This design comes from an exercise in tuning for small area on the open sky130 flow, not from production work.
Where RTL was checked, it was by simulation tests only, not by an equivalence proof against the original.
Some runs may be left out. An edit can pass the tests and still lose a function that they never use.
Only the layout flow was run in run 2; the RTL was not checked for function there.
The clock cells of runs 4 to 11 come from the design's own scripts or RTL, not from TritonCTS.
The flow treats the clock pin as an ideal source. Dropping or thinning the clock tree relies on that and would not hold on a real chip.
Power figures rest on the tool's default switching activity, not on a simulated workload.

==> flow/config.mk <==
export PLATFORM = sky130hd
export DESIGN_NAME = TinyCPU
export DESIGN_NICKNAME = TinyCPU
export VERILOG_FILES = /design/flow/design.v
export SDC_FILE = /design/flow/constraint.sdc
export NUM_CORES = 4
export LEC_CHECK = 0
export ABC_AREA = 1
export CAP_MARGIN = 20
export CORE_MARGIN = 2
export CORE_UTILIZATION = 40
export SLEW_MARGIN = 20
==> flow/run.sh <==
#!/bin/bash
# synth_recipe.tcl (not shown) runs the flow's synth.tcl, then flattens the netlist and writes it again
# the make line also repeats each setting of config.mk as NAME=value (left out here)
make -C /OpenROAD-flow-scripts/flow DESIGN_CONFIG=/design/flow/config.mk WORK_HOME=/design/flow/orfs CLKGATE_MAP_FILE= SYNTH_SCRIPT=/design/flow/synth_recipe.tcl finish
==> flow/constraint.sdc <==
create_clock -name core_clock -period 5.0 [get_ports {Clk}]
set_input_delay 1.0000 -clock core_clock [delete_from_list [all_inputs] [get_ports {Clk}]]
set_output_delay 1.0000 -clock core_clock [all_outputs]
set_load 0.01 [all_outputs]
==> flow/design.v <==
`timescale 1ns / 1ps
module TinyCPU(In,Clk,Result);
	input [11:0] In;
	input Clk;
	output [7:0] Result;
	wire [7:0] data;
	wire [3:0] instruction;
	wire clear,enableA,enableB,enableOut;
	wire s0,s1,s2,s3;
	wire [7:0] QoutA;
	wire [7:0] QoutB;
	wire [7:0] mux2;
	wire [7:0] mux8;
	wire [63:0] ALUout;
	BusSplit split(
		.In(In),
		.data(data),
		.instruction(instruction)
	);
	InstructionDecoder decoder(
		.instruction(instruction),
		.clear(clear),
		.enableA(enableA),
		.enableB(enableB),
		.enableOut(enableOut),
		.s0(s0),
		.s1(s1),
		.s2(s2),
		.s3(s3)
	);
	Register8bit regA(
		.D(data),
		.En(enableA),
		.Clk(Clk),
		.CLR(clear),
		.Qout(QoutA)
	);
	Mux2To1 mux21(
		.A(data),
		.B(Result),
		.Sel(s0),
		.Y(mux2)
	);
	Register8bit regB(
		.D(mux2),
		.En(enableB),
		.Clk(Clk),
		.CLR(clear),
		.Qout(QoutB)
	);
	ALU alu(
		.A(QoutA),
		.B(QoutB),
		.Out(ALUout)
	);
	Mux8To1 mux81(
		.A(ALUout[7:0]),
		.B(ALUout[15:8]),
		.C(ALUout[23:16]),
		.D(ALUout[31:24]),
		.E(ALUout[39:32]),
		.F(ALUout[47:40]),
		.G(ALUout[55:48]),
		.H(ALUout[63:56]),
		.Sel({s1,s2,s3}),
		.Y(mux8)
	);
	Register8bit regOut(
		.D(mux8),
		.En(enableOut),
		.Clk(Clk),
		.CLR(clear),
		.Qout(Result)
	);
endmodule 
module ALU(A,B,Out);
	input [7:0] A,B;
	output [63:0] Out;
	Adder add(
		.A(A),
		.B(B),
		.Out0(Out[7:0])
	);
	ShiftLeft shiftL(
		.A(A),
		.Out1(Out[15:8])
	);
	ShiftRight shiftR(
		.A(A),
		.Out2(Out[23:16])
	);
	assign Out[31:24] = A & B;
   assign Out[39:32] = A | B;
	assign Out[47:40] = A ^ B;
   assign Out[55:48] = ~(A & B);
	Comparator compare(
		.A(A),
		.B(B),
		.Out7(Out[63:56])
	);
endmodule 
module InstructionDecoder(instruction,clear,enableA,enableB,enableOut,s0,s1,s2,s3);
	input [3:0] instruction;
	output clear, enableA, enableB, enableOut, s0, s1, s2, s3;
	reg clear, enableA, enableB, enableOut, s0, s1, s2, s3;
	always@(instruction) begin 
		if(instruction == 4'b0000) begin
			clear = 1;
			enableA = 1;
			enableB = 1;
			enableOut = 1;
			s0 = 1'b0;
			s1 = 1'b0;
			s2 = 1'b0;
			s3 = 1'b0;
		end else if (instruction == 4'b0001) begin 
			clear = 0;
			enableA = 1;
			enableB = 0;
			enableOut = 0;
			s0 = 1'b0;
			s1 = 1'b0;
			s2 = 1'b0;
			s3 = 1'b0;
		end else if (instruction == 4'b0010) begin 
			clear = 0;
			enableA = 0;	
			enableB = 1;
			enableOut = 0;
			s0 = 1'b0;
			s1 = 1'b0;
			s2 = 1'b0;
			s3 = 1'b0;
		end else if (instruction == 4'b0011) begin 
			clear = 0;
			enableA = 0;
			enableB = 1;
			enableOut = 0;
			s0 = 1'b1;
			s1 = 1'b0;
			s2 = 1'b0;
			s3 = 1'b0;
		end else if (instruction == 4'b0100) begin 
			clear = 0;
			enableA = 0;
			enableB = 0;
			enableOut = 1;
			s0 = 1'b0;
			s1 = 1'b0;
			s2 = 1'b0;
			s3 = 1'b0;
		end else if (instruction == 4'b0101) begin 
			clear = 0;
			enableA = 0;
			enableB = 0;
			enableOut = 1;
			s0 = 1'b0;
			s1 = 1'b0;
			s2 = 1'b0;
			s3 = 1'b1;
		end else if (instruction == 4'b0110) begin 
			clear = 0;
			enableA = 0;
			enableB = 0;
			enableOut = 1;
			s0 = 1'b0;
			s1 = 1'b0;
			s2 = 1'b1;
			s3 = 1'b0;
		end else if (instruction == 4'b0111) begin 		
			clear = 0;
			enableA = 0;
			enableB = 0;
			enableOut = 1;
			s0 = 1'b0;
			s1 = 1'b0;
			s2 = 1'b1;
			s3 = 1'b1;
		end else if (instruction == 4'b1000) begin 
			clear = 0;
			enableA = 0;
			enableB = 0;
			enableOut = 1;
			s0 = 1'b0;
			s1 = 1'b1;
			s2 = 1'b0;
			s3 = 1'b0;
		end else if (instruction == 4'b1001) begin 
			clear = 0;
			enableA = 0;
			enableB = 0;
			enableOut = 1;
			s0 = 1'b0;
			s1 = 1'b1;
			s2 = 1'b0;
			s3 = 1'b1;
		end else if (instruction == 4'b1010) begin 
			clear = 0;
			enableA = 0;
			enableB = 0;
			enableOut = 1;
			s0 = 1'b0;
			s1 = 1'b1;
			s2 = 1'b1;
			s3 = 1'b0;
		end else if (instruction == 4'b1011) begin 
			clear = 0;
			enableA = 0;
			enableB = 0;
			enableOut = 1;
			s0 = 1'b0;
			s1 = 1'b1;
			s2 = 1'b1;
			s3 = 1'b1;
		end else begin
			clear = 0;
			enableA = 0;
			enableB = 0;
			enableOut = 0;
			s0 = 1'b0;
			s1 = 1'b0;
			s2 = 1'b0;
			s3 = 1'b0;
		end  
	end 
endmodule 
module BusSplit(In,data,instruction);
	input [11:0] In;
	output [7:0] data;
	output [3:0] instruction;
	assign data = In[7:0];
	assign instruction = In[11:8];
endmodule 
module Mux2To1(A,B,Sel,Y);
	input [7:0] A,B;
	input Sel;
	output [7:0] Y;
	assign Y = ({8{~Sel}} & A) | ({8{Sel}} & B);
endmodule 
module Mux8To1(A,B,C,D,E,F,G,H,Sel,Y);
	input [7:0] A,B,C,D,E,F,G,H;
	input [2:0] Sel;
	output [7:0] Y;
	wire [7:0] out1,out2,out3,out4,out5,out6;
	assign out1 = ({8{~Sel[0]}} & A) | ({8{Sel[0]}} & B);
	assign out2 = ({8{~Sel[0]}} & C) | ({8{Sel[0]}} & D);
	assign out3 = ({8{~Sel[0]}} & E) | ({8{Sel[0]}} & F);
	assign out4 = ({8{~Sel[0]}} & G) | ({8{Sel[0]}} & H);
	assign out5 = ({8{~Sel[1]}} & out1) | ({8{Sel[1]}} & out2);
	assign out6 = ({8{~Sel[1]}} & out3) | ({8{Sel[1]}} & out4);
	assign Y = ({8{~Sel[2]}} & out5) | ({8{Sel[2]}} & out6);
endmodule 
module Adder(A,B,Out0);
	input [7:0] A,B;
	output [7:0] Out0;
	reg [7:0] Out0;
	always@(A or B) begin
		Out0 <= A + B;
	end 
endmodule 
module Comparator(A,B,Out7);
	input [7:0] A,B;
	output [7:0] Out7;
	reg [7:0] Out7;
	always@(A or B) begin 
		if(A >= B)
			Out7 <= 8'b11111111;
		else 
			Out7 <= 8'b00000000;
	end 
endmodule 
module ShiftRight(A,Out2);
	input [7:0] A;
	output [7:0] Out2;
	assign Out2 = A >> 1;
endmodule 
module ShiftLeft(A,Out1);
	input [7:0] A;
	output [7:0] Out1;
	assign Out1 = A << 1;
endmodule 
module Register8bit(D,En,Clk,CLR,Qout);
	input [7:0] D;
	input En;
	input Clk,CLR;
	output [7:0] Qout;
	reg [7:0] Qout;
	always@(posedge Clk) begin 
		if(En) begin 
			if(CLR)
				Qout <= 8'b00000000;
			else 
				Qout <= D;
		end 
	end 
endmodule 
==> metrics.md, run 1 <==
| Metric | Value |
|---|---|
| Syn Area/Cell | 7.29 um^2 |
| CP required | 4.99 ns |
| CTS Buffer Depth | 2 |
| GRT Resource Usage Total | 18.4% |
| PostCTS Resize Cnt | 0 |
| Area fraction in compound gates after synthesis | 17.1% |
| Combinational group share of total power | 32.2% |
| Final setup vio count | 0 |
| Fraction of final layout cells sized beyond drive strength 1 | 5.76% |
| Max-cap check violation count | 0 |
| Leading cell type by number of instances after synthesis | nand2_1 |
| Worst path arrival time | 3.28 ns |
| Max Fanout on Critical Path | 14 |
| Clock group share of total power | 20.2% |
| CTS HTree Levels | 1 |
| Starting DRT DRC Count | 180 |
| Combinational power | 172 uW |
| CTS Root Cell | clkbuf_8 |
| Unrepaired setup endpoints after global routing | false |
| Largest family of logic cells by synthesized area | simple AND/OR/NAND/NOR gates |
| Proportion of synthesized flip-flops having asynchronous set or reset | 0% |
| Drt via density | 4.98 |
| Total via count in the routed design | 2000 |
| Flop and latch count out of synthesis | 24 |
| Maximum clock frequency | 305 MHz |
| Maximum number of pins on one net before global-route repair | 29 |
| Cell accounting for the most synthesized area | edfxtp_1 |
| HP Class | reg -> reg |
| Top library cells by usage in the layout, fill and taps aside | 79 x nand2_1, 54 x inv_1, 36 x a21oi_1 |
| Wire length of the first global-routing pass | 9.30 mm |
| Residual DRC | 0 |
| Simple-gate share of the synthesized area | 23.8% |
| Number of distinct library cells after synthesis | 29 |
| Setup repair bufs after CTS | 0 |
| Crit path capture type | register |
| Post-synthesis instance area | 2300 um^2 |
| Maximum ir drop on the vdd rail | 177 uV |
| Setup Crit Path Kind | in -> reg |
| Initial antenna violation count | 0 |
| Power dissipated in the clock network | 108 uW |
| Category of the worst setup path launch point | input pin |
| Layer carrying the most global-route usage | met2 |
| Number of top-level design ports | 21 |
| Die outline width | 79.8 um |
| Antenna cells | 0 |
| Fin area | 2570 um^2 |
| Detailed placer's ending HPWL | 4.26 mm |
| Chip Height | 79.8 um |
| Outcome | complete, no violations |
| Area share of the leading cell type in the synthesized netlist | 31.4% |
| Min cycle time layout | 3.28 ns |
| GRT met1 Usage | 27.3% |
run 1: path summary, 6_finish.rpt:
path                                   to  slack [ns]  depth (start not counted)
min reg2reg    regB.Qout[4]$_SDFFCE_PP0P_        0.66                          2
max reg2reg  regOut.Qout[4]$_SDFFCE_PP0P_        2.82                         11
min            regB.Qout[4]$_SDFFCE_PP0P_        0.66                          2
max          regOut.Qout[2]$_SDFFCE_PP0P_        1.72                          9
run 1: per-stage QoR:
stage / hold slack (ns) / setup slack [ns] / cells / utilization (%)
final: 0.659 / 1.72 / 402 / 46.5
after global placement: 0.647 / 1.46 / 399 / 45.7
after detailed placement: 0.648 / 1.43 / 399 / 45.7
after floorplan: 0.676 / 2.32 / 315 / -
after global routing: 0.736 / 1.50 / 402 / 46.5
after CTS: 0.663 / 1.69 / 402 / 46.5
run 1: final cells by class:
type	count	area [um^2]
tap	72	90.1
inverter	56	210
multi-input combinational	225	1300
fill	574	2970
sequential	24	721
timing repair buffer	22	215
clock buffer	3	41.3
run 1: critical path: stages:
cell and delay [ns]:
clkdlybuf4s50_1 0.49, inv_1 0.07, ha_1 0.29, inv_2 0.14
nor2_1 0.05, buf_4 0.17, nand2_1 0.32, inv_1 0.30
or2_2 0.45
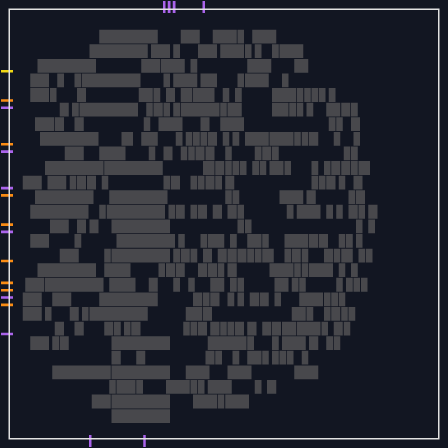
Figure 1: run 1, ports around the boundary.
Pins as bars across the die edge, other pins in grey.
[orange] `Result` | pins: 8 | direction: output | edge: left
[purple] `In` | pins: 12 | direction: input | edge: 6 left, 4 top, 2 bottom
[yellow] `Clk` | pins: 1 | direction: input | edge: left

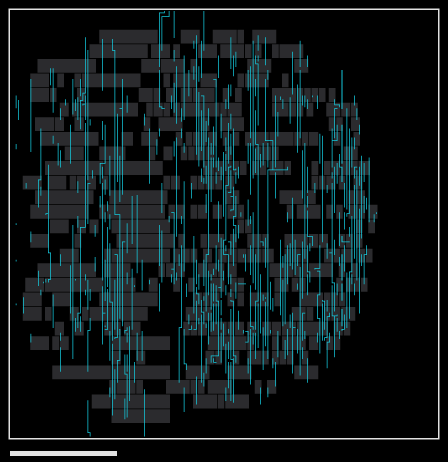
Figure 2: run 1, the metal 2 layer.
The bar under the picture is 20 um long.
nets with wire on the layer: 261
wire length on this layer: 2470 um
longest straight run: 35.2 um
main direction: vertical
share of all routed wire: 45%

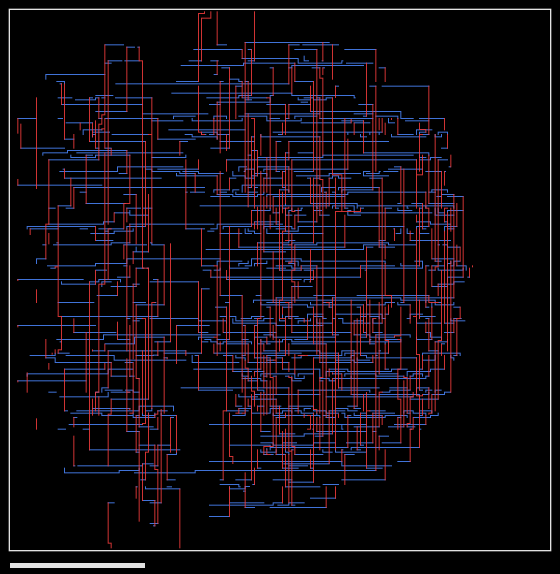
Figure 3: run 1, routed metal, one colour a layer.
The bar under the picture is 20 um long. Two of the layers only.
[red] met2 | wire length: 2470 um
[blue] met1 | wire length: 2790 um

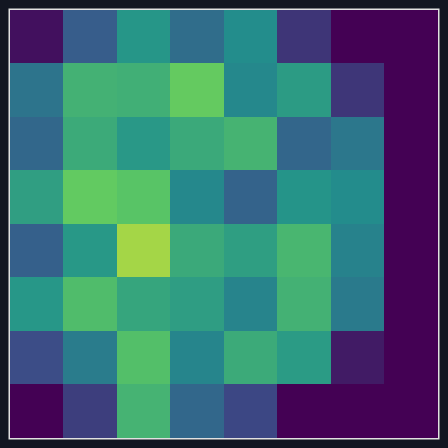
Figure 4: run 1, cell density map.
The die is cut into 8 by 8 equal tiles; dark purple is low, yellow is high, 0 to 100% covered.
mean over tiles: 39%
densest ninth of the die: left middle
tiles over 75% full: 4.7%
fullest tile: 86%

==> run 1 -> run 2 <==
==> flow/design.v (replaced) <==
module TinyCPU(In, Clk, Result);
	input  [11:0] In;
	input         Clk;
	output [7:0]  Result;
	reg [7:0] A, B, R;
	wire [3:0] op = In[11:8];
	wire [7:0] d  = In[7:0];
	reg  [7:0] alu;
	assign Result = R;
	wire [8:0] c;
	assign c[0] = 1'b0;
	genvar i;
	generate for (i = 0; i < 8; i = i + 1) begin : g_add
		assign c[i+1] = (A[i] & B[i]) | (c[i] & (A[i] | B[i]));
	end endgenerate
	wire [7:0] sum = A ^ B ^ c[7:0];
	wire [8:0] ge;
	assign ge[0] = 1'b1;
	generate for (i = 0; i < 8; i = i + 1) begin : g_cmp
		assign ge[i+1] = (A[i] & ~B[i]) | (ge[i] & (A[i] | ~B[i]));
	end endgenerate
	always @(*) begin
		case (op)
			4'd4:    alu = sum;
			4'd5:    alu = {A[6:0], 1'b0};
			4'd6:    alu = {1'b0, A[7:1]};
			4'd7:    alu = A & B;
			4'd8:    alu = A | B;
			4'd9:    alu = A ^ B;
			4'd10:   alu = ~(A & B);
			default: alu = {8{ge[8]}};
		endcase
	end
	always @(posedge Clk) begin
		if (op == 4'd0) begin
			A <= 8'd0; B <= 8'd0; R <= 8'd0;
		end else begin
			if (op == 4'd1) A <= d;
			if (op == 4'd2) B <= d;
			if (op == 4'd3) B <= R;
			if (op >= 4'd4 && op <= 4'd11) R <= alu;
		end
	end
endmodule
==> flow/flow/run.sh (new file) <==
#!/bin/bash
set -euo pipefail
export BUFFER_PORTS_ARGS="-buffer_cell sky130_fd_sc_hd__buf_1"
bash standard.sh finish > flow_standard.log 2>&1
==> flow/standard.sh (new file) <==
#!/bin/bash
# synth_recipe.tcl (not shown) runs the flow's synth.tcl, then flattens the netlist and writes it again
# the make line also repeats each setting of config.mk as NAME=value (left out here)
make -C /OpenROAD-flow-scripts/flow DESIGN_CONFIG=/design/flow/config.mk WORK_HOME=/design/flow/orfs CLKGATE_MAP_FILE= SYNTH_SCRIPT=/design/flow/synth_recipe.tcl "${@:-finish}"
removed: flow/run.sh
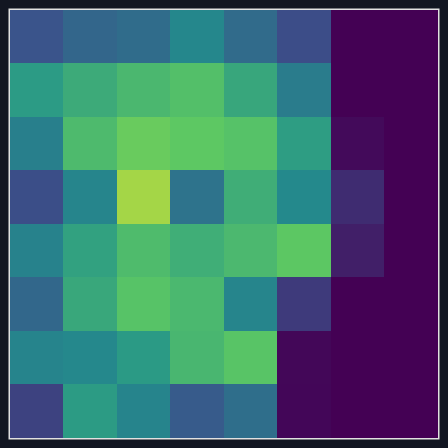
Figure 5: run 2, cell density map.
The die is cut into 8 by 8 equal tiles; dark purple is low, yellow is high, 0 to 100% covered.
mean over tiles: 38%
tiles over 75% full: 3.1%
nearly empty tiles: 23%
densest ninth of the die: middle
emptiest ninth of the die: bottom right

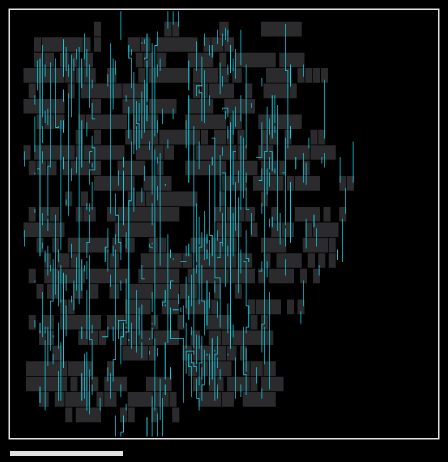
Figure 6: run 2, the metal 2 layer.
The bar under the picture is 20 um long.
share of all routed wire: 42%
wire length on this layer: 1990 um
nets with wire on the layer: 221

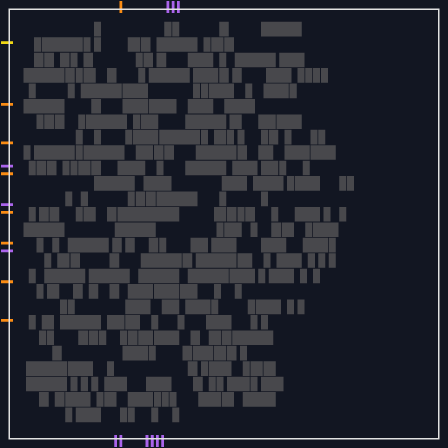
Figure 7: run 2, ports around the boundary.
Pins as bars across the die edge, other pins in grey.
[orange] `Result` | pins: 8 | direction: output | edge: 7 left, 1 top
[purple] `In` | pins: 12 | direction: input | edge: 6 bottom, 3 top, 3 left
[yellow] `Clk` | pins: 1 | direction: input | edge: left
all pins by edge: 11 left, 6 bottom, 4 top

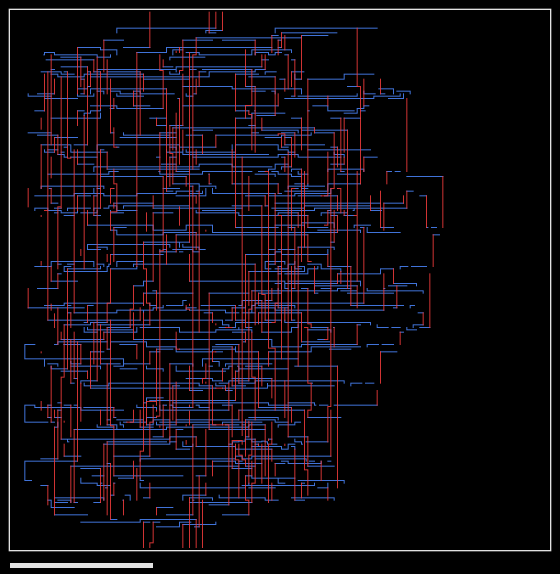
Figure 8: run 2, routed metal, one colour a layer.
The bar under the picture is 20 um long. Two of the layers only.
[blue] met1 | wire length: 2550 um
[red] met2 | wire length: 1990 um

==> metrics.md, run 2 <==
| Metric | Value |
|---|---|
| Adder-cell area share of the yosys netlist | 26.7% |
| Latest clock arrival within the worst-skew pair | 0.27 ns |
| Capturing element of the worst setup path | R[6]$_SDFFE_PN0P_ |
| Worst hold stages | 2 |
| Post-route core utilization | 44.6% |
| Area-dominant cell class after layout | multi-input combinational cells |
| Hold buffers post-CTS | 0 |
| Chip Height | 75.5 um |
| Syn Area/Cell | 7.98 um^2 |
| GRT met1 Usage | 28.5% |
| Crit path capture type | register |
| Leftover overflow at the end of global routing | 0 |
| Starting DRT DRC Count | 71 |
| Worst Hold Endpoint | B[3]$_SDFFE_PN0P_ |
| Simple-gate share of the synthesized area | 16.1% |
| CTS tree | yes |
| Cell accounting for the most synthesized area | dfxtp_1 |
| CTS Root Cell | clkbuf_8 |
| Net Switching | 303 uW |
| Proportion of synthesized flip-flops having asynchronous set or reset | 0% |
| Number of top-level design ports | 21 |
| Via count of the first global-routing pass | 1570 |
| Largest family of logic cells by synthesized area | adder cells |
| Hold Violations, Final | 0 |
| Tap cell instance count | 70 |
| Unrepaired setup endpoints after global routing | false |
| Count of multi-input combinational gates | 182 |
| Net count after synthesis | 309 |
| Clock network contribution to total cell area | 3.19% |
| Category of the worst setup path launch point | register |
| Critical register-to-register path startpoint | A[0]$_SDFFE_PN0N_ |
| CTS HTree Levels | 1 |
| Share of synthesized area spent on multiplexers | 0% |
| Area share of xor/xnor cells in the synthesized design | 0% |
| Maximum clock frequency | 292 MHz |
| Met3 usage | 2.12% |
| Most used standard cells in the synthesized netlist | 40 x nand2_1, 36 x inv_1, 34 x ha_1, 24 x dfxtp_1, 24 x o21ai_0 |
| Total via count in the routed design | 1704 |
| Routed length on met1 | 2.55 mm |
| Wire length of the first global-routing pass | 7.99 mm |
| Leading cell type by number of instances after synthesis | nand2_1 |
| Layout buffer count excluding clock buffers | 20 |
| Share of the yosys chip area belonging to registers | 23.5% |
| Fin area | 2230 um^2 |
| Worst Hold Launch | R[3]$_SDFFE_PN0P_ |
| CP required | 5.21 ns |
| GRT Resource Usage Total | 18.2% |
| Data buffer area share | 3.36% |
| Max Fanout on Critical Path | 3 |
| HP Class | reg -> reg |
| Post-Route Skew | 0.00615 ns |
| Outcome | complete, no violations |
| Fraction of final layout cells sized beyond drive strength 1 | 10.2% |
| Post-Syn Instances | 256 |
| Total detailed-routing wirelength | 4.76 mm |
| Layout clock buffers | 3 |
| Area fraction in compound gates after synthesis | 23.2% |
| Core Region | 5010 um^2 |
| Number of distinct library cells after synthesis | 37 |
| Largest regs | A x8, B x8, R x8 |
| CTS Buffer Depth | 2 |
| Die outline width | 75.5 um |
| Share of the final layout cell area in multi-input gates | 60.4% |
| Layer carrying the most global-route usage | met1 |
| Ys flop type | dfxtp_1 |
| Clock group share of total power | 22.9% |
| Antenna cells | 0 |
| Post-synthesis instance area | 2040 um^2 |
| Worst Setup SP | A[0]$_SDFFE_PN0N_ |
| Top library cells by usage in the layout, fill and taps aside | 40 x nand2_1, 36 x inv_1, 34 x ha_1 |
| R2r endpoint | R[6]$_SDFFE_PN0P_ |
| Min cycle time layout | 3.43 ns |
| Worst-case reg-to-reg path depth | 12 |
| Detailed placer's ending HPWL | 3.74 mm |
| Maximum number of pins on one net before global-route repair | 25 |
| Combinational group share of total power | 38.4% |
| Residual DRC | 0 |
| Drt via density | 4.95 |
| Placed insts | 340 |
| Final setup vio count | 0 |
| Footprint of the multi-input gates | 1350 um^2 |
| Number of filler cells placed in the layout | 524 |
| Total CTS buffers | 3 |
| Total area of sequential cells | 480 um^2 |
| Sequential fraction of design power | 38.7% |
| Area share of the leading cell type in the synthesized netlist | 23.5% |
| Flop and latch count out of synthesis | 24 |
| PostCTS Resize Cnt | 0 |
| Area enclosed by the die boundary | 5690 um^2 |
| Setup Crit Path Kind | reg -> reg |
| Non-clock inverter count | 44 |
| Setup slack of the most critical reg-to-reg path | 1.57 ns |
| Initial antenna violation count | 0 |
| Number of sequential cells in the layout | 24 |
| Maximum ir drop on the vdd rail | 231 uV |
| Share of the final layout cell area in sequential cells | 21.5% |
| Max-cap check violation count | 0 |
| Number of non-filler instances in the completed layout | 344 |
| Worst path arrival time | 3.64 ns |
| Setup repair bufs after CTS | 0 |
| Hold Slack | 0.504 ns |
-- run 2: cell count changes after synthesis, moves of 8 or more --
cell	previous run	this run
a21oi_1	36	21
a31oi_1	0	8
dfxtp_1	0	24
edfxtp_1	24	0
inv_1	54	36
nand2_1	79	40
nand3_1	17	4
nor2_1	21	9
o21ai_0	14	24
-- run 2: power by group through the flow --
stage,Combinational [mW],Sequential (mW),Clock [mW]
2_1_floorplan,0.213,0.300,0
4_1_cts,0.297,0.299,0.175
6_report,0.295,0.298,0.176
3_3_place_gp,0.290,0.301,0
3_5_place_dp,0.296,0.303,0
5_1_grt,0.341,0.310,0.182
-- run 2: worst max-delay path, stage by stage (launching register included) --
cell and delay (ns):
dfxtp_1 0.34, ha_1 0.24, fa_1 0.40, fa_1 0.39, fa_1 0.41, fa_1 0.38, inv_1 0.07, fa_1 0.18
fa_1 0.42, o22ai_2 0.17, a221oi_1 0.06, nor3b_2 0.17, a21oi_1 0.14
-- run 2: metrics by stage --
stage	total power, mW	setup slack, ns
2_1_floorplan	0.513	1.78
3_3_place_gp	0.592	1.67
3_5_place_dp	0.598	1.61
4_1_cts	0.771	1.58
5_1_grt	0.834	1.41
6_report	0.770	1.57
--- run 3 (changed files replaced; the others as in run 2) ---
==> flow/design.v <==
module TinyCPU(In, Clk, Result);
	input  [11:0] In;
	input         Clk;
	output [7:0]  Result;
	wire [3:0] op = In[11:8];
	wire [7:0] d  = In[7:0];
	reg  [7:0] A, nB, R;
	wire [7:0] A_n, nB_n, R_n;
	wire [7:0] b = ~nB;
	wire ld1, hA, ld2, st, hB, hold, e4, e5, e6, P, Q, N;
	wire ge;
	assign Result = R;
	always @(posedge Clk) begin
		A  <= A_n;
		nB <= nB_n;
		R  <= R_n;
	end
	Decoder dec(.op(op), .ge(ge), .ld1(ld1), .hA(hA), .ld2(ld2), .st(st), .hB(hB),
		.hold(hold), .e4(e4), .e5(e5), .e6(e6), .P(P), .Q(Q), .N(N));
	wire [8:1] g;
	Or2 cmp0(.a(A[0]), .b(nB[0]), .y(g[1]));
	wire [7:0] x, gen, S;
	wire [7:1] c, ncg;
	assign c[1] = gen[0];
	assign S[0] = x[0];
	wire [7:0] n1, nF;
	genvar i;
	generate for (i = 0; i < 8; i = i + 1) begin : sl
		Ao22 amux(.a1(ld1), .a2(d[i]), .b1(hA), .b2(A[i]), .y(A_n[i]));
		Aoi222 bmux(.a1(ld2), .a2(d[i]), .b1(st), .b2(R[i]), .c1(hB), .c2(b[i]), .y(nB_n[i]));
		HalfAdd ha(.a(A[i]), .b(b[i]), .s(x[i]), .co(gen[i]));
		if (i > 0) begin : ch
			Maj3 cmp(.a(A[i]), .b(nB[i]), .c(g[i]), .y(g[i+1]));
			Nand2 gate(.a(c[i]), .b(e4), .y(ncg[i]));
			Xnor2 sum(.a(x[i]), .b(ncg[i]), .y(S[i]));
		end
		if (i > 0 && i < 7) begin : cy
			Ao21 carry(.a1(x[i]), .a2(c[i]), .b1(gen[i]), .y(c[i+1]));
		end
		if (i == 0) begin : sh0
			Aoi22 sh(.a1(hold), .a2(R[i]), .b1(e6), .b2(A[i+1]), .y(n1[i]));
		end else if (i == 7) begin : sh7
			Aoi22 sh(.a1(hold), .a2(R[i]), .b1(e5), .b2(A[i-1]), .y(n1[i]));
		end else begin : shm
			Aoi222 sh(.a1(hold), .a2(R[i]), .b1(e5), .b2(A[i-1]), .c1(e6), .c2(A[i+1]), .y(n1[i]));
		end
		Aoi222 fsel(.a1(S[i]), .a2(P), .b1(gen[i]), .b2(Q), .c1(nB[i]), .c2(N), .y(nF[i]));
		Nand2 rout(.a(n1[i]), .b(nF[i]), .y(R_n[i]));
	end endgenerate
	assign ge = g[8];
endmodule
module Decoder(op, ge, ld1, hA, ld2, st, hB, hold, e4, e5, e6, P, Q, N);
	input [3:0] op;
	input ge;
	output ld1, hA, ld2, st, hB, hold, e4, e5, e6, P, Q, N;
	wire cmpge = (op == 4'd11) & ge;
	assign ld1  = (op == 4'd0001);
	assign hA   = (op > 4'd1);
	assign ld2  = (op == 4'd2);
	assign st   = (op == 4'd3);
	assign hB   = (op != 4'd0) & (op != 4'd2) & (op != 4'd3);
	assign hold = (op == 4'd1) | (op == 4'd2) | (op == 4'd3) | (op >= 4'd12);
	assign e4   = ~op[3] & ~op[0];    
	assign e5   = (op == 4'd5);
	assign e6   = (op == 4'd6);
	assign P    = (op == 4'd4) | (op == 4'd8) | (op == 4'd9) | (op == 4'd10) | cmpge;
	assign Q    = (op == 4'd7) | (op == 4'd8) | cmpge;
	assign N    = (op == 4'd10) | cmpge;
endmodule
module Ao21(a1, a2, b1, y);
	input a1, a2, b1;
	output y;
	assign y = (a1 & a2) | b1;
endmodule
module Xnor2(a, b, y);
	input a, b;
	output y;
	assign y = ~(a ^ b);
endmodule
module HalfAdd(a, b, s, co);
	input a, b;
	output s, co;
	assign s  = a ^ b;
	assign co = a & b;
endmodule
module Aoi222(a1, a2, b1, b2, c1, c2, y);
	input a1, a2, b1, b2, c1, c2;
	output y;
	assign y = ~((a1 & a2) | (b1 & b2) | (c1 & c2));
endmodule
module Aoi22(a1, a2, b1, b2, y);
	input a1, a2, b1, b2;
	output y;
	assign y = ~((a1 & a2) | (b1 & b2));
endmodule
module Ao22(a1, a2, b1, b2, y);
	input a1, a2, b1, b2;
	output y;
	assign y = (a1 & a2) | (b1 & b2);
endmodule
module Maj3(a, b, c, y);
	input a, b, c;
	output y;
	assign y = (a & b) | (c & (a | b));
endmodule
module Or2(a, b, y);
	input a, b;
	output y;
	assign y = a | b;
endmodule
module Nand2(a, b, y);
	input a, b;
	output y;
	assign y = ~(a & b);
endmodule
==> flow/flow/run.sh <==
#!/bin/bash
# Layout flow: the standard ORFS flow (standard.sh) with two changes:
#  - synthesis maps each module with several ABC scripts and keeps the
#    smallest result (flow/abc_pre.tcl), hierarchically, then flattens as
#    synth_recipe.tcl does; registers are those of the standard synthesis;
#  - ports are buffered with the smallest buffer cell.
set -euo pipefail
W=$PWD
export BUFFER_PORTS_ARGS="-buffer_cell sky130_fd_sc_hd__buf_1"
export MY_ABC_SCRIPTS="$W/flow/amap.script:$W/flow/mapa.script:$W/flow/deep.script"
cat flow/abc_pre.tcl synth_recipe.tcl > my_synth.tcl
bash standard.sh SYNTH_SCRIPT=$W/my_synth.tcl SYNTH_HIERARCHICAL=1 finish > flow_standard.log 2>&1
==> flow/flow/abc_pre.tcl <==
# This flow's own technology mapping: each module is mapped by each ABC script
# in MY_ABC_SCRIPTS (colon separated) and keeps the smallest result.
proc abc {args} {
  set i [lsearch -exact $args -script]
  if { $i >= 0 } {
    set args [lreplace $args $i [expr {$i + 1}]]
  }
  set libargs {}
  foreach {k v} [lrange $args 0 end] {}
  set j [lsearch -exact $args -liberty]
  set lib [lindex $args [expr {$j + 1}]]
  set scripts [split $::env(MY_ABC_SCRIPTS) ":"]
  set mods [split [string trim [tee -q -s result.string select -list-mod =*]] "\n"]
  foreach m $mods {
    set m [string trim $m]
    if { $m eq "" || [string match "*sky130*" $m] } { continue }
    set best ""
    set best_area 1e18
    foreach s $scripts {
      design -save abc_pre_map
      yosys abc {*}$args -script $s $m
      set st [tee -q -s result.string stat -liberty $lib $m]
      set area 1e17
      regexp {Chip area for module[^:]*:\s*([0-9.eE+-]+)} $st -> area
      puts "MY_ABC module $m script $s area $area"
      design -load abc_pre_map
      if { $area < $best_area } {
        set best_area $area
        set best $s
      }
    }
    puts "MY_ABC module $m best $best area $best_area"
    yosys abc {*}$args -script $best $m
  }
}
==> flow/flow/amap.script <==
strash
dch -f
amap
topo
==> flow/flow/deep.script <==
strash
&get -n
&deepsyn -T 3
&put
dch -f
amap
topo
==> flow/flow/mapa.script <==
strash
dch -f
map -a
topo
==> flow/config.mk <==
export PLATFORM = sky130hd
export DESIGN_NAME = TinyCPU
export DESIGN_NICKNAME = TinyCPU
export VERILOG_FILES = /design/flow/design.v
export SDC_FILE = /design/flow/constraint.sdc
export NUM_CORES = 4
export LEC_CHECK = 0
export ABC_AREA = 1
export CAP_MARGIN = 20
export CORE_MARGIN = 2
export CORE_UTILIZATION = 40
export CTS_BUF_LIST = sky130_fd_sc_hd__clkbuf_8
export CTS_CLUSTER_SIZE = 30
export SLEW_MARGIN = 20
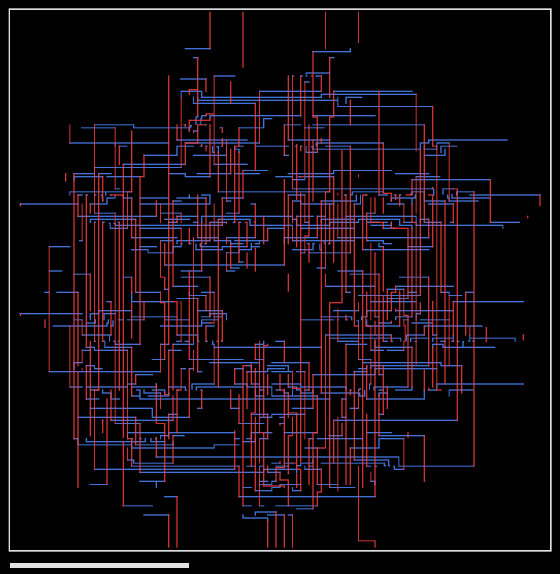
Figure 9: run 3, routed metal, one colour a layer.
The bar under the picture is 20 um long. Two of the layers only.
[blue] met1 | wire length: 1500 um
[red] met2 | wire length: 1780 um

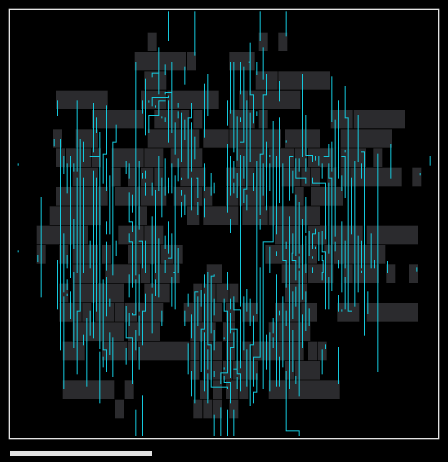
Figure 10: run 3, the metal 2 layer.
The bar under the picture is 20 um long.
share of all routed wire: 48%
nets with wire on the layer: 169

==> metrics.md, run 3 <==
| Metric | Value |
|---|---|
| Met3 usage | 6.06% |
| Final setup vio count | 0 |
| Critical path depth in cells | 12 |
| Critical-path cell list | or2_0, maj3_1, maj3_1, maj3_1, maj3_1, maj3_1, maj3_1, maj3_1, o21ai_0, a31oi_1, a222oi_1, nand2_1 |
| Leading cell type by number of instances after synthesis | dfxtp_1 |
| Largest regs | A x8, R x8, nB x8 |
| Power dissipated in the clock network | 115 uW |
| Fraction of final layout cells sized beyond drive strength 1 | 3.05% |
| Wire length of the first global-routing pass | 5.91 mm |
| Die outline width | 60.2 um |
| Maximum clock frequency | 227 MHz |
| Cell accounting for the most synthesized area | dfxtp_1 |
| Drt via density | 6.29 |
| Latest clock arrival within the worst-skew pair | 0.27 ns |
| Maximum number of pins on one net before global-route repair | 13 |
| Syn Area/Cell | 9.04 um^2 |
| Setup Crit Path Kind | reg -> reg |
| Detailed placer's ending HPWL | 2.53 mm |
| Share of the yosys chip area belonging to registers | 38.0% |
| Total via count in the routed design | 1308 |
| CTS Buffer Depth | 2 |
| Sequential fraction of design power | 47.6% |
| Net Switching | 203 uW |
| Combinational power | 188 uW |
| Hold buffers post-CTS | 0 |
| Net count after synthesis | 161 |
| Most frequent cell on the critical path | maj3_1 |
| Proportion of synthesized flip-flops having asynchronous set or reset | 0% |
| Worst hold stages | 2 |
| Area enclosed by the die boundary | 3630 um^2 |
| Starting DRT DRC Count | 157 |
| Post-place setup slack | 0.651 ns |
| Sequential-cell power consumption | 276 uW |
| Post-route core utilization | 47.9% |
| GRT met1 Usage | 25.9% |
| Leftover overflow at the end of global routing | 0 |
| Hold Slack | 0.496 ns |
| Max Fanout on Critical Path | 8 |
| Total detailed-routing wirelength | 3.68 mm |
| Post-Syn Instances | 140 |
| Via count of the first global-routing pass | 1271 |
| Layer carrying the most global-route usage | met2 |
| Flop and latch count out of synthesis | 24 |
| Largest delay contributor family on the critical path | adder cells |
| Routed length on met1 | 1.50 mm |
| Worst path arrival time | 4.56 ns |
| HP Class | reg -> reg |
| Post-synthesis instance area | 1260 um^2 |
| Post-Route Skew | 0.00328 ns |
| CP Buf/Inv Count | 0 |
| Outcome | complete, no violations |
| Most used standard cells in the synthesized netlist | 24 x dfxtp_1, 22 x a222oi_1, 22 x nand2_1, 15 x clkinv_1, 10 x nor2_1 |
| Power group with the highest consumption | sequential cells |
| CTS Root Cell | clkbuf_8 |
| Initial antenna violation count | 0 |
| CTS HTree Levels | 1 |
| Smallest setup slack after layout | 0.586 ns |
| Residual DRC | 0 |
| GRT Resource Usage Total | 22.1% |
| Chip Height | 60.2 um |
| Antenna cells | 0 |
| PostCTS Resize Cnt | 0 |
| Global placer's final weighted congestion | 0.856 |
| Min cycle time layout | 4.41 ns |
| Critical path's slowest cell | a222oi_1 |
| Number of top-level design ports | 21 |
| Number of distinct library cells after synthesis | 18 |
| Combinational group share of total power | 32.4% |
| Core Region | 3030 um^2 |
| Placed insts | 205 |
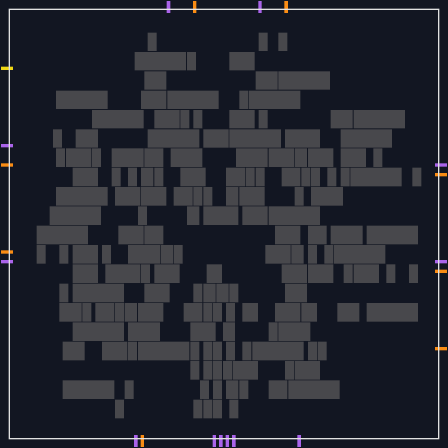
Figure 11: run 3, ports around the boundary.
Pins as bars across the die edge, other pins in grey.
[orange] `Result` | pins: 8 | direction: output | edge: 3 right, 2 top, 2 left, 1 bottom
[purple] `In` | pins: 12 | direction: input | edge: 6 bottom, 2 right, 2 top, 2 left
[yellow] `Clk` | pins: 1 | direction: input | edge: left

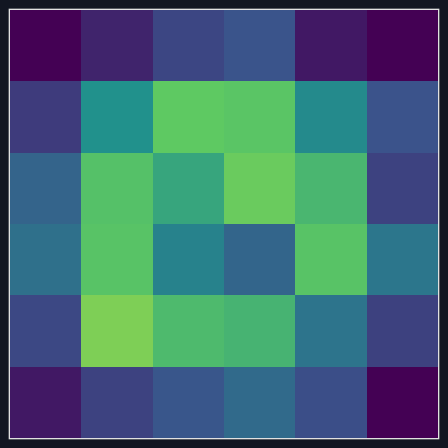
Figure 12: run 3, cell density map.
The die is cut into 6 by 6 equal tiles; dark purple is low, yellow is high, 0 to 100% covered.
mean over tiles: 39%
nearly empty tiles: 8.3%
fullest tile: 80%
tiles over 75% full: 5.6%

## run 3: cell types whose count changed in the layout (fill, tap and decap cells not counted), sizes merged, moves of 5 or more
cell,delta
a222oi,+22
o22ai,-5
inv,-44
fa,-6
maj3,+7
a31oi,-7
clkinv,+15
a22o,+8
ha,-26
a21oi,-20
a21o,+6
o21ai,-17
nand2,-23
## run 3: cell families after synthesis
| kind of cell | count (synthesis) | synth area share [%] |
|---|---|---|
| buffers and inverters | 15 | 4.45 |
| and+or+nand+nor | 37 | 11.7 |
| adders and majority gates | 15 | 13.5 |
| AOI/OAI and AO/OA | 49 | 32.4 |
| DFF | 24 | 38.0 |
## run 3: final cells by class
type | instances | area [um^2]
inverter | 15 | 56.3
fill | 298 | 1580
tap | 44 | 55.1
timing repair buffer | 21 | 82.6
multi-input combinational | 101 | 734
sequential | 24 | 480
clock buffer | 3 | 41.3
## run 3: path summary, 6_finish.rpt
kind	start	to	slack [ns]
max	A[0]$_DFF_P_	R[2]$_DFF_P_	0.59
min	nB[0]$_DFF_P_	nB[0]$_DFF_P_	0.50
max reg2reg	A[0]$_DFF_P_	R[2]$_DFF_P_	0.59
min reg2reg	nB[0]$_DFF_P_	nB[0]$_DFF_P_	0.50
==> run 3 -> run 4 <==
==> flow/flow/run.sh (replaced) <==
#!/bin/bash
# Layout flow: the standard ORFS flow (standard.sh) with three changes:
#  - synthesis maps each module with several ABC scripts and keeps the
#    smallest result (flow/abc_pre.tcl), hierarchically, then flattens as
#    synth_recipe.tcl does; registers are those of the standard synthesis;
#  - ports are buffered with the smallest buffer cell;
#  - the clock tree is two buffers driven by the clock port, each driving
#    half of the registers
#    (flow/pre_cts.tcl, in place of TritonCTS).
set -euo pipefail
W=$PWD
export BUFFER_PORTS_ARGS="-buffer_cell sky130_fd_sc_hd__buf_1"
export MY_ABC_SCRIPTS="$W/flow/amap.script:$W/flow/mapa.script:$W/flow/deep.script"
export PRE_CTS_TCL="$W/flow/pre_cts.tcl"
export MY_CLOCK_PORT=Clk
export MY_CLOCK_BUF=sky130_fd_sc_hd__buf_4
export MY_CLOCK_NBUF=2
cat flow/abc_pre.tcl synth_recipe.tcl > my_synth.tcl
bash standard.sh SYNTH_SCRIPT=$W/my_synth.tcl SYNTH_HIERARCHICAL=1 finish > flow_standard.log 2>&1
==> flow/flow/pre_cts.tcl (new file) <==
# Clock tree without TritonCTS, which always builds at least one H-tree level
# even for a few dozen sinks. The registers are split into MY_CLOCK_NBUF
# groups of equal size by position; the clock port drives one clock buffer
# per group, placed at the centre of its group, which drives the group's
# clock pins. Every register is one buffer away from the clock port.
rename clock_tree_synthesis orfs_clock_tree_synthesis
proc clock_tree_synthesis { args } {
  set db [ord::get_db]
  set block [ord::get_db_block]
  set port_net [$block findNet $::env(MY_CLOCK_PORT)]
  set master [$db findMaster $::env(MY_CLOCK_BUF)]
  set nbuf $::env(MY_CLOCK_NBUF)
  set sinks {}
  foreach it [$port_net getITerms] {
    set box [[$it getInst] getBBox]
    set x [expr { ([$box xMin] + [$box xMax]) / 2 }]
    set y [expr { ([$box yMin] + [$box yMax]) / 2 }]
    lappend sinks [list $it $x $y]
  }
  # split along the wider side of the sinks' bounding box
  set xs [lmap s $sinks { lindex $s 1 }]
  set ys [lmap s $sinks { lindex $s 2 }]
  set w [expr { [tcl::mathfunc::max {*}$xs] - [tcl::mathfunc::min {*}$xs] }]
  set h [expr { [tcl::mathfunc::max {*}$ys] - [tcl::mathfunc::min {*}$ys] }]
  set key [expr { $w >= $h ? 1 : 2 }]
  set sinks [lsort -integer -index $key $sinks]
  set n [llength $sinks]
  for { set k 0 } { $k < $nbuf } { incr k } {
    set lo [expr { $k * $n / $nbuf }]
    set hi [expr { ($k + 1) * $n / $nbuf - 1 }]
    set group [lrange $sinks $lo $hi]
    set buf [odb::dbInst_create $block $master clkbuf_leaf_$k]
    set leaf [odb::dbNet_create $block clknet_leaf_$k]
    $leaf setSigType CLOCK
    set sx 0
    set sy 0
    foreach s $group {
      lassign $s it x y
      set sx [expr { $sx + $x }]
      set sy [expr { $sy + $y }]
      $it disconnect
      $it connect $leaf
    }
    set m [llength $group]
    [$buf findITerm A] connect $port_net
    [$buf findITerm X] connect $leaf
    $buf setLocation [expr { $sx / $m }] [expr { $sy / $m }]
    $buf setPlacementStatus PLACED
    puts "Clock buffer [$buf getName] ($::env(MY_CLOCK_BUF)) drives $m clock pins"
  }
  global_connect
}
--- a/flow/config.mk
+++ b/flow/config.mk
@@ -8,7 +8,6 @@
 export ABC_AREA = 1
 export CAP_MARGIN = 20
 export CORE_MARGIN = 2
-export CORE_UTILIZATION = 40
-export CTS_BUF_LIST = sky130_fd_sc_hd__clkbuf_8
-export CTS_CLUSTER_SIZE = 30
+export CORE_UTILIZATION = 60
+export PLACE_DENSITY = 0.8
 export SLEW_MARGIN = 20
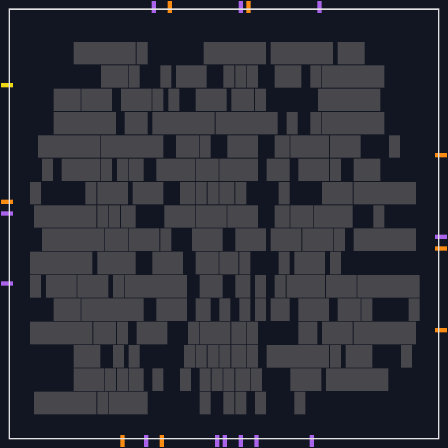
Figure 13: run 4, ports around the boundary.
Pins as bars across the die edge, other pins in grey.
[yellow] `Clk` | pins: 1 | direction: input | edge: left
[orange] `Result` | pins: 8 | direction: output | edge: 3 right, 2 top, 2 bottom, 1 left
[purple] `In` | pins: 12 | direction: input | edge: 6 bottom, 3 top, 2 left, 1 right
all pins by edge: 8 bottom, 5 top, 4 left, 4 right

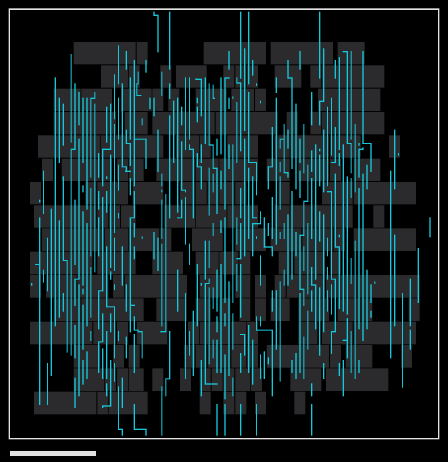
Figure 14: run 4, the metal 2 layer.
The bar under the picture is 10 um long.
share of all routed wire: 50%
nets with wire on the layer: 170

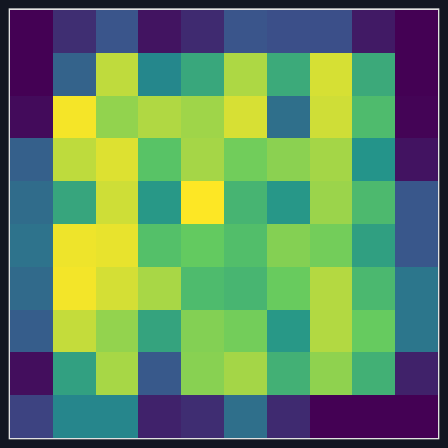
Figure 15: run 4, cell density map.
The die is cut into 10 by 10 equal tiles; dark purple is low, yellow is high, 0 to 100% covered.
tiles over 75% full: 38%
nearly empty tiles: 8.0%
mean over tiles: 55%
fullest tile: 100%

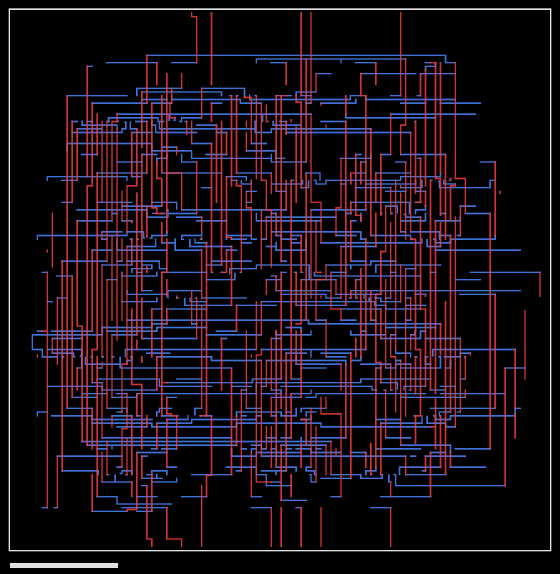
Figure 16: run 4, routed metal, one colour a layer.
The bar under the picture is 10 um long. Two of the layers only.
[red] met2 | wire length: 1710 um
[blue] met1 | wire length: 1450 um

==> metrics.md, run 4 <==
| Metric | Value |
|---|---|
| Most used standard cells in the synthesized netlist | 24 x dfxtp_1, 22 x a222oi_1, 22 x nand2_1, 15 x clkinv_1, 10 x nor2_1 |
| Setup slack of the most critical reg-to-reg path | 0.69 ns |
| Max Fanout on Critical Path | 8 |
| Proportion of synthesized flip-flops having asynchronous set or reset | 0% |
| Unrepaired setup endpoints after global routing | false |
| Maximum number of pins on one net before global-route repair | 13 |
| Capturing element of the worst setup path | R[1]$_DFF_P_ |
| Cell accounting for the most synthesized area | dfxtp_1 |
| Area enclosed by the die boundary | 2490 um^2 |
| Via count of the first global-routing pass | 1236 |
| Clock group share of total power | 13.1% |
| Max-cap check violation count | 0 |
| Outcome | complete, no violations |
| Most frequent cell on the critical path | maj3_1 |
| Share of the yosys chip area belonging to registers | 38.0% |
| Setup Crit Path Kind | reg -> reg |
| Wire length of the first global-routing pass | 5.48 mm |
| Category of the worst setup path launch point | register |
| Post-Route Skew | 0.000889 ns |
| Total detailed-routing wirelength | 3.39 mm |
| HP Class | reg -> reg |
| Critical path's slowest cell | a222oi_1 |
| R2r endpoint | R[1]$_DFF_P_ |
| Sum of internal, switching and leakage power | 531 uW |
| Detailed placer's ending HPWL | 2.41 mm |
| Final setup vio count | 0 |
| Crit-path max cell delay | 0.40 ns |
| Post-place setup slack | 0.722 ns |
| Worst path arrival time | 4.34 ns |
| Placed insts | 188 |
| Leading cell type by number of instances after synthesis | dfxtp_1 |
| Number of top-level design ports | 21 |
| Post-Syn Instances | 140 |
| Smallest setup slack after layout | 0.693 ns |
| Sequential fraction of design power | 51.8% |
| Largest regs | A x8, R x8, nB x8 |
| CP required | 5.04 ns |
| Post-synthesis instance area | 1260 um^2 |
| Post-route core utilization | 70.5% |
| Starting DRT DRC Count | 144 |
| Worst hold stages | 2 |
| Worst-case reg-to-reg path depth | 12 |
| Residual DRC | 0 |
| Maximum clock frequency | 232 MHz |
| Syn Area/Cell | 9.04 um^2 |
| Latest clock arrival within the worst-skew pair | 0.15 ns |
| Hold Slack | 0.493 ns |
| Critical-path cell list | or2_0, maj3_1, maj3_1, maj3_1, maj3_1, maj3_1, maj3_1, maj3_1, o21ai_0, a31oi_1, a222oi_1, nand2_1 |
| Fraction of final layout cells sized beyond drive strength 1 | 1.84% |
| Initial antenna violation count | 0 |
| Setup repair bufs after CTS | 0 |
| Number of distinct library cells after synthesis | 18 |
| Top library cells by usage in the layout, fill and taps aside | 24 x dfxtp_1, 22 x a222oi_1, 22 x nand2_1 |
| Leftover overflow at the end of global routing | 0 |
| Maximum ir drop on the vdd rail | 245 uV |
| Global placer's final weighted congestion | 0.890 |
| Crit path capture type | register |
| Combinational group share of total power | 35.1% |
| Total via count in the routed design | 1281 |
-- run 4: cell counts after synthesis --
Identical to the previous run, type by type.
-- run 4: layer usage --
metal  global-route usage, %  routed length [um]  up-vias
li1                        -                   -      608
met1                    36.2                1450      615
met2                    50.0                1710       54
met3                   0.909                 193        4
met4                    8.80                  38        0
met5                       0                   0        -
-- run 4: power by group through the flow --
stage / Clock (mW) / Combinational (mW) / Sequential, mW
6_report: 0.0696 / 0.186 / 0.275
5_1_grt: 0.0747 / 0.209 / 0.281
3_5_place_dp: 0 / 0.183 / 0.279
2_1_floorplan: 0 / 0.127 / 0.278
4_1_cts: 0.0501 / 0.184 / 0.279
3_3_place_gp: 0 / 0.174 / 0.278
-- run 4: cell type report --
cell class                 instances  area (um^2)
fill                             171          584
inverter                          15         56.3
buffer                             2         15.0
timing repair buffer              21         82.6
sequential                        24          480
tap                               27         33.8
multi-input combinational        101          729
-- run 4: cell families after synthesis --
group | after synthesis | synth area share [%]
AO/OA/AOI/OAI | 49 | 32.4
adder cells (fa/ha/maj) | 15 | 13.5
buffers and inverters | 15 | 4.45
flip-flops | 24 | 38.0
AND/OR/NAND/NOR | 37 | 11.7
==> run 4 -> run 5 <==
--- a/flow/config.mk
+++ b/flow/config.mk
@@ -6,8 +6,8 @@
 export NUM_CORES = 4
 export LEC_CHECK = 0
 export ABC_AREA = 1
-export CAP_MARGIN = 20
+export CAP_MARGIN = 0
 export CORE_MARGIN = 2
 export CORE_UTILIZATION = 60
 export PLACE_DENSITY = 0.8
-export SLEW_MARGIN = 20
+export SLEW_MARGIN = 0
==> metrics.md, run 5 <==
| Metric | Value |
|---|---|
| Share of synthesized area spent on multiplexers | 0% |
| Worst-case reg-to-reg path depth | 12 |
| Maximum ir drop on the vdd rail | 245 uV |
| Total via count in the routed design | 1281 |
| Power group with the highest consumption | sequential cells |
| Smallest setup slack after layout | 0.693 ns |
| Latest clock arrival within the worst-skew pair | 0.15 ns |
| Fraction of final layout cells sized beyond drive strength 1 | 1.84% |
| Maximum clock frequency | 232 MHz |
| Met2 layer usage reported by global route | 50.0% |
| Core Region | 1980 um^2 |
| Largest regs | A x8, R x8, nB x8 |
| Crit-path max cell delay | 0.40 ns |
| Net count after synthesis | 161 |
| Critical-path cell list | or2_0, maj3_1, maj3_1, maj3_1, maj3_1, maj3_1, maj3_1, maj3_1, o21ai_0, a31oi_1, a222oi_1, nand2_1 |
| Simple-gate share of the synthesized area | 11.7% |
| Cell accounting for the most synthesized area | dfxtp_1 |
| Worst path arrival time | 4.34 ns |
| Fin area | 1400 um^2 |
| Net Switching | 189 uW |
| Via count of the first global-routing pass | 1236 |
| CP required | 5.04 ns |
| Hold Slack | 0.493 ns |
| Category of the worst setup path launch point | register |
| Most frequent cell on the critical path | maj3_1 |
| Sequential-cell power consumption | 275 uW |
| Layer carrying the most global-route usage | met2 |
| Starting DRT DRC Count | 144 |
| Post-Syn Instances | 140 |
| Sequential fraction of design power | 51.8% |
| Top library cells by usage in the layout, fill and taps aside | 24 x dfxtp_1, 22 x a222oi_1, 22 x nand2_1 |
| Number of distinct library cells after synthesis | 18 |
| Syn Area/Cell | 9.04 um^2 |
| Combinational group share of total power | 35.1% |
| Crit path capture type | register |
| Post-route core utilization | 70.5% |
| Worst hold stages | 2 |
| Area enclosed by the die boundary | 2490 um^2 |
| Leftover overflow at the end of global routing | 0 |
| Ys flop type | dfxtp_1 |
| Total area of sequential cells | 480 um^2 |
| Outcome | complete, no violations |
| Area share of the leading cell type in the synthesized netlist | 38.0% |
| Maximum number of pins on one net before global-route repair | 13 |
| Final setup vio count | 0 |
| Number of sequential cells in the layout | 24 |
| Post-synthesis instance area | 1260 um^2 |
| Max Fanout on Critical Path | 8 |
| Critical path's slowest cell | a222oi_1 |
## run 5: cell counts after synthesis
Identical to the previous run, type by type.
## run 5: path summary, 6_finish.rpt
| kind | start | end | slack (ns) |
|---|---|---|---|
| max | A[0]$_DFF_P_ | R[1]$_DFF_P_ | 0.69 |
| min | nB[0]$_DFF_P_ | nB[0]$_DFF_P_ | 0.49 |
| max reg2reg | A[0]$_DFF_P_ | R[1]$_DFF_P_ | 0.69 |
| min reg2reg | nB[0]$_DFF_P_ | nB[0]$_DFF_P_ | 0.49 |
## run 5: logic make-up (layout without fill, tap and decap cells)
group,count (synthesis),after routing
simple gates,37,37
buf+inv,15,38
flops,24,24
fa+ha+maj,15,15
compound gates,49,49
## run 5: worst max-delay path: cells and delay by family, from the launching register on
| kind | cells | cell delay, ns |
|---|---|---|
| AO/OA/AOI/OAI | 3 | 1.01 |
| adder cells (fa/ha/maj) | 7 | 2.52 |
| flip-flops | 1 | 0.36 |
| AND/OR/NAND/NOR | 2 | 0.32 |
## run 5: layer usage
layer / routed length, um / share of wire (%)
met5: 0 / 0
met1: 1450 / 43
met2: 1710 / 50
met4: 38 / 1.1
met3: 193 / 5.7
==> run 5 -> run 6 <==
--- a/flow/design.v
+++ b/flow/design.v
@@ -20,8 +20,8 @@
 	wire [8:1] g;
 	Or2 cmp0(.a(A[0]), .b(nB[0]), .y(g[1]));
 	wire [7:0] x, gen, S;
-	wire [7:1] c, ncg;
-	assign c[1] = gen[0];
+	wire [7:1] cg;
+	And2 cy0(.a(gen[0]), .b(e4), .y(cg[1]));
 	assign S[0] = x[0];
 	wire [7:0] n1, nF;
 	genvar i;
@@ -31,11 +31,10 @@
 		HalfAdd ha(.a(A[i]), .b(b[i]), .s(x[i]), .co(gen[i]));
 		if (i > 0) begin : ch
 			Maj3 cmp(.a(A[i]), .b(nB[i]), .c(g[i]), .y(g[i+1]));
-			Nand2 gate(.a(c[i]), .b(e4), .y(ncg[i]));
-			Xnor2 sum(.a(x[i]), .b(ncg[i]), .y(S[i]));
+			Xor2 sum(.a(x[i]), .b(cg[i]), .y(S[i]));
 		end
 		if (i > 0 && i < 7) begin : cy
-			Ao21 carry(.a1(x[i]), .a2(c[i]), .b1(gen[i]), .y(c[i+1]));
+			Ao22 carry(.a1(gen[i]), .a2(e4), .b1(x[i]), .b2(cg[i]), .y(cg[i+1]));
 		end
 		if (i == 0) begin : sh0
 			Aoi22 sh(.a1(hold), .a2(R[i]), .b1(e6), .b2(A[i+1]), .y(n1[i]));
@@ -67,15 +66,15 @@
 	assign Q    = (op == 4'd7) | (op == 4'd8) | cmpge;
 	assign N    = (op == 4'd10) | cmpge;
 endmodule
-module Ao21(a1, a2, b1, y);
-	input a1, a2, b1;
-	output y;
-	assign y = (a1 & a2) | b1;
-endmodule
-module Xnor2(a, b, y);
+module Xor2(a, b, y);
 	input a, b;
 	output y;
-	assign y = ~(a ^ b);
+	assign y = a ^ b;
+endmodule
+module And2(a, b, y);
+	input a, b;
+	output y;
+	assign y = a & b;
 endmodule
 module HalfAdd(a, b, s, co);
 	input a, b;
--- a/flow/flow/run.sh
+++ b/flow/flow/run.sh
@@ -1,5 +1,5 @@
 #!/bin/bash
-# Layout flow: the standard ORFS flow (standard.sh) with three changes:
+# Layout flow: the standard ORFS flow (standard.sh) with these changes:
 #  - synthesis maps each module with several ABC scripts and keeps the
 #    smallest result (flow/abc_pre.tcl), hierarchically, then flattens as
 #    synth_recipe.tcl does; registers are those of the standard synthesis;
@@ -10,7 +10,9 @@
 set -euo pipefail
 W=$PWD
 export BUFFER_PORTS_ARGS="-buffer_cell sky130_fd_sc_hd__buf_1"
-export MY_ABC_SCRIPTS="$W/flow/amap.script:$W/flow/mapa.script:$W/flow/deep.script"
+export MY_ABC_SCRIPTS="$W/flow/amap.script:$W/flow/mapa.script"
+export MY_ABC_SCRIPTS_Decoder="$W/flow/amap.script:$W/flow/mapa.script:$W/flow/deep.script:$W/flow/deepam.script"
+export MY_ABC_DONT_USE="sky130_fd_sc_hd__a2111oi_* sky130_fd_sc_hd__nor4_* sky130_fd_sc_hd__nor4b_* sky130_fd_sc_hd__nor4bb_*"
 export PRE_CTS_TCL="$W/flow/pre_cts.tcl"
 export MY_CLOCK_PORT=Clk
 export MY_CLOCK_BUF=sky130_fd_sc_hd__buf_4
--- a/flow/flow/abc_pre.tcl
+++ b/flow/flow/abc_pre.tcl
@@ -1,19 +1,26 @@
 # This flow's own technology mapping: each module is mapped by each ABC script
-# in MY_ABC_SCRIPTS (colon separated) and keeps the smallest result.
+# in MY_ABC_SCRIPTS (colon separated), or in MY_ABC_SCRIPTS_<module> if that
+# is set, and keeps the smallest result. Cells
+# named in MY_ABC_DONT_USE (space separated patterns) are not used: cells
+# with four transistors in series drive the decoder's long nets too slowly.
 proc abc {args} {
   set i [lsearch -exact $args -script]
   if { $i >= 0 } {
     set args [lreplace $args $i [expr {$i + 1}]]
   }
-  set libargs {}
-  foreach {k v} [lrange $args 0 end] {}
   set j [lsearch -exact $args -liberty]
   set lib [lindex $args [expr {$j + 1}]]
-  set scripts [split $::env(MY_ABC_SCRIPTS) ":"]
+  foreach c $::env(MY_ABC_DONT_USE) {
+    lappend args -dont_use $c
+  }
   set mods [split [string trim [tee -q -s result.string select -list-mod =*]] "\n"]
   foreach m $mods {
     set m [string trim $m]
     if { $m eq "" || [string match "*sky130*" $m] } { continue }
+    set scripts [split $::env(MY_ABC_SCRIPTS) ":"]
+    if { [info exists ::env(MY_ABC_SCRIPTS_$m)] } {
+      set scripts [split $::env(MY_ABC_SCRIPTS_$m) ":"]
+    }
     set best ""
     set best_area 1e18
     foreach s $scripts {
==> flow/flow/deep.script (replaced) <==
strash
&get -n
&deepsyn -I 30 -J 300 -S 7
&put
dch -f
map -a
topo
==> flow/flow/deepam.script (new file) <==
strash
&get -n
&deepsyn -I 30 -J 300 -S 7
&put
dch -f
amap
topo
--- a/flow/config.mk
+++ b/flow/config.mk
@@ -6,8 +6,8 @@
 export NUM_CORES = 4
 export LEC_CHECK = 0
 export ABC_AREA = 1
-export CAP_MARGIN = 0
+export CAP_MARGIN = 20
 export CORE_MARGIN = 2
 export CORE_UTILIZATION = 60
 export PLACE_DENSITY = 0.8
-export SLEW_MARGIN = 0
+export SLEW_MARGIN = 20
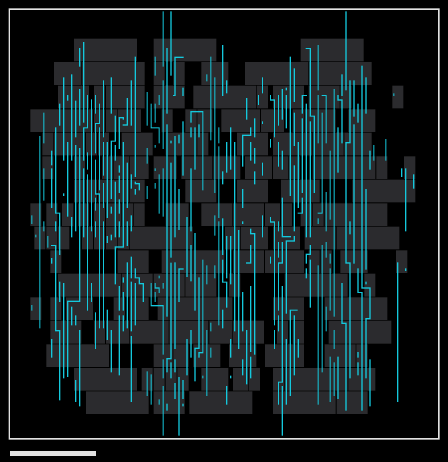
Figure 17: run 6, the metal 2 layer.
The bar under the picture is 10 um long.
longest straight run: 26.2 um
main direction: vertical
nets with wire on the layer: 159
wire length on this layer: 1470 um
share of all routed wire: 45%

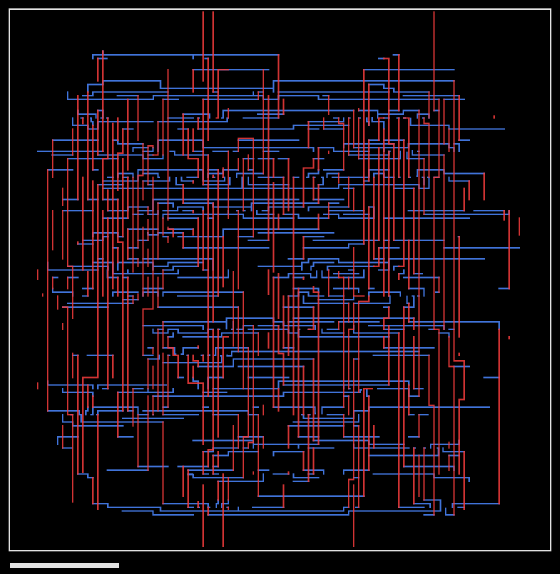
Figure 18: run 6, routed metal, one colour a layer.
The bar under the picture is 10 um long. Two of the layers only.
[red] met2 | wire length: 1470 um
[blue] met1 | wire length: 1390 um

==> metrics.md, run 6 <==
| Metric | Value |
|---|---|
| Hold Slack | 0.500 ns |
| Min cycle time layout | 4.37 ns |
| Chip Height | 49.5 um |
| Initial antenna violation count | 0 |
| Count of multi-input combinational gates | 97 |
| Top library cells by usage in the layout, fill and taps aside | 24 x dfxtp_1, 22 x a222oi_1, 20 x buf_1 |
| PostCTS Resize Cnt | 0 |
| Worst Hold Launch | nB[0]$_DFF_P_ |
| Number of filler cells placed in the layout | 189 |
| Outcome | complete, no violations |
| Syn Area/Cell | 9.41 um^2 |
| Cell accounting for the most synthesized area | dfxtp_1 |
| Worst hold stages | 2 |
| Area enclosed by the die boundary | 2450 um^2 |
| Share of the yosys chip area belonging to registers | 38.7% |
| Share of the final layout cell area in sequential cells | 35.0% |
| Area share of the leading cell type in the synthesized netlist | 38.7% |
| Net count after synthesis | 153 |
| Maximum clock frequency | 229 MHz |
| R2r endpoint | R[3]$_DFF_P_ |
| Leftover overflow at the end of global routing | 0 |
| Power dissipated in the clock network | 69.6 uW |
| Combinational group share of total power | 34.4% |
| Post-Syn Instances | 132 |
| Core Region | 1960 um^2 |
| Detailed placer's ending HPWL | 2.30 mm |
| Wire length of the first global-routing pass | 5.39 mm |
| Sequential fraction of design power | 52.4% |
| Largest regs | A x8, R x8, nB x8 |
| Total area of sequential cells | 480 um^2 |
| Setup slack of the most critical reg-to-reg path | 0.63 ns |
| Worst path arrival time | 4.41 ns |
| Number of non-filler instances in the completed layout | 181 |
| GRT Resource Usage Total | 27.5% |
| Share of the final layout cell area in multi-input gates | 52.9% |
| Share of synthesized area spent on multiplexers | 0% |
| Flop and latch count out of synthesis | 24 |
| Simple-gate share of the synthesized area | 10.8% |
| Critical register-to-register path startpoint | A[0]$_DFF_P_ |
| Hold Violations, Final | 0 |
| Footprint of the multi-input gates | 726 um^2 |
| Number of top-level design ports | 21 |
| Most frequent cell on the critical path | maj3_1 |
| Setup Crit Path Kind | reg -> reg |
| Most used standard cells in the synthesized netlist | 24 x dfxtp_1, 22 x a222oi_1, 15 x nor2_1, 14 x a22o_1, 14 x nand2_1 |
| Crit path capture type | register |
| Net Switching | 189 uW |
| Post-Route Skew | 0.00782 ns |
| Starting DRT DRC Count | 161 |
| Category of the worst setup path launch point | register |
| Smallest setup slack after layout | 0.635 ns |
| Maximum number of pins on one net before global-route repair | 13 |
| Antenna cells | 0 |
| Critical path's slowest cell | a222oi_1 |
| Via count of the first global-routing pass | 1150 |
| Post-place setup slack | 0.731 ns |
| Area-dominant cell class after layout | multi-input combinational cells |
| Max-cap check violation count | 0 |
| Sum of internal, switching and leakage power | 529 uW |
| Hold buffers post-CTS | 0 |
| Ys flop type | dfxtp_1 |
| Combinational power | 182 uW |
| Worst-case reg-to-reg path depth | 12 |
| Crit-path max cell delay | 0.41 ns |
| Worst Hold Endpoint | nB[0]$_DFF_P_ |
| Drt via density | 6.78 |
| Fin area | 1370 um^2 |
| Final setup vio count | 0 |
| CP required | 5.04 ns |
| Power group with the highest consumption | sequential cells |
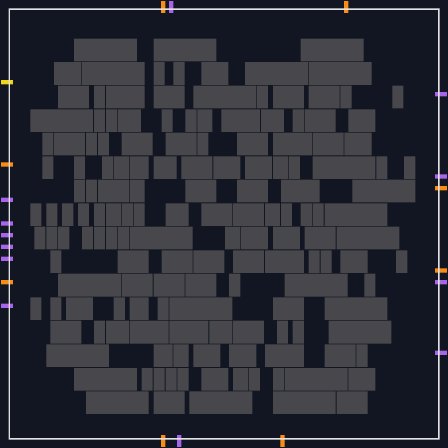
Figure 19: run 6, ports around the boundary.
Pins as bars across the die edge, other pins in grey.
[yellow] `Clk` | pins: 1 | direction: input | edge: left
[purple] `In` | pins: 12 | direction: input | edge: 6 left, 4 right, 1 bottom, 1 top
[orange] `Result` | pins: 8 | direction: output | edge: 2 left, 2 bottom, 2 right, 2 top
all pins by edge: 9 left, 6 right, 3 bottom, 3 top

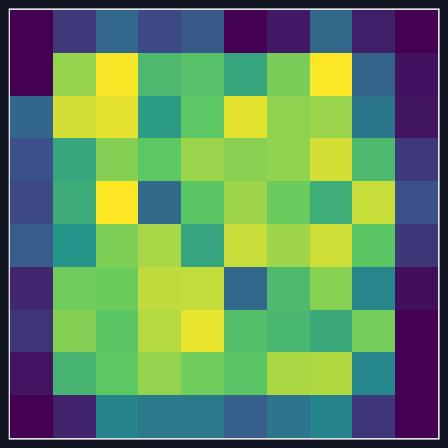
Figure 20: run 6, cell density map.
The die is cut into 10 by 10 equal tiles; dark purple is low, yellow is high, 0 to 100% covered.
mean over tiles: 55%
densest ninth of the die: middle
tiles over 75% full: 36%
nearly empty tiles: 8.0%
fullest tile: 100%

## run 6: cell types whose count changed after synthesis
cell / before / now
nand2_1: 22 / 14
a21oi_1: 1 / 8
o21ai_0: 8 / 1
a21o_1: 6 / 0
a22o_1: 8 / 14
nor2_1: 10 / 15
clkinv_1: 15 / 11
nand3_1: 2 / 0
a2111oi_0: 1 / 0
a211oi_1: 0 / 1
and2_0: 0 / 1
and2_2: 0 / 1
nor2b_1: 1 / 0
## run 6: layer usage
layer	vias up	track usage, %	wire length (um)
met5	-	0	0
met4	0	4.63	26
met3	3	3.03	374
met2	73	45.3	1470
met1	561	39.8	1390
li1	591	-	-
## run 6: per-module statistics from Yosys (local to each module, per instance)
module   cell area (um^2)  flops+latches
Maj3                 10.0              0
HalfAdd              12.5              0
Or2                  6.26              0
Ao22                 8.76              0
TinyCPU               510             24
Xor2                 8.76              0
Nand2                3.75              0
Decoder               100              0
Aoi222               10.0              0
And2                 6.26              0
Aoi22                7.51              0
## run 6: critical path: cells and delay by family, from the launching register on
kind            cells  cell delay [ns]
compound gates      3             1.06
flops               1             0.36
simple gates        2             0.29
fa+ha+maj           7             2.54
==> run 6 -> run 7 <==
--- a/flow/config.mk
+++ b/flow/config.mk
@@ -8,6 +8,6 @@
 export ABC_AREA = 1
 export CAP_MARGIN = 20
 export CORE_MARGIN = 2
-export CORE_UTILIZATION = 60
+export CORE_UTILIZATION = 36
 export PLACE_DENSITY = 0.8
 export SLEW_MARGIN = 20
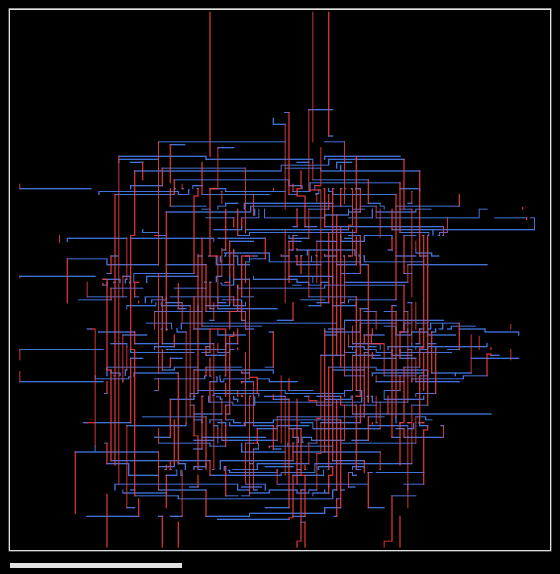
Figure 21: run 7, routed metal, one colour a layer.
The bar under the picture is 20 um long. Two of the layers only.
[blue] met1 | wire length: 1580 um
[red] met2 | wire length: 1410 um

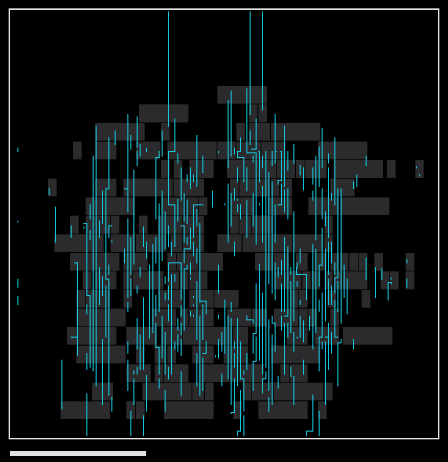
Figure 22: run 7, the metal 2 layer.
The bar under the picture is 20 um long.
nets with wire on the layer: 150
longest straight run: 38.1 um

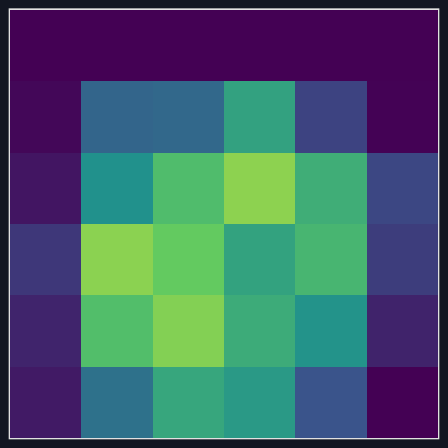
Figure 23: run 7, cell density map.
The die is cut into 6 by 6 equal tiles; dark purple is low, yellow is high, 0 to 100% covered.
fullest tile: 82%
mean over tiles: 34%
tiles over 75% full: 11%
emptiest ninth of the die: top right
densest ninth of the die: middle
nearly empty tiles: 25%

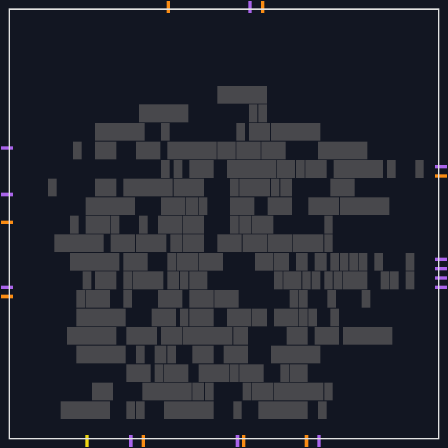
Figure 24: run 7, ports around the boundary.
Pins as bars across the die edge, other pins in grey.
[orange] `Result` | pins: 8 | direction: output | edge: 3 bottom, 2 left, 2 top, 1 right
[purple] `In` | pins: 12 | direction: input | edge: 5 right, 3 bottom, 3 left, 1 top
[yellow] `Clk` | pins: 1 | direction: input | edge: bottom
all pins by edge: 7 bottom, 6 right, 5 left, 3 top

==> metrics.md, run 7 <==
| Metric | Value |
|---|---|
| Max-cap check violation count | 0 |
| Hold buffers post-CTS | 0 |
| Die outline width | 62.7 um |
| Core Region | 3340 um^2 |
| Post-route setup TNS | 0 ns |
| Via count of the first global-routing pass | 1095 |
| Number of enable flip-flop cells after synthesis | 0 |
| Fraction of final layout cells sized beyond drive strength 1 | 2.60% |
| Number of top-level design ports | 21 |
| Top cells by area, synth | dfxtp_1 39%, a222oi_1 18%, a22o_1 9.9% |
| Initial antenna violation count | 0 |
| Total leakage power | 0.550 nW |
| Global placer's final weighted congestion | 0.887 |
| Area share of xor/xnor cells in the synthesized design | 0% |
| Share of the final layout cell area in sequential cells | 34.4% |
| Post-synthesis instance area | 1240 um^2 |
| Maximum ir drop on the vdd rail | 138 uV |
| Setup Crit Path Kind | reg -> reg |
| Largest family of logic cells by synthesized area | compound AO/OA/AOI/OAI gates |
| Wire length on met3 | 236 um |
| Share of the final layout cell area in multi-input gates | 52.0% |
| Total detailed-routing wirelength | 3.26 mm |
| Most frequent cell on the critical path | maj3_1 |
| Net Switching | 186 uW |
| Highest routed layer | met4 |
| Count of multi-input combinational gates | 97 |
| Outcome | complete, no violations |
| Hold Violations, Final | 0 |
| Category of the worst setup path launch point | register |
| Combinational group share of total power | 34.2% |
| Met2 layer usage reported by global route | 25.5% |
| Most used standard cells in the synthesized netlist | 24 x dfxtp_1, 22 x a222oi_1, 15 x nor2_1, 14 x a22o_1, 14 x nand2_1 |
| Simple-gate share of the synthesized area | 10.8% |
| PostCTS Resize Cnt | 0 |
| Area fraction in compound gates after synthesis | 33.5% |
| Post-Route Skew | 0.00459 ns |
| Top library cells by usage in the layout, fill and taps aside | 24 x dfxtp_1, 22 x a222oi_1, 20 x buf_1 |
| GRT met1 Usage | 24.1% |
| Critical path's slowest cell | a222oi_1 |
| Maximum number of pins on one net before global-route repair | 13 |
| Largest regs | A x8, R x8, nB x8 |
| Initial cell density of the core | 37.2% |
| Clock transition at path regs | 0.11 ns |
| HP Class | reg -> reg |
| Critical-path cell list | or2_0, maj3_1, maj3_1, maj3_1, maj3_1, maj3_1, maj3_1, maj3_1, o21ai_0, a31oi_1, a222oi_1, nand2_1 |
| Wire length of the first global-routing pass | 5.29 mm |
| Latest clock arrival within the worst-skew pair | 0.15 ns |
| GRT Resource Usage Total | 16.2% |
| Share of synthesized area spent on multiplexers | 0% |
| Antenna cells | 0 |
| Worst-case reg-to-reg path depth | 12 |
| Share of the yosys chip area belonging to registers | 38.7% |
| Largest delay contributor family on the critical path | adder cells |
| Maximum clock frequency | 233 MHz |
| Max Fanout on Critical Path | 8 |
| Starting DRT DRC Count | 152 |
| Footprint of the multi-input gates | 726 um^2 |
| Leading cell type by number of instances after synthesis | dfxtp_1 |
| Syn Area/Cell | 9.41 um^2 |
| Total via count in the routed design | 1214 |
| Sum of internal, switching and leakage power | 526 uW |
| Worst path arrival time | 4.33 ns |
| Area-dominant cell class after layout | multi-input combinational cells |
| Setup repair bufs after CTS | 0 |
| Total area of sequential cells | 480 um^2 |
| Leftover overflow at the end of global routing | 0 |
| Unrepaired setup endpoints after global routing | false |
| CP Buf/Inv Count | 0 |
| Count of input and output buffers | 20 |
| Ys flop type | dfxtp_1 |
| Post-Syn Instances | 132 |
| CP required | 5.04 ns |
| Detailed placer's ending HPWL | 2.28 mm |
| Clock group share of total power | 13.4% |
| Number of filler cells placed in the layout | 338 |
| Min cycle time layout | 4.29 ns |
| Area enclosed by the die boundary | 3940 um^2 |
| Internal Dissipation | 340 uW |
| Post-route core utilization | 41.8% |
| Sequential fraction of design power | 52.4% |
| Cell accounting for the most synthesized area | dfxtp_1 |
| Final antenna-violating net count | 0 |
| Crit-path max cell delay | 0.40 ns |
| Residual DRC | 0 |
| Metal2 WL | 1.41 mm |
| Proportion of synthesized flip-flops having asynchronous set or reset | 0% |
| Critical path depth in cells | 12 |
| Final setup vio count | 0 |
| Non-clock inverter count | 11 |
| Chip Height | 62.7 um |
| Net count after synthesis | 153 |
| Number of sequential cells in the layout | 24 |
| Tap cell instance count | 46 |
| Adder-cell area share of the yosys netlist | 13.7% |
| Met3 usage | 0.721% |
| Flop and latch count out of synthesis | 24 |
| Crit path capture type | register |
| Layer carrying the most global-route usage | met2 |
| Routed length on met1 | 1.58 mm |
| Area share of the leading cell type in the synthesized netlist | 38.7% |
| Number of distinct library cells after synthesis | 17 |
| Drt via density | 6.07 |
| Worst hold stages | 2 |
## run 7: cell counts in the layout (fill, tap and decap cells not counted)
Identical to the previous run, type by type.
## run 7: worst paths after layout
path	end	startpoint	slack (ns)
max	R[7]$_DFF_P_	A[0]$_DFF_P_	0.71
min	nB[3]$_DFF_P_	nB[3]$_DFF_P_	0.50
max reg2reg	R[7]$_DFF_P_	A[0]$_DFF_P_	0.71
min reg2reg	nB[3]$_DFF_P_	nB[3]$_DFF_P_	0.50
## run 7: power by group through the flow
stage | combinational (mW) | clock [mW] | sequential [mW]
global route | 0.204 | 0.0823 | 0.282
finish | 0.180 | 0.0705 | 0.276
CTS | 0.179 | 0.0501 | 0.280
global placement | 0.173 | 0 | 0.280
detailed placement | 0.178 | 0 | 0.280
floorplan | 0.126 | 0 | 0.278
## run 7: metrics by stage
stage	setup slack, ns	cell area [um^2]	hold slack (ns)	cells
global placement	0.847	1380	0.484	198
floorplan	1.07	1240	0.453	132
detailed placement	0.793	1380	0.487	198
CTS	0.785	1390	0.483	200
global route	0.492	1400	0.526	200
finish	0.710	1400	0.503	200
==> run 7 -> run 8 <==
--- a/flow/config.mk
+++ b/flow/config.mk
@@ -7,7 +7,7 @@
 export LEC_CHECK = 0
 export ABC_AREA = 1
 export CAP_MARGIN = 20
-export CORE_MARGIN = 2
-export CORE_UTILIZATION = 36
+export CORE_AREA = 2 2 60 60
+export DIE_AREA = 0 0 62 62
 export PLACE_DENSITY = 0.8
 export SLEW_MARGIN = 20
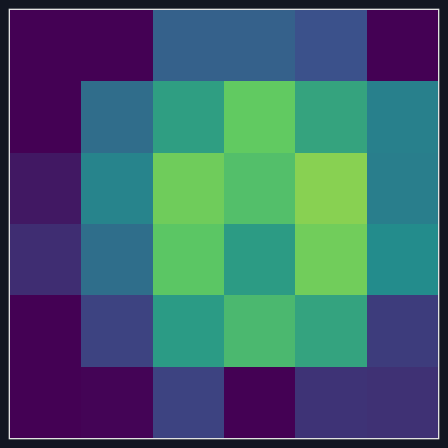
Figure 25: run 8, cell density map.
The die is cut into 6 by 6 equal tiles; dark purple is low, yellow is high, 0 to 100% covered.
emptiest ninth of the die: bottom left
densest ninth of the die: middle
mean over tiles: 35%
fullest tile: 82%
nearly empty tiles: 22%

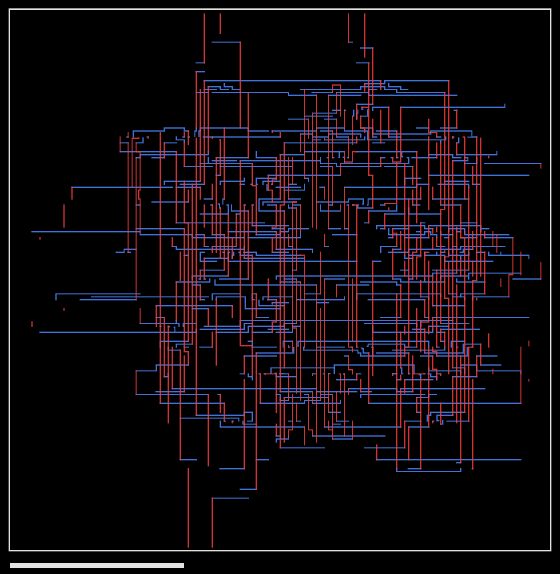
Figure 26: run 8, routed metal, one colour a layer.
The bar under the picture is 20 um long. Two of the layers only.
[red] met2 | wire length: 1480 um
[blue] met1 | wire length: 1430 um

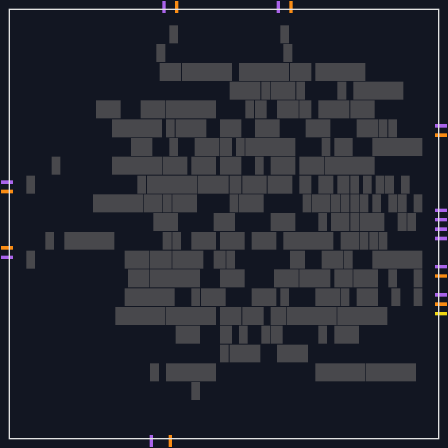
Figure 27: run 8, ports around the boundary.
Pins as bars across the die edge, other pins in grey.
[orange] `Result` | pins: 8 | direction: output | edge: 3 right, 2 left, 2 top, 1 bottom
[purple] `In` | pins: 12 | direction: input | edge: 7 right, 2 left, 2 top, 1 bottom
[yellow] `Clk` | pins: 1 | direction: input | edge: right
all pins by edge: 11 right, 4 left, 4 top, 2 bottom

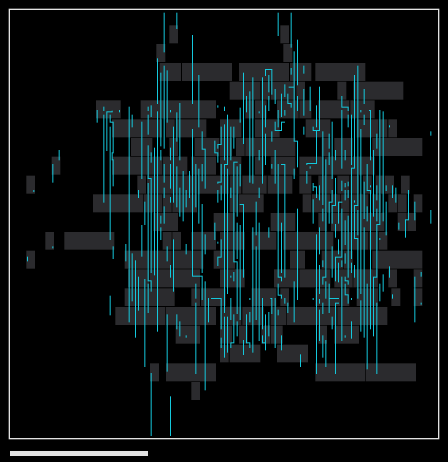
Figure 28: run 8, the metal 2 layer.
The bar under the picture is 20 um long.
nets with wire on the layer: 155
longest straight run: 31.8 um

==> metrics.md, run 8 <==
| Metric | Value |
|---|---|
| Maximum clock frequency | 233 MHz |
| Count of input and output buffers | 20 |
| Unrepaired setup endpoints after global routing | false |
| Worst-case reg-to-reg path depth | 12 |
| Crit path capture type | register |
| Global placer's final weighted congestion | 0.904 |
| Number of filler cells placed in the layout | 323 |
| Max-cap check violation count | 0 |
| Die outline width | 62 um |
| Clock group share of total power | 13.5% |
| Wire length of the first global-routing pass | 4.91 mm |
| Area fraction in compound gates after synthesis | 33.5% |
| Number of non-filler instances in the completed layout | 200 |
| Post-route core utilization | 42.5% |
| Leading cell type by number of instances after synthesis | dfxtp_1 |
| Maximum ir drop on the vdd rail | 123 uV |
| Ys flop type | dfxtp_1 |
| Setup repair bufs after CTS | 0 |
| Core Region | 3280 um^2 |
| Share of the final layout cell area in sequential cells | 34.4% |
| Category of the worst setup path launch point | register |
| Post-Route Skew | 0.00884 ns |
| Antenna cells | 0 |
| Syn Area/Cell | 9.41 um^2 |
| Drt via density | 6.10 |
| Setup Crit Path Kind | reg -> reg |
| Residual DRC | 0 |
| Share of the final layout cell area in multi-input gates | 52.0% |
| HP Class | reg -> reg |
| Via count of the first global-routing pass | 1057 |
| Hold Violations, Final | 0 |
| Total area of sequential cells | 480 um^2 |
| Final setup vio count | 0 |
| Count of multi-input combinational gates | 97 |
| Cell accounting for the most synthesized area | dfxtp_1 |
| Post-place setup slack | 0.772 ns |
| Non-clock inverter count | 11 |
| Outcome | complete, no violations |
| Placed insts | 198 |
| Post-Syn Instances | 132 |
| GRT Resource Usage Total | 16.6% |
| Area share of xor/xnor cells in the synthesized design | 0% |
| Latest clock arrival within the worst-skew pair | 0.15 ns |
| Fraction of final layout cells sized beyond drive strength 1 | 2.60% |
| PostCTS Resize Cnt | 0 |
| Share of the yosys chip area belonging to registers | 38.7% |
| Number of enable flip-flop cells after synthesis | 0 |
| Total via count in the routed design | 1219 |
| Starting DRT DRC Count | 217 |
| Leftover overflow at the end of global routing | 0 |
| Largest regs | A x8, R x8, nB x8 |
| Proportion of synthesized flip-flops having asynchronous set or reset | 0% |
| Net Switching | 189 uW |
| Hold buffers post-CTS | 0 |
| Share of synthesized area spent on multiplexers | 0% |
| Sequential fraction of design power | 52.6% |
| Smallest setup slack after layout | 0.711 ns |
| Clock transition at path regs | 0.12 ns |
| Footprint of the multi-input gates | 726 um^2 |
| Area-dominant cell class after layout | multi-input combinational cells |
| Number of distinct library cells after synthesis | 17 |
| Adder-cell area share of the yosys netlist | 13.7% |
| Top library cells by usage in the layout, fill and taps aside | 24 x dfxtp_1, 22 x a222oi_1, 20 x buf_1 |
run 8: power groups by stage:
stage	combinational (mW)	clock [mW]	sequential [mW]
after floorplan	0.126	0	0.278
after global placement	0.172	0	0.282
after detailed placement	0.178	0	0.281
after CTS	0.178	0.0501	0.283
after global routing	0.202	0.0770	0.284
final	0.179	0.0713	0.278
run 8: metal layers:
layer  routed length, um  GRT usage (%)  vias up
li1                    -              -      583
met1                1430           23.9      564
met2                1480           28.6       70
met3                 339           1.04        2
met4                  12          0.912        0
met5                   0              0        -
run 8: critical path, cell delays in order (launching register included):
cell      delay, ns
dfxtp_1        0.35
or2_0          0.24
maj3_1         0.36
maj3_1         0.36
maj3_1         0.36
maj3_1         0.36
maj3_1         0.36
maj3_1         0.36
maj3_1         0.35
o21ai_0        0.27
a31oi_1        0.33
a222oi_1       0.37
nand2_1        0.10
run 8: worst max-delay path by stage:
stage	depth (start not counted)	endpoint
finish	12	R[3]$_DFF_P_
floorplan	12	R[7]$_DFF_P_
detailed placement	12	R[4]$_DFF_P_
global placement	12	R[3]$_DFF_P_
global route	12	R[4]$_DFF_P_
CTS	12	R[0]$_DFF_P_
==> run 8 -> run 9 <==
--- a/flow/design.v
+++ b/flow/design.v
@@ -53,7 +53,7 @@
 	input ge;
 	output ld1, hA, ld2, st, hB, hold, e4, e5, e6, P, Q, N;
 	wire cmpge = (op == 4'd11) & ge;
-	assign ld1  = (op == 4'd0001);
+	assign ld1  = (op == 4'd1);
 	assign hA   = (op > 4'd1);
 	assign ld2  = (op == 4'd2);
 	assign st   = (op == 4'd3);
--- a/flow/flow/run.sh
+++ b/flow/flow/run.sh
@@ -12,7 +12,7 @@
 export BUFFER_PORTS_ARGS="-buffer_cell sky130_fd_sc_hd__buf_1"
 export MY_ABC_SCRIPTS="$W/flow/amap.script:$W/flow/mapa.script"
 export MY_ABC_SCRIPTS_Decoder="$W/flow/amap.script:$W/flow/mapa.script:$W/flow/deep.script:$W/flow/deepam.script"
-export MY_ABC_DONT_USE="sky130_fd_sc_hd__a2111oi_* sky130_fd_sc_hd__nor4_* sky130_fd_sc_hd__nor4b_* sky130_fd_sc_hd__nor4bb_*"
+export MY_ABC_DONT_USE="sky130_fd_sc_hd__a2111oi_* sky130_fd_sc_hd__nor4_* sky130_fd_sc_hd__nor4b_* sky130_fd_sc_hd__nor4bb_* sky130_fd_sc_hd__nor3_1 sky130_fd_sc_hd__nor3b_1 *_2 *_4 *_6 *_8 *_12 *_16"
 export PRE_CTS_TCL="$W/flow/pre_cts.tcl"
 export MY_CLOCK_PORT=Clk
 export MY_CLOCK_BUF=sky130_fd_sc_hd__buf_4
==> flow/flow/abc_pre.tcl (replaced) <==
proc abc {args} {
  set i [lsearch -exact $args -script]
  if { $i >= 0 } {
    set args [lreplace $args $i [expr {$i + 1}]]
  }
  set j [lsearch -exact $args -liberty]
  set lib [lindex $args [expr {$j + 1}]]
  foreach c $::env(MY_ABC_DONT_USE) {
    lappend args -dont_use $c
  }
  set mods [split [string trim [tee -q -s result.string select -list-mod =*]] "\n"]
  foreach m $mods {
    set m [string trim $m]
    if { $m eq "" || [string match "*sky130*" $m] } { continue }
    set scripts [split $::env(MY_ABC_SCRIPTS) ":"]
    if { [info exists ::env(MY_ABC_SCRIPTS_$m)] } {
      set scripts [split $::env(MY_ABC_SCRIPTS_$m) ":"]
    }
    set best ""
    set best_area 1e18
    design -save abc_pre_map
    set k 0
    foreach s $scripts {
      design -load abc_pre_map
      yosys abc {*}$args -script $s $m
      set st [tee -q -s result.string stat -liberty $lib $m]
      set area 1e17
      regexp {Chip area for module[^:]*:\s*([0-9.eE+-]+)} $st -> area
      puts "MY_ABC module $m script $s area $area"
      design -save abc_map_$k
      if { $area < $best_area } {
        set best_area $area
        set best $k
      }
      incr k
    }
    puts "MY_ABC module $m best [lindex $scripts $best] area $best_area"
    design -load abc_map_$best
  }
}
--- a/flow/config.mk
+++ b/flow/config.mk
@@ -7,7 +7,7 @@
 export LEC_CHECK = 0
 export ABC_AREA = 1
 export CAP_MARGIN = 20
-export CORE_AREA = 2 2 60 60
-export DIE_AREA = 0 0 62 62
+export CORE_MARGIN = 2
+export CORE_UTILIZATION = 36
 export PLACE_DENSITY = 0.8
 export SLEW_MARGIN = 20
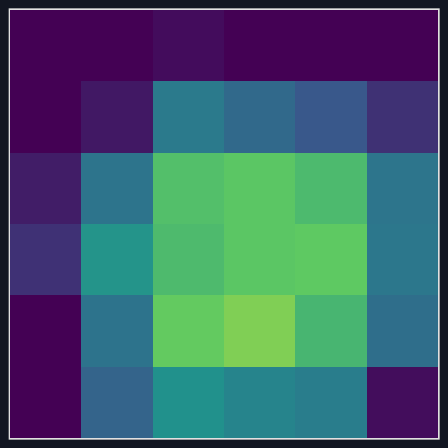
Figure 29: run 9, cell density map.
The die is cut into 6 by 6 equal tiles; dark purple is low, yellow is high, 0 to 100% covered.
mean over tiles: 34%
densest ninth of the die: middle
fullest tile: 80%
emptiest ninth of the die: top left
nearly empty tiles: 22%
tiles over 75% full: 5.6%

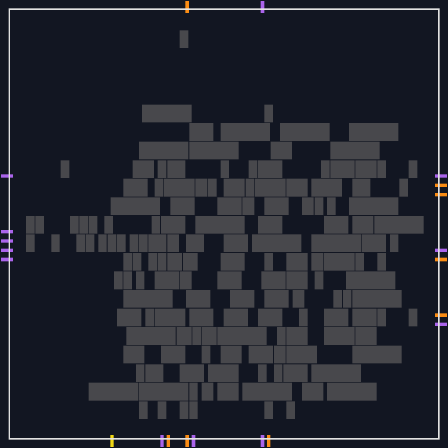
Figure 30: run 9, ports around the boundary.
Pins as bars across the die edge, other pins in grey.
[yellow] `Clk` | pins: 1 | direction: input | edge: bottom
[orange] `Result` | pins: 8 | direction: output | edge: 4 right, 3 bottom, 1 top
[purple] `In` | pins: 12 | direction: input | edge: 5 left, 3 bottom, 3 right, 1 top

==> metrics.md, run 9 <==
| Metric | Value |
|---|---|
| Total detailed-routing wirelength | 3.36 mm |
| Maximum number of pins on one net before global-route repair | 13 |
| Number of non-filler instances in the completed layout | 201 |
| Core Region | 3340 um^2 |
| Final setup vio count | 0 |
| Max Fanout on Critical Path | 8 |
| CP required | 5.05 ns |
| Outcome | complete, no violations |
| Post-synthesis instance area | 1240 um^2 |
| Syn Area/Cell | 9.35 um^2 |
| Initial antenna violation count | 0 |
| Area enclosed by the die boundary | 3940 um^2 |
| Crit path capture type | register |
| Starting DRT DRC Count | 212 |
| Non-clock inverter count | 12 |
| Number of top-level design ports | 21 |
| Met2 layer usage reported by global route | 26.3% |
| Count of input and output buffers | 20 |
| Largest family of logic cells by synthesized area | compound AO/OA/AOI/OAI gates |
| Metal2 WL | 1.47 mm |
| Worst Setup SP | nB[0]$_DFF_P_ |
| Count of multi-input combinational gates | 97 |
| GRT met1 Usage | 24.6% |
| Post-Route Skew | 0.0134 ns |
| Net count after synthesis | 154 |
| Met3 usage | 1.44% |
| Worst Hold Launch | nB[0]$_DFF_P_ |
| Leading cell type by number of instances after synthesis | dfxtp_1 |
| Chip Height | 62.8 um |
| Tap cell instance count | 46 |
| Cell accounting for the most synthesized area | dfxtp_1 |
| Via count of the first global-routing pass | 1126 |
| Maximum ir drop on the vdd rail | 108 uV |
| Smallest setup slack after layout | 0.692 ns |
| Proportion of synthesized flip-flops having asynchronous set or reset | 0% |
| Area post-placement | 1380 um^2 |
| Critical register-to-register path startpoint | nB[0]$_DFF_P_ |
| Maximum clock frequency | 232 MHz |
| Fin area | 1390 um^2 |
| Area fraction in compound gates after synthesis | 33.5% |
| Largest regs | A x8, R x8, nB x8 |
| Area share of xor/xnor cells in the synthesized design | 0% |
| Adder-cell area share of the yosys netlist | 13.7% |
| Number of filler cells placed in the layout | 358 |
| Min cycle time layout | 4.31 ns |
| Hold buffers post-CTS | 0 |
| Simple-gate share of the synthesized area | 10.6% |
| Leftover overflow at the end of global routing | 0 |
| Final antenna-violating net count | 0 |
| Clock transition at path regs | 0.12 ns |
| Post-route setup TNS | 0 ns |
| Sum of internal, switching and leakage power | 529 uW |
| Residual DRC | 0 |
| Global placer's final weighted congestion | 0.834 |
| Number of distinct library cells after synthesis | 16 |
| Post-Syn Instances | 133 |
| Number of enable flip-flop cells after synthesis | 0 |
| Most used standard cells in the synthesized netlist | 24 x dfxtp_1, 22 x a222oi_1, 16 x nor2_1, 14 x a22o_1, 14 x nand2_1 |
| Layer carrying the most global-route usage | met2 |
| Top cells by area, synth | dfxtp_1 39%, a222oi_1 18%, a22o_1 9.9% |
| Share of the yosys chip area belonging to registers | 38.6% |
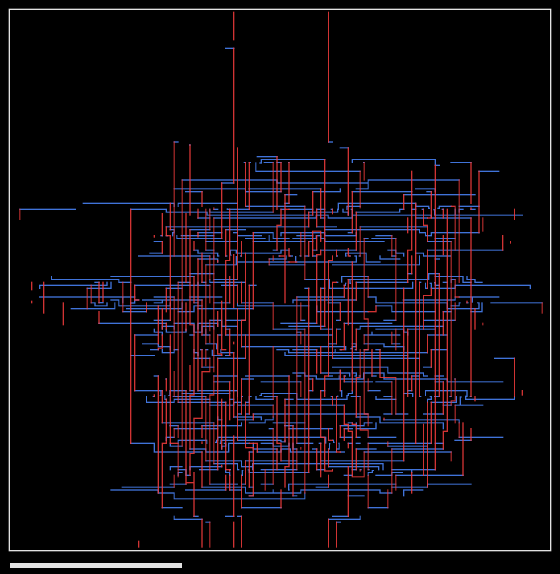
Figure 31: run 9, routed metal, one colour a layer.
The bar under the picture is 20 um long. Two of the layers only.
[blue] met1 | wire length: 1530 um
[red] met2 | wire length: 1470 um

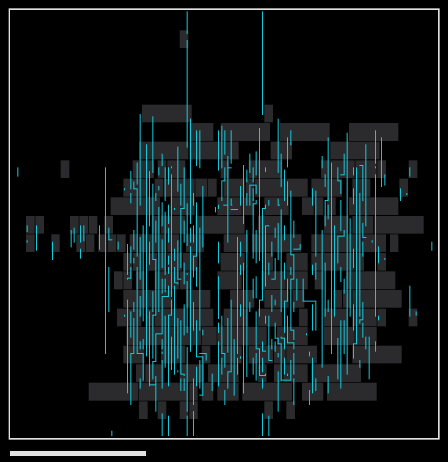
Figure 32: run 9, the metal 2 layer.
The bar under the picture is 20 um long.
share of all routed wire: 44%
longest straight run: 35.4 um

-- run 9: cell types whose count changed in the layout (fill, tap and decap cells not counted), sizes merged --
| cell | delta |
|---|---|
| clkinv | +1 |
| nor2 | +1 |
| nor3 | -1 |
-- run 9: logic make-up after synthesis --
| kind of cell | Yosys count |
|---|---|
| compound gates | 49 |
| simple gates | 33 |
| flops | 24 |
| fa+ha+maj | 15 |
| buf+inv | 12 |
-- run 9: report_power, final --
| group | total (mW) | internal [mW] | switching, mW |
|---|---|---|---|
| logic | 0.179 | 0.0834 | 0.0958 |
| registers | 0.279 | 0.235 | 0.0438 |
| clock network | 0.0710 | 0.0212 | 0.0499 |
-- run 9: critical path: stages (launching register included) --
cell      delay [ns]
dfxtp_1         0.35
or2_0           0.23
maj3_1          0.36
maj3_1          0.36
maj3_1          0.36
maj3_1          0.36
maj3_1          0.36
maj3_1          0.37
maj3_1          0.35
o21ai_0         0.28
a31oi_1         0.32
a222oi_1        0.41
nand2_1         0.09
==> run 9 -> run 10 <==
--- a/flow/design.v
+++ b/flow/design.v
@@ -53,7 +53,7 @@
 	input ge;
 	output ld1, hA, ld2, st, hB, hold, e4, e5, e6, P, Q, N;
 	wire cmpge = (op == 4'd11) & ge;
-	assign ld1  = (op == 4'd1);
+	assign ld1  = (op == 4'd0001);
 	assign hA   = (op > 4'd1);
 	assign ld2  = (op == 4'd2);
 	assign st   = (op == 4'd3);
--- a/flow/flow/run.sh
+++ b/flow/flow/run.sh
@@ -12,7 +12,7 @@
 export BUFFER_PORTS_ARGS="-buffer_cell sky130_fd_sc_hd__buf_1"
 export MY_ABC_SCRIPTS="$W/flow/amap.script:$W/flow/mapa.script"
 export MY_ABC_SCRIPTS_Decoder="$W/flow/amap.script:$W/flow/mapa.script:$W/flow/deep.script:$W/flow/deepam.script"
-export MY_ABC_DONT_USE="sky130_fd_sc_hd__a2111oi_* sky130_fd_sc_hd__nor4_* sky130_fd_sc_hd__nor4b_* sky130_fd_sc_hd__nor4bb_* sky130_fd_sc_hd__nor3_1 sky130_fd_sc_hd__nor3b_1 *_2 *_4 *_6 *_8 *_12 *_16"
+export MY_ABC_DONT_USE="sky130_fd_sc_hd__a2111oi_* sky130_fd_sc_hd__nor4_* sky130_fd_sc_hd__nor4b_* sky130_fd_sc_hd__nor4bb_* sky130_fd_sc_hd__nor3_1 sky130_fd_sc_hd__nor3b_1"
 export PRE_CTS_TCL="$W/flow/pre_cts.tcl"
 export MY_CLOCK_PORT=Clk
 export MY_CLOCK_BUF=sky130_fd_sc_hd__buf_4
--- a/flow/flow/abc_pre.tcl
+++ b/flow/flow/abc_pre.tcl
@@ -1,3 +1,8 @@
+# This flow's own technology mapping: each module is mapped by each ABC script
+# in MY_ABC_SCRIPTS (colon separated), or in MY_ABC_SCRIPTS_<module> if that
+# is set, and keeps the smallest result. Cells named in MY_ABC_DONT_USE
+# (space separated patterns) are not used: NOR-type cells with three or four
+# transistors in series drive the decoder's long nets too slowly.
 proc abc {args} {
   set i [lsearch -exact $args -script]
   if { $i >= 0 } {
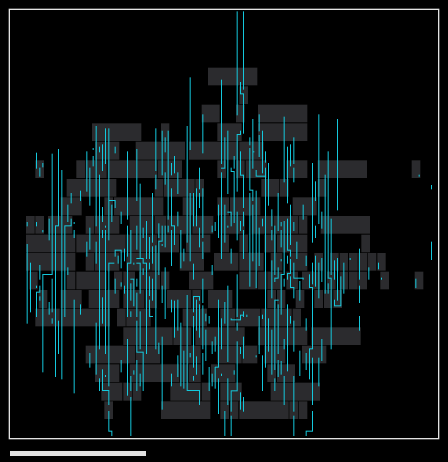
Figure 33: run 10, the metal 2 layer.
The bar under the picture is 20 um long.
main direction: vertical
share of all routed wire: 44%

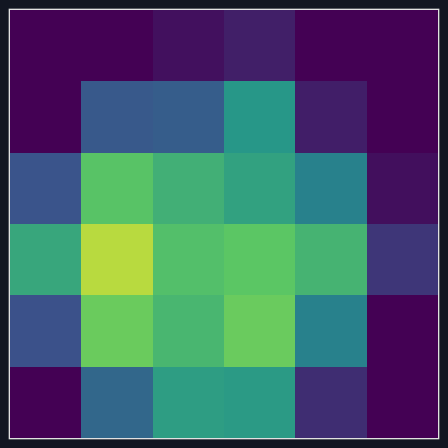
Figure 34: run 10, cell density map.
The die is cut into 6 by 6 equal tiles; dark purple is low, yellow is high, 0 to 100% covered.
emptiest ninth of the die: top right
fullest tile: 89%
mean over tiles: 34%
nearly empty tiles: 25%
tiles over 75% full: 8.3%

==> metrics.md, run 10 <==
| Metric | Value |
|---|---|
| Combinational power | 181 uW |
| Crit-path max cell delay | 0.40 ns |
| Tcrit/Tclk final | 85.9% |
| Setup Crit Path Kind | reg -> reg |
| Placed insts | 199 |
| Core Region | 3340 um^2 |
| Worst Hold Launch | nB[0]$_DFF_P_ |
| Top library cells by usage in the layout, fill and taps aside | 24 x dfxtp_1, 22 x a222oi_1, 20 x buf_1 |
| Maximum clock frequency | 233 MHz |
| Die outline width | 62.8 um |
| Post-Syn Instances | 133 |
| Area post-placement | 1380 um^2 |
| Final antenna-violating net count | 0 |
| Setup slack of the most critical reg-to-reg path | 0.71 ns |
| Worst-case reg-to-reg path depth | 12 |
| Starting DRT DRC Count | 148 |
| Hold Violations, Final | 0 |
| Initial cell density of the core | 37.3% |
| PostCTS Resize Cnt | 0 |
| Number of filler cells placed in the layout | 337 |
| Post-route setup TNS | 0 ns |
| Share of the yosys chip area belonging to registers | 38.6% |
| Net count after synthesis | 154 |
| Crit path capture type | register |
| Clock transition at path regs | 0.11 ns |
| GRT met1 Usage | 25.1% |
| Metal2 WL | 1.48 mm |
| Category of the worst setup path launch point | register |
| Min cycle time layout | 4.29 ns |
| CP required | 5.04 ns |
| Routed length on met1 | 1.57 mm |
| Post-Route Skew | 0.00186 ns |
| Worst hold stages | 2 |
| Chip Height | 62.8 um |
| Number of enable flip-flop cells after synthesis | 0 |
| Count of input and output buffers | 20 |
| Detailed placer's ending HPWL | 2.36 mm |
| Wire length on met3 | 309 um |
| Fin area | 1390 um^2 |
| Power group with the highest consumption | sequential cells |
| Worst path arrival time | 4.33 ns |
| Number of distinct library cells after synthesis | 16 |
| Critical register-to-register path startpoint | nB[0]$_DFF_P_ |
| Total via count in the routed design | 1255 |
| Most frequent cell on the critical path | maj3_1 |
| Smallest setup slack after layout | 0.707 ns |
| Cell accounting for the most synthesized area | dfxtp_1 |
| Most used standard cells in the synthesized netlist | 24 x dfxtp_1, 22 x a222oi_1, 16 x nor2_1, 14 x a22o_1, 14 x nand2_1 |
| Critical-path cell list | or2_0, maj3_1, maj3_1, maj3_1, maj3_1, maj3_1, maj3_1, maj3_1, o21ai_0, a31oi_1, a222oi_1, nand2_1 |
| Layer carrying the most global-route usage | met2 |
| Hold Slack | 0.507 ns |
| Actual transition at the worst max-transition pin | 0.998 ns |
| HP Class | reg -> reg |
| Max Fanout on Critical Path | 8 |
| Pwr dens | 379 nW/um^2 |
| Global placer's final weighted congestion | 0.835 |
| Internal Dissipation | 340 uW |
| Maximum ir drop on the vdd rail | 185 uV |
| Flop and latch count out of synthesis | 24 |
| Antenna cells | 0 |
| Total leakage power | 0.550 nW |
| Switching part of the total | 35.6% |
| Max-cap check violation count | 0 |
| Outcome | complete, no violations |
| Post-route core utilization | 41.7% |
| Highest routed layer | met4 |
| Latest clock arrival within the worst-skew pair | 0.15 ns |
| Sequential-cell power consumption | 277 uW |
| Hold buffers post-CTS | 0 |
| Fraction of final layout cells sized beyond drive strength 1 | 1.94% |
| Leading cell type by number of instances after synthesis | dfxtp_1 |
| Number of top-level design ports | 21 |
| Power dissipated in the clock network | 69.9 uW |
| Proportion of synthesized flip-flops having asynchronous set or reset | 0% |
| Largest regs | A x8, R x8, nB x8 |
| Critical path depth in cells | 12 |
| Synth Warn # | 7 |
| Final setup vio count | 0 |
| Largest delay contributor family on the critical path | adder cells |
| Met2 layer usage reported by global route | 25.5% |
| Worst Hold Endpoint | nB[0]$_DFF_P_ |
| R2r endpoint | R[6]$_DFF_P_ |
| Clock group share of total power | 13.2% |
| Initial antenna violation count | 0 |
| Sequential fraction of design power | 52.5% |
| Syn Area/Cell | 9.36 um^2 |
| Area share of the leading cell type in the synthesized netlist | 38.6% |
| GRT Resource Usage Total | 16.6% |
| Critical path's slowest cell | a222oi_1 |
| Total detailed-routing wirelength | 3.39 mm |
| Wire length of the first global-routing pass | 5.53 mm |
| Number of non-filler instances in the completed layout | 201 |
| Sum of internal, switching and leakage power | 528 uW |
| Maximum number of pins on one net before global-route repair | 13 |
| Ys flop type | dfxtp_1 |
| Residual DRC | 0 |
| Combinational group share of total power | 34.2% |
| Unrepaired setup endpoints after global routing | false |
| CP Buf/Inv Count | 0 |
| Post-synthesis instance area | 1240 um^2 |
| Via count of the first global-routing pass | 1162 |
| Met3 usage | 2.16% |
| Top cells by area, synth | dfxtp_1 39%, a222oi_1 18%, a22o_1 9.8% |
| Drt via density | 6.24 |
| Setup repair bufs after CTS | 0 |
| Area enclosed by the die boundary | 3940 um^2 |
| Post-place setup slack | 0.767 ns |
| Net Switching | 188 uW |
| Leftover overflow at the end of global routing | 0 |
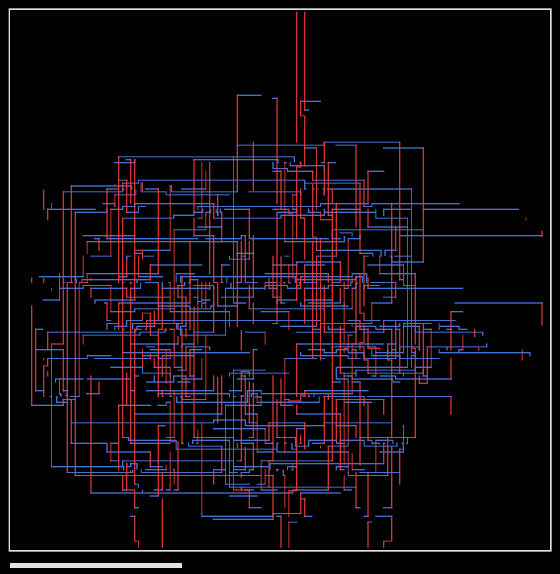
Figure 35: run 10, routed metal, one colour a layer.
The bar under the picture is 20 um long. Two of the layers only.
[red] met2 | wire length: 1480 um
[blue] met1 | wire length: 1570 um

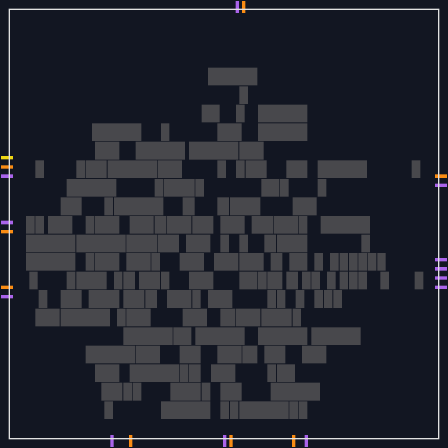
Figure 36: run 10, ports around the boundary.
Pins as bars across the die edge, other pins in grey.
[purple] `In` | pins: 12 | direction: input | edge: 5 right, 3 bottom, 3 left, 1 top
[yellow] `Clk` | pins: 1 | direction: input | edge: left
[orange] `Result` | pins: 8 | direction: output | edge: 3 bottom, 3 left, 1 top, 1 right
all pins by edge: 7 left, 6 bottom, 6 right, 2 top

==> run 10: final cells by class <==
| type | instances | area [um^2] | share of cell area (%) |
|---|---|---|---|
| timing repair buffer | 20 | 75.1 | 5.39 |
| inverter | 12 | 45.0 | 3.23 |
| buffer | 2 | 15.0 | 1.08 |
| multi-input combinational | 97 | 719 | 51.7 |
| tap | 46 | 57.6 | 4.13 |
| sequential | 24 | 480 | 34.5 |
==> run 10: worst max-delay path by stage <==
stage | start | endpoint
3_3_place_gp | nB[0]$_DFF_P_ | R[6]$_DFF_P_
3_5_place_dp | nB[0]$_DFF_P_ | R[6]$_DFF_P_
5_1_grt | nB[0]$_DFF_P_ | R[1]$_DFF_P_
2_1_floorplan | nB[0]$_DFF_P_ | R[7]$_DFF_P_
6_report | nB[0]$_DFF_P_ | R[6]$_DFF_P_
4_1_cts | nB[0]$_DFF_P_ | R[5]$_DFF_P_
==> run 10: logic make-up after synthesis <==
family	count (synthesis)	synth area share, %
adder cells (fa/ha/maj)	15	13.7
AO/OA/AOI/OAI	49	33.5
AND/OR/NAND/NOR	33	10.7
flip-flops	24	38.6
buffers and inverters	12	3.62
==> run 10 -> run 11 <==
--- a/flow/design.v
+++ b/flow/design.v
@@ -53,7 +53,7 @@
 	input ge;
 	output ld1, hA, ld2, st, hB, hold, e4, e5, e6, P, Q, N;
 	wire cmpge = (op == 4'd11) & ge;
-	assign ld1  = (op == 4'd0001);
+	assign ld1  = (op == 4'd1);
 	assign hA   = (op > 4'd1);
 	assign ld2  = (op == 4'd2);
 	assign st   = (op == 4'd3);
--- a/flow/flow/run.sh
+++ b/flow/flow/run.sh
@@ -12,7 +12,7 @@
 export BUFFER_PORTS_ARGS="-buffer_cell sky130_fd_sc_hd__buf_1"
 export MY_ABC_SCRIPTS="$W/flow/amap.script:$W/flow/mapa.script"
 export MY_ABC_SCRIPTS_Decoder="$W/flow/amap.script:$W/flow/mapa.script:$W/flow/deep.script:$W/flow/deepam.script"
-export MY_ABC_DONT_USE="sky130_fd_sc_hd__a2111oi_* sky130_fd_sc_hd__nor4_* sky130_fd_sc_hd__nor4b_* sky130_fd_sc_hd__nor4bb_* sky130_fd_sc_hd__nor3_1 sky130_fd_sc_hd__nor3b_1"
+export MY_ABC_DONT_USE="sky130_fd_sc_hd__a2111oi_* sky130_fd_sc_hd__nor4_* sky130_fd_sc_hd__nor4b_* sky130_fd_sc_hd__nor4bb_* sky130_fd_sc_hd__nor3_1 sky130_fd_sc_hd__nor3b_1 *_2 *_4 *_6 *_8 *_12 *_16"
 export PRE_CTS_TCL="$W/flow/pre_cts.tcl"
 export MY_CLOCK_PORT=Clk
 export MY_CLOCK_BUF=sky130_fd_sc_hd__buf_4
--- a/flow/flow/abc_pre.tcl
+++ b/flow/flow/abc_pre.tcl
@@ -1,8 +1,3 @@
-# This flow's own technology mapping: each module is mapped by each ABC script
-# in MY_ABC_SCRIPTS (colon separated), or in MY_ABC_SCRIPTS_<module> if that
-# is set, and keeps the smallest result. Cells named in MY_ABC_DONT_USE
-# (space separated patterns) are not used: NOR-type cells with three or four
-# transistors in series drive the decoder's long nets too slowly.
 proc abc {args} {
   set i [lsearch -exact $args -script]
   if { $i >= 0 } {
==> flow/flow/pre_cts.tcl (replaced) <==
# Clock tree without TritonCTS, which always builds at least one H-tree level
# even for a few dozen sinks. The registers are split into MY_CLOCK_NBUF
# groups of equal size by position (along x or along y, whichever gives the
# smaller largest group outline); the clock port drives one buffer per group,
# placed at the centre of its group, which drives the group's clock pins.
# Every register is one buffer away from the clock port.
rename clock_tree_synthesis orfs_clock_tree_synthesis
proc my_cts_groups { sinks key nbuf } {
  set sinks [lsort -integer -index $key $sinks]
  set n [llength $sinks]
  set groups {}
  for { set k 0 } { $k < $nbuf } { incr k } {
    lappend groups [lrange $sinks [expr { $k * $n / $nbuf }] [expr { ($k + 1) * $n / $nbuf - 1 }]]
  }
  return $groups
}
proc my_cts_hpwl { group } {
  set xs [lmap s $group { lindex $s 1 }]
  set ys [lmap s $group { lindex $s 2 }]
  return [expr { [tcl::mathfunc::max {*}$xs] - [tcl::mathfunc::min {*}$xs] + [tcl::mathfunc::max {*}$ys] - [tcl::mathfunc::min {*}$ys] }]
}
proc clock_tree_synthesis { args } {
  set db [ord::get_db]
  set block [ord::get_db_block]
  set port_net [$block findNet $::env(MY_CLOCK_PORT)]
  set master [$db findMaster $::env(MY_CLOCK_BUF)]
  set nbuf $::env(MY_CLOCK_NBUF)
  set sinks {}
  foreach it [$port_net getITerms] {
    set box [[$it getInst] getBBox]
    set x [expr { ([$box xMin] + [$box xMax]) / 2 }]
    set y [expr { ([$box yMin] + [$box yMax]) / 2 }]
    lappend sinks [list $it $x $y]
  }
  set best {}
  set best_cost 0
  foreach key {1 2} {
    set groups [my_cts_groups $sinks $key $nbuf]
    set cost [tcl::mathfunc::max {*}[lmap g $groups { my_cts_hpwl $g }]]
    if { $best eq {} || $cost < $best_cost } {
      set best $groups
      set best_cost $cost
    }
  }
  set k 0
  foreach group $best {
    set buf [odb::dbInst_create $block $master clkbuf_leaf_$k]
    set leaf [odb::dbNet_create $block clknet_leaf_$k]
    $leaf setSigType CLOCK
    set sx 0
    set sy 0
    foreach s $group {
      lassign $s it x y
      set sx [expr { $sx + $x }]
      set sy [expr { $sy + $y }]
      $it disconnect
      $it connect $leaf
    }
    set m [llength $group]
    [$buf findITerm A] connect $port_net
    [$buf findITerm X] connect $leaf
    $buf setLocation [expr { $sx / $m }] [expr { $sy / $m }]
    $buf setPlacementStatus PLACED
    puts "Clock buffer [$buf getName] ($::env(MY_CLOCK_BUF)) drives $m clock pins"
    incr k
  }
  global_connect
}
--- a/flow/config.mk
+++ b/flow/config.mk
@@ -9,5 +9,5 @@
 export CAP_MARGIN = 20
 export CORE_MARGIN = 2
 export CORE_UTILIZATION = 36
-export PLACE_DENSITY = 0.8
+export PLACE_DENSITY = 0.9
 export SLEW_MARGIN = 20
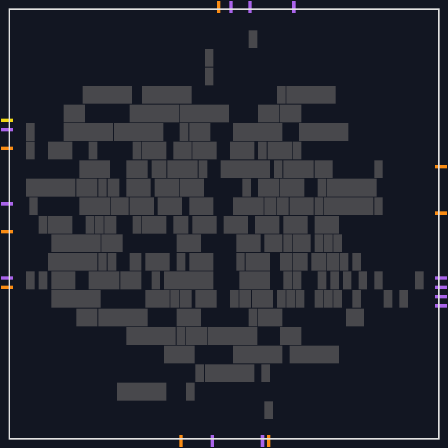
Figure 37: run 11, ports around the boundary.
Pins as bars across the die edge, other pins in grey.
[orange] `Result` | pins: 8 | direction: output | edge: 3 left, 2 bottom, 2 right, 1 top
[yellow] `Clk` | pins: 1 | direction: input | edge: left
[purple] `In` | pins: 12 | direction: input | edge: 4 right, 3 top, 3 left, 2 bottom
all pins by edge: 7 left, 6 right, 4 top, 4 bottom

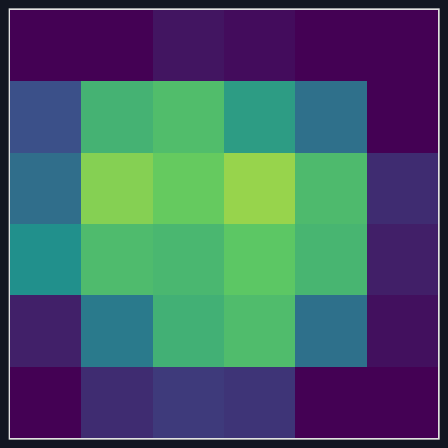
Figure 38: run 11, cell density map.
The die is cut into 6 by 6 equal tiles; dark purple is low, yellow is high, 0 to 100% covered.
fullest tile: 84%
tiles over 75% full: 8.3%
densest ninth of the die: middle
nearly empty tiles: 22%
emptiest ninth of the die: top right

==> metrics.md, run 11 <==
| Metric | Value |
|---|---|
| Outcome | complete, no violations |
| Number of enable flip-flop cells after synthesis | 0 |
| Post-synthesis instance area | 1240 um^2 |
| Layer carrying the most global-route usage | met2 |
| Wire length on met3 | 402 um |
| Fraction of final layout cells sized beyond drive strength 1 | 1.92% |
| Top cells by area, synth | dfxtp_1 39%, a222oi_1 18%, a22o_1 9.9% |
| Latest clock arrival within the worst-skew pair | 0.15 ns |
| R2r endpoint | R[2]$_DFF_P_ |
| Sum of internal, switching and leakage power | 529 uW |
| Share of the yosys chip area belonging to registers | 38.6% |
| Critical-path cell list | or2_0, maj3_1, maj3_1, maj3_1, maj3_1, maj3_1, maj3_1, maj3_1, o21ai_0, a31oi_1, a222oi_1, nand2_1 |
| Critical path depth in cells | 12 |
| HP Class | reg -> reg |
| Die outline width | 62.8 um |
| Total via count in the routed design | 1214 |
| Worst path arrival time | 4.32 ns |
| GRT met1 Usage | 23.2% |
| Fin area | 1400 um^2 |
| GRT Resource Usage Total | 16.6% |
| Most frequent cell on the critical path | maj3_1 |
| Count of input and output buffers | 20 |
| Leading cell type by number of instances after synthesis | dfxtp_1 |
| Largest regs | A x8, R x8, nB x8 |
| Area post-placement | 1380 um^2 |
| Total leakage power | 0.554 nW |
| Area fraction in compound gates after synthesis | 33.5% |
| Drt via density | 6.01 |
| Number of non-filler instances in the completed layout | 202 |
| Met3 usage | 1.80% |
| CP Buf/Inv Count | 0 |
| Max Fanout on Critical Path | 8 |
| Area share of xor/xnor cells in the synthesized design | 0% |
| Cell accounting for the most synthesized area | dfxtp_1 |
| Core Region | 3340 um^2 |
| Hold Violations, Final | 0 |
| Total detailed-routing wirelength | 3.16 mm |
| Tcrit/Tclk final | 85.8% |
| Wire length of the first global-routing pass | 5.47 mm |
| Setup Crit Path Kind | reg -> reg |
| Worst Setup SP | nB[0]$_DFF_P_ |
| Number of distinct library cells after synthesis | 16 |
| Chip Height | 62.8 um |
| Category of the worst setup path launch point | register |
| Final setup vio count | 0 |
| Setup repair bufs after CTS | 0 |
| Crit-path max cell delay | 0.37 ns |
| Via count of the first global-routing pass | 1153 |
| Hold buffers post-CTS | 0 |
| Placed insts | 200 |
| Capturing element of the worst setup path | R[2]$_DFF_P_ |
| Antenna cells | 0 |
| Metal2 WL | 1.38 mm |
| Post-Route Skew | 0.00825 ns |
| Maximum ir drop on the vdd rail | 185 uV |
| Residual DRC | 0 |
| Global placer's final weighted congestion | 0.899 |
| Starting DRT DRC Count | 197 |
| Ys flop type | dfxtp_1 |
| Unrepaired setup endpoints after global routing | false |
| Proportion of synthesized flip-flops having asynchronous set or reset | 0% |
| Max-cap check violation count | 0 |
| Initial antenna violation count | 0 |
| Post-place setup slack | 0.786 ns |
| Net count after synthesis | 154 |
| Actual transition at the worst max-transition pin | 0.977 ns |
| Worst-case reg-to-reg path depth | 12 |
| Share of synthesized area spent on multiplexers | 0% |
| Final antenna-violating net count | 0 |
| Post-route setup TNS | 0 ns |
| Highest routed layer | met4 |
| Worst Hold Launch | R[0]$_DFF_P_ |
| Area share of the leading cell type in the synthesized netlist | 38.6% |
| Most used standard cells in the synthesized netlist | 24 x dfxtp_1, 22 x a222oi_1, 16 x nor2_1, 14 x a22o_1, 14 x nand2_1 |
| Adder-cell area share of the yosys netlist | 13.7% |
| Worst Hold Endpoint | nB[0]$_DFF_P_ |
| Leftover overflow at the end of global routing | 0 |
| PostCTS Resize Cnt | 0 |
| Critical register-to-register path startpoint | nB[0]$_DFF_P_ |
| Min cycle time layout | 4.29 ns |
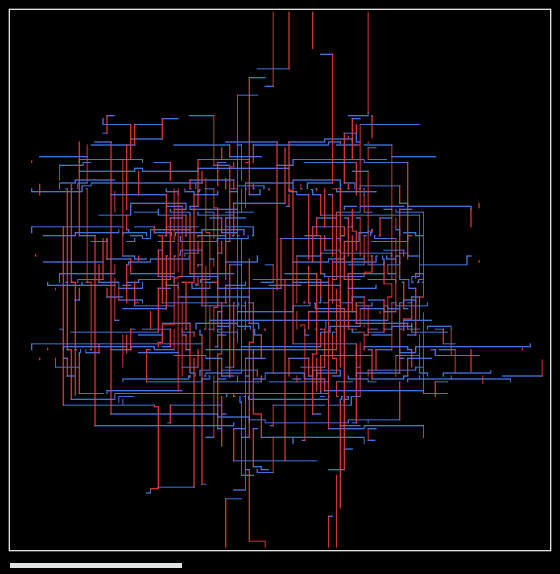
Figure 39: run 11, routed metal, one colour a layer.
The bar under the picture is 20 um long. Two of the layers only.
[blue] met1 | wire length: 1340 um
[red] met2 | wire length: 1380 um

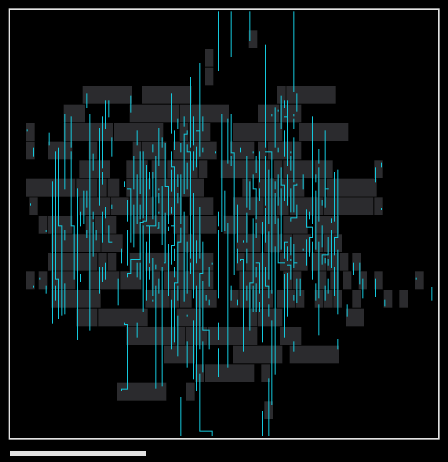
Figure 40: run 11, the metal 2 layer.
The bar under the picture is 20 um long.
main direction: vertical
nets with wire on the layer: 153
share of all routed wire: 44%
wire length on this layer: 1380 um

## run 11: changes by cell type after synthesis
cell / delta
and2_1: +1
and2_2: -1
## run 11: per-module statistics from Yosys (local to each module, per instance)
| module | cells inside | copies in the design | area, um^2 |
|---|---|---|---|
| And2 | 1 | 1 | 6.26 |
| Aoi22 | 1 | 2 | 7.51 |
| Nand2 | 1 | 8 | 3.75 |
| Maj3 | 1 | 7 | 10.0 |
| Xor2 | 2 | 7 | 8.76 |
| Decoder | 24 | 1 | 101 |
| HalfAdd | 1 | 8 | 12.5 |
| Or2 | 1 | 1 | 6.26 |
| TinyCPU | 32 | 1 | 510 |
| Aoi222 | 1 | 22 | 10.0 |
| Ao22 | 1 | 14 | 8.76 |
## run 11: power by group
part	total [mW]	switching (mW)	internal [mW]
sequential	0.277	0.0426	0.235
combinational	0.180	0.0960	0.0843
clock	0.0714	0.0502	0.0212
total	0.529	0.189	0.340
## run 11: area by class of cell
cell class	count	area, um^2
plain buffers	2	15.0
fillers	355	1940
inverters	12	45.0
multi-input cells	97	718
flip-flops and latches	24	480
well taps	46	57.6
repair buffers	21	82.6

static timing again, ports no longer ideal:
In the flow no input, the clock included, has a driving cell. The finished layouts below were timed again as built, in two steps. Step 1 sets driving cells, clkbuf_16 on the clock port and buf_2 on the other inputs (assumed; they add their load-dependent delay and slew). Step 2 also shifts input and output timing later by t, the mid clock arrival at the registers, as if the neighbouring blocks saw the same clock. a / b / c = ideal / step 1 / step 2; a / b = the first two.
run	t (ns)	setup slack, ns	hold WS [ns]	clock arrival spread, ns	pins driven straight from the clock port
run 1	0.282	1.719 / 1.722 / 1.440	0.659 / 0.659 / 0.659	0.003 / 0.002	1
run 2	0.295	1.571 / 1.571 / 1.571	0.504 / 0.504 / 0.504	0.006 / 0.006	1
run 3	0.290	0.586 / 0.586 / 0.586	0.496 / 0.496 / 0.496	0.003 / 0.003	1
run 4	0.174	0.693 / 0.693 / 0.693	0.493 / 0.493 / 0.493	0.001 / 0.001	2
run 5	0.174	0.693 / 0.693 / 0.693	0.493 / 0.493 / 0.493	0.001 / 0.001	2
run 6	0.177	0.635 / 0.635 / 0.635	0.500 / 0.500 / 0.500	0.007 / 0.008	2
run 7	0.178	0.710 / 0.710 / 0.710	0.503 / 0.503 / 0.503	0.005 / 0.005	2
run 8	0.179	0.711 / 0.711 / 0.711	0.506 / 0.506 / 0.506	0.009 / 0.009	2
run 9	0.183	0.692 / 0.692 / 0.692	0.498 / 0.498 / 0.498	0.014 / 0.014	2
run 10	0.179	0.707 / 0.707 / 0.707	0.507 / 0.507 / 0.507	0.002 / 0.002	2
run 11	0.179	0.710 / 0.710 / 0.710	0.498 / 0.498 / 0.498	0.008 / 0.008	2
After both steps setup and hold are still met in every run listed. The setup slack of run 1, which loses most, moves by +0.003 ns with the drivers and by -0.279 ns with both steps.
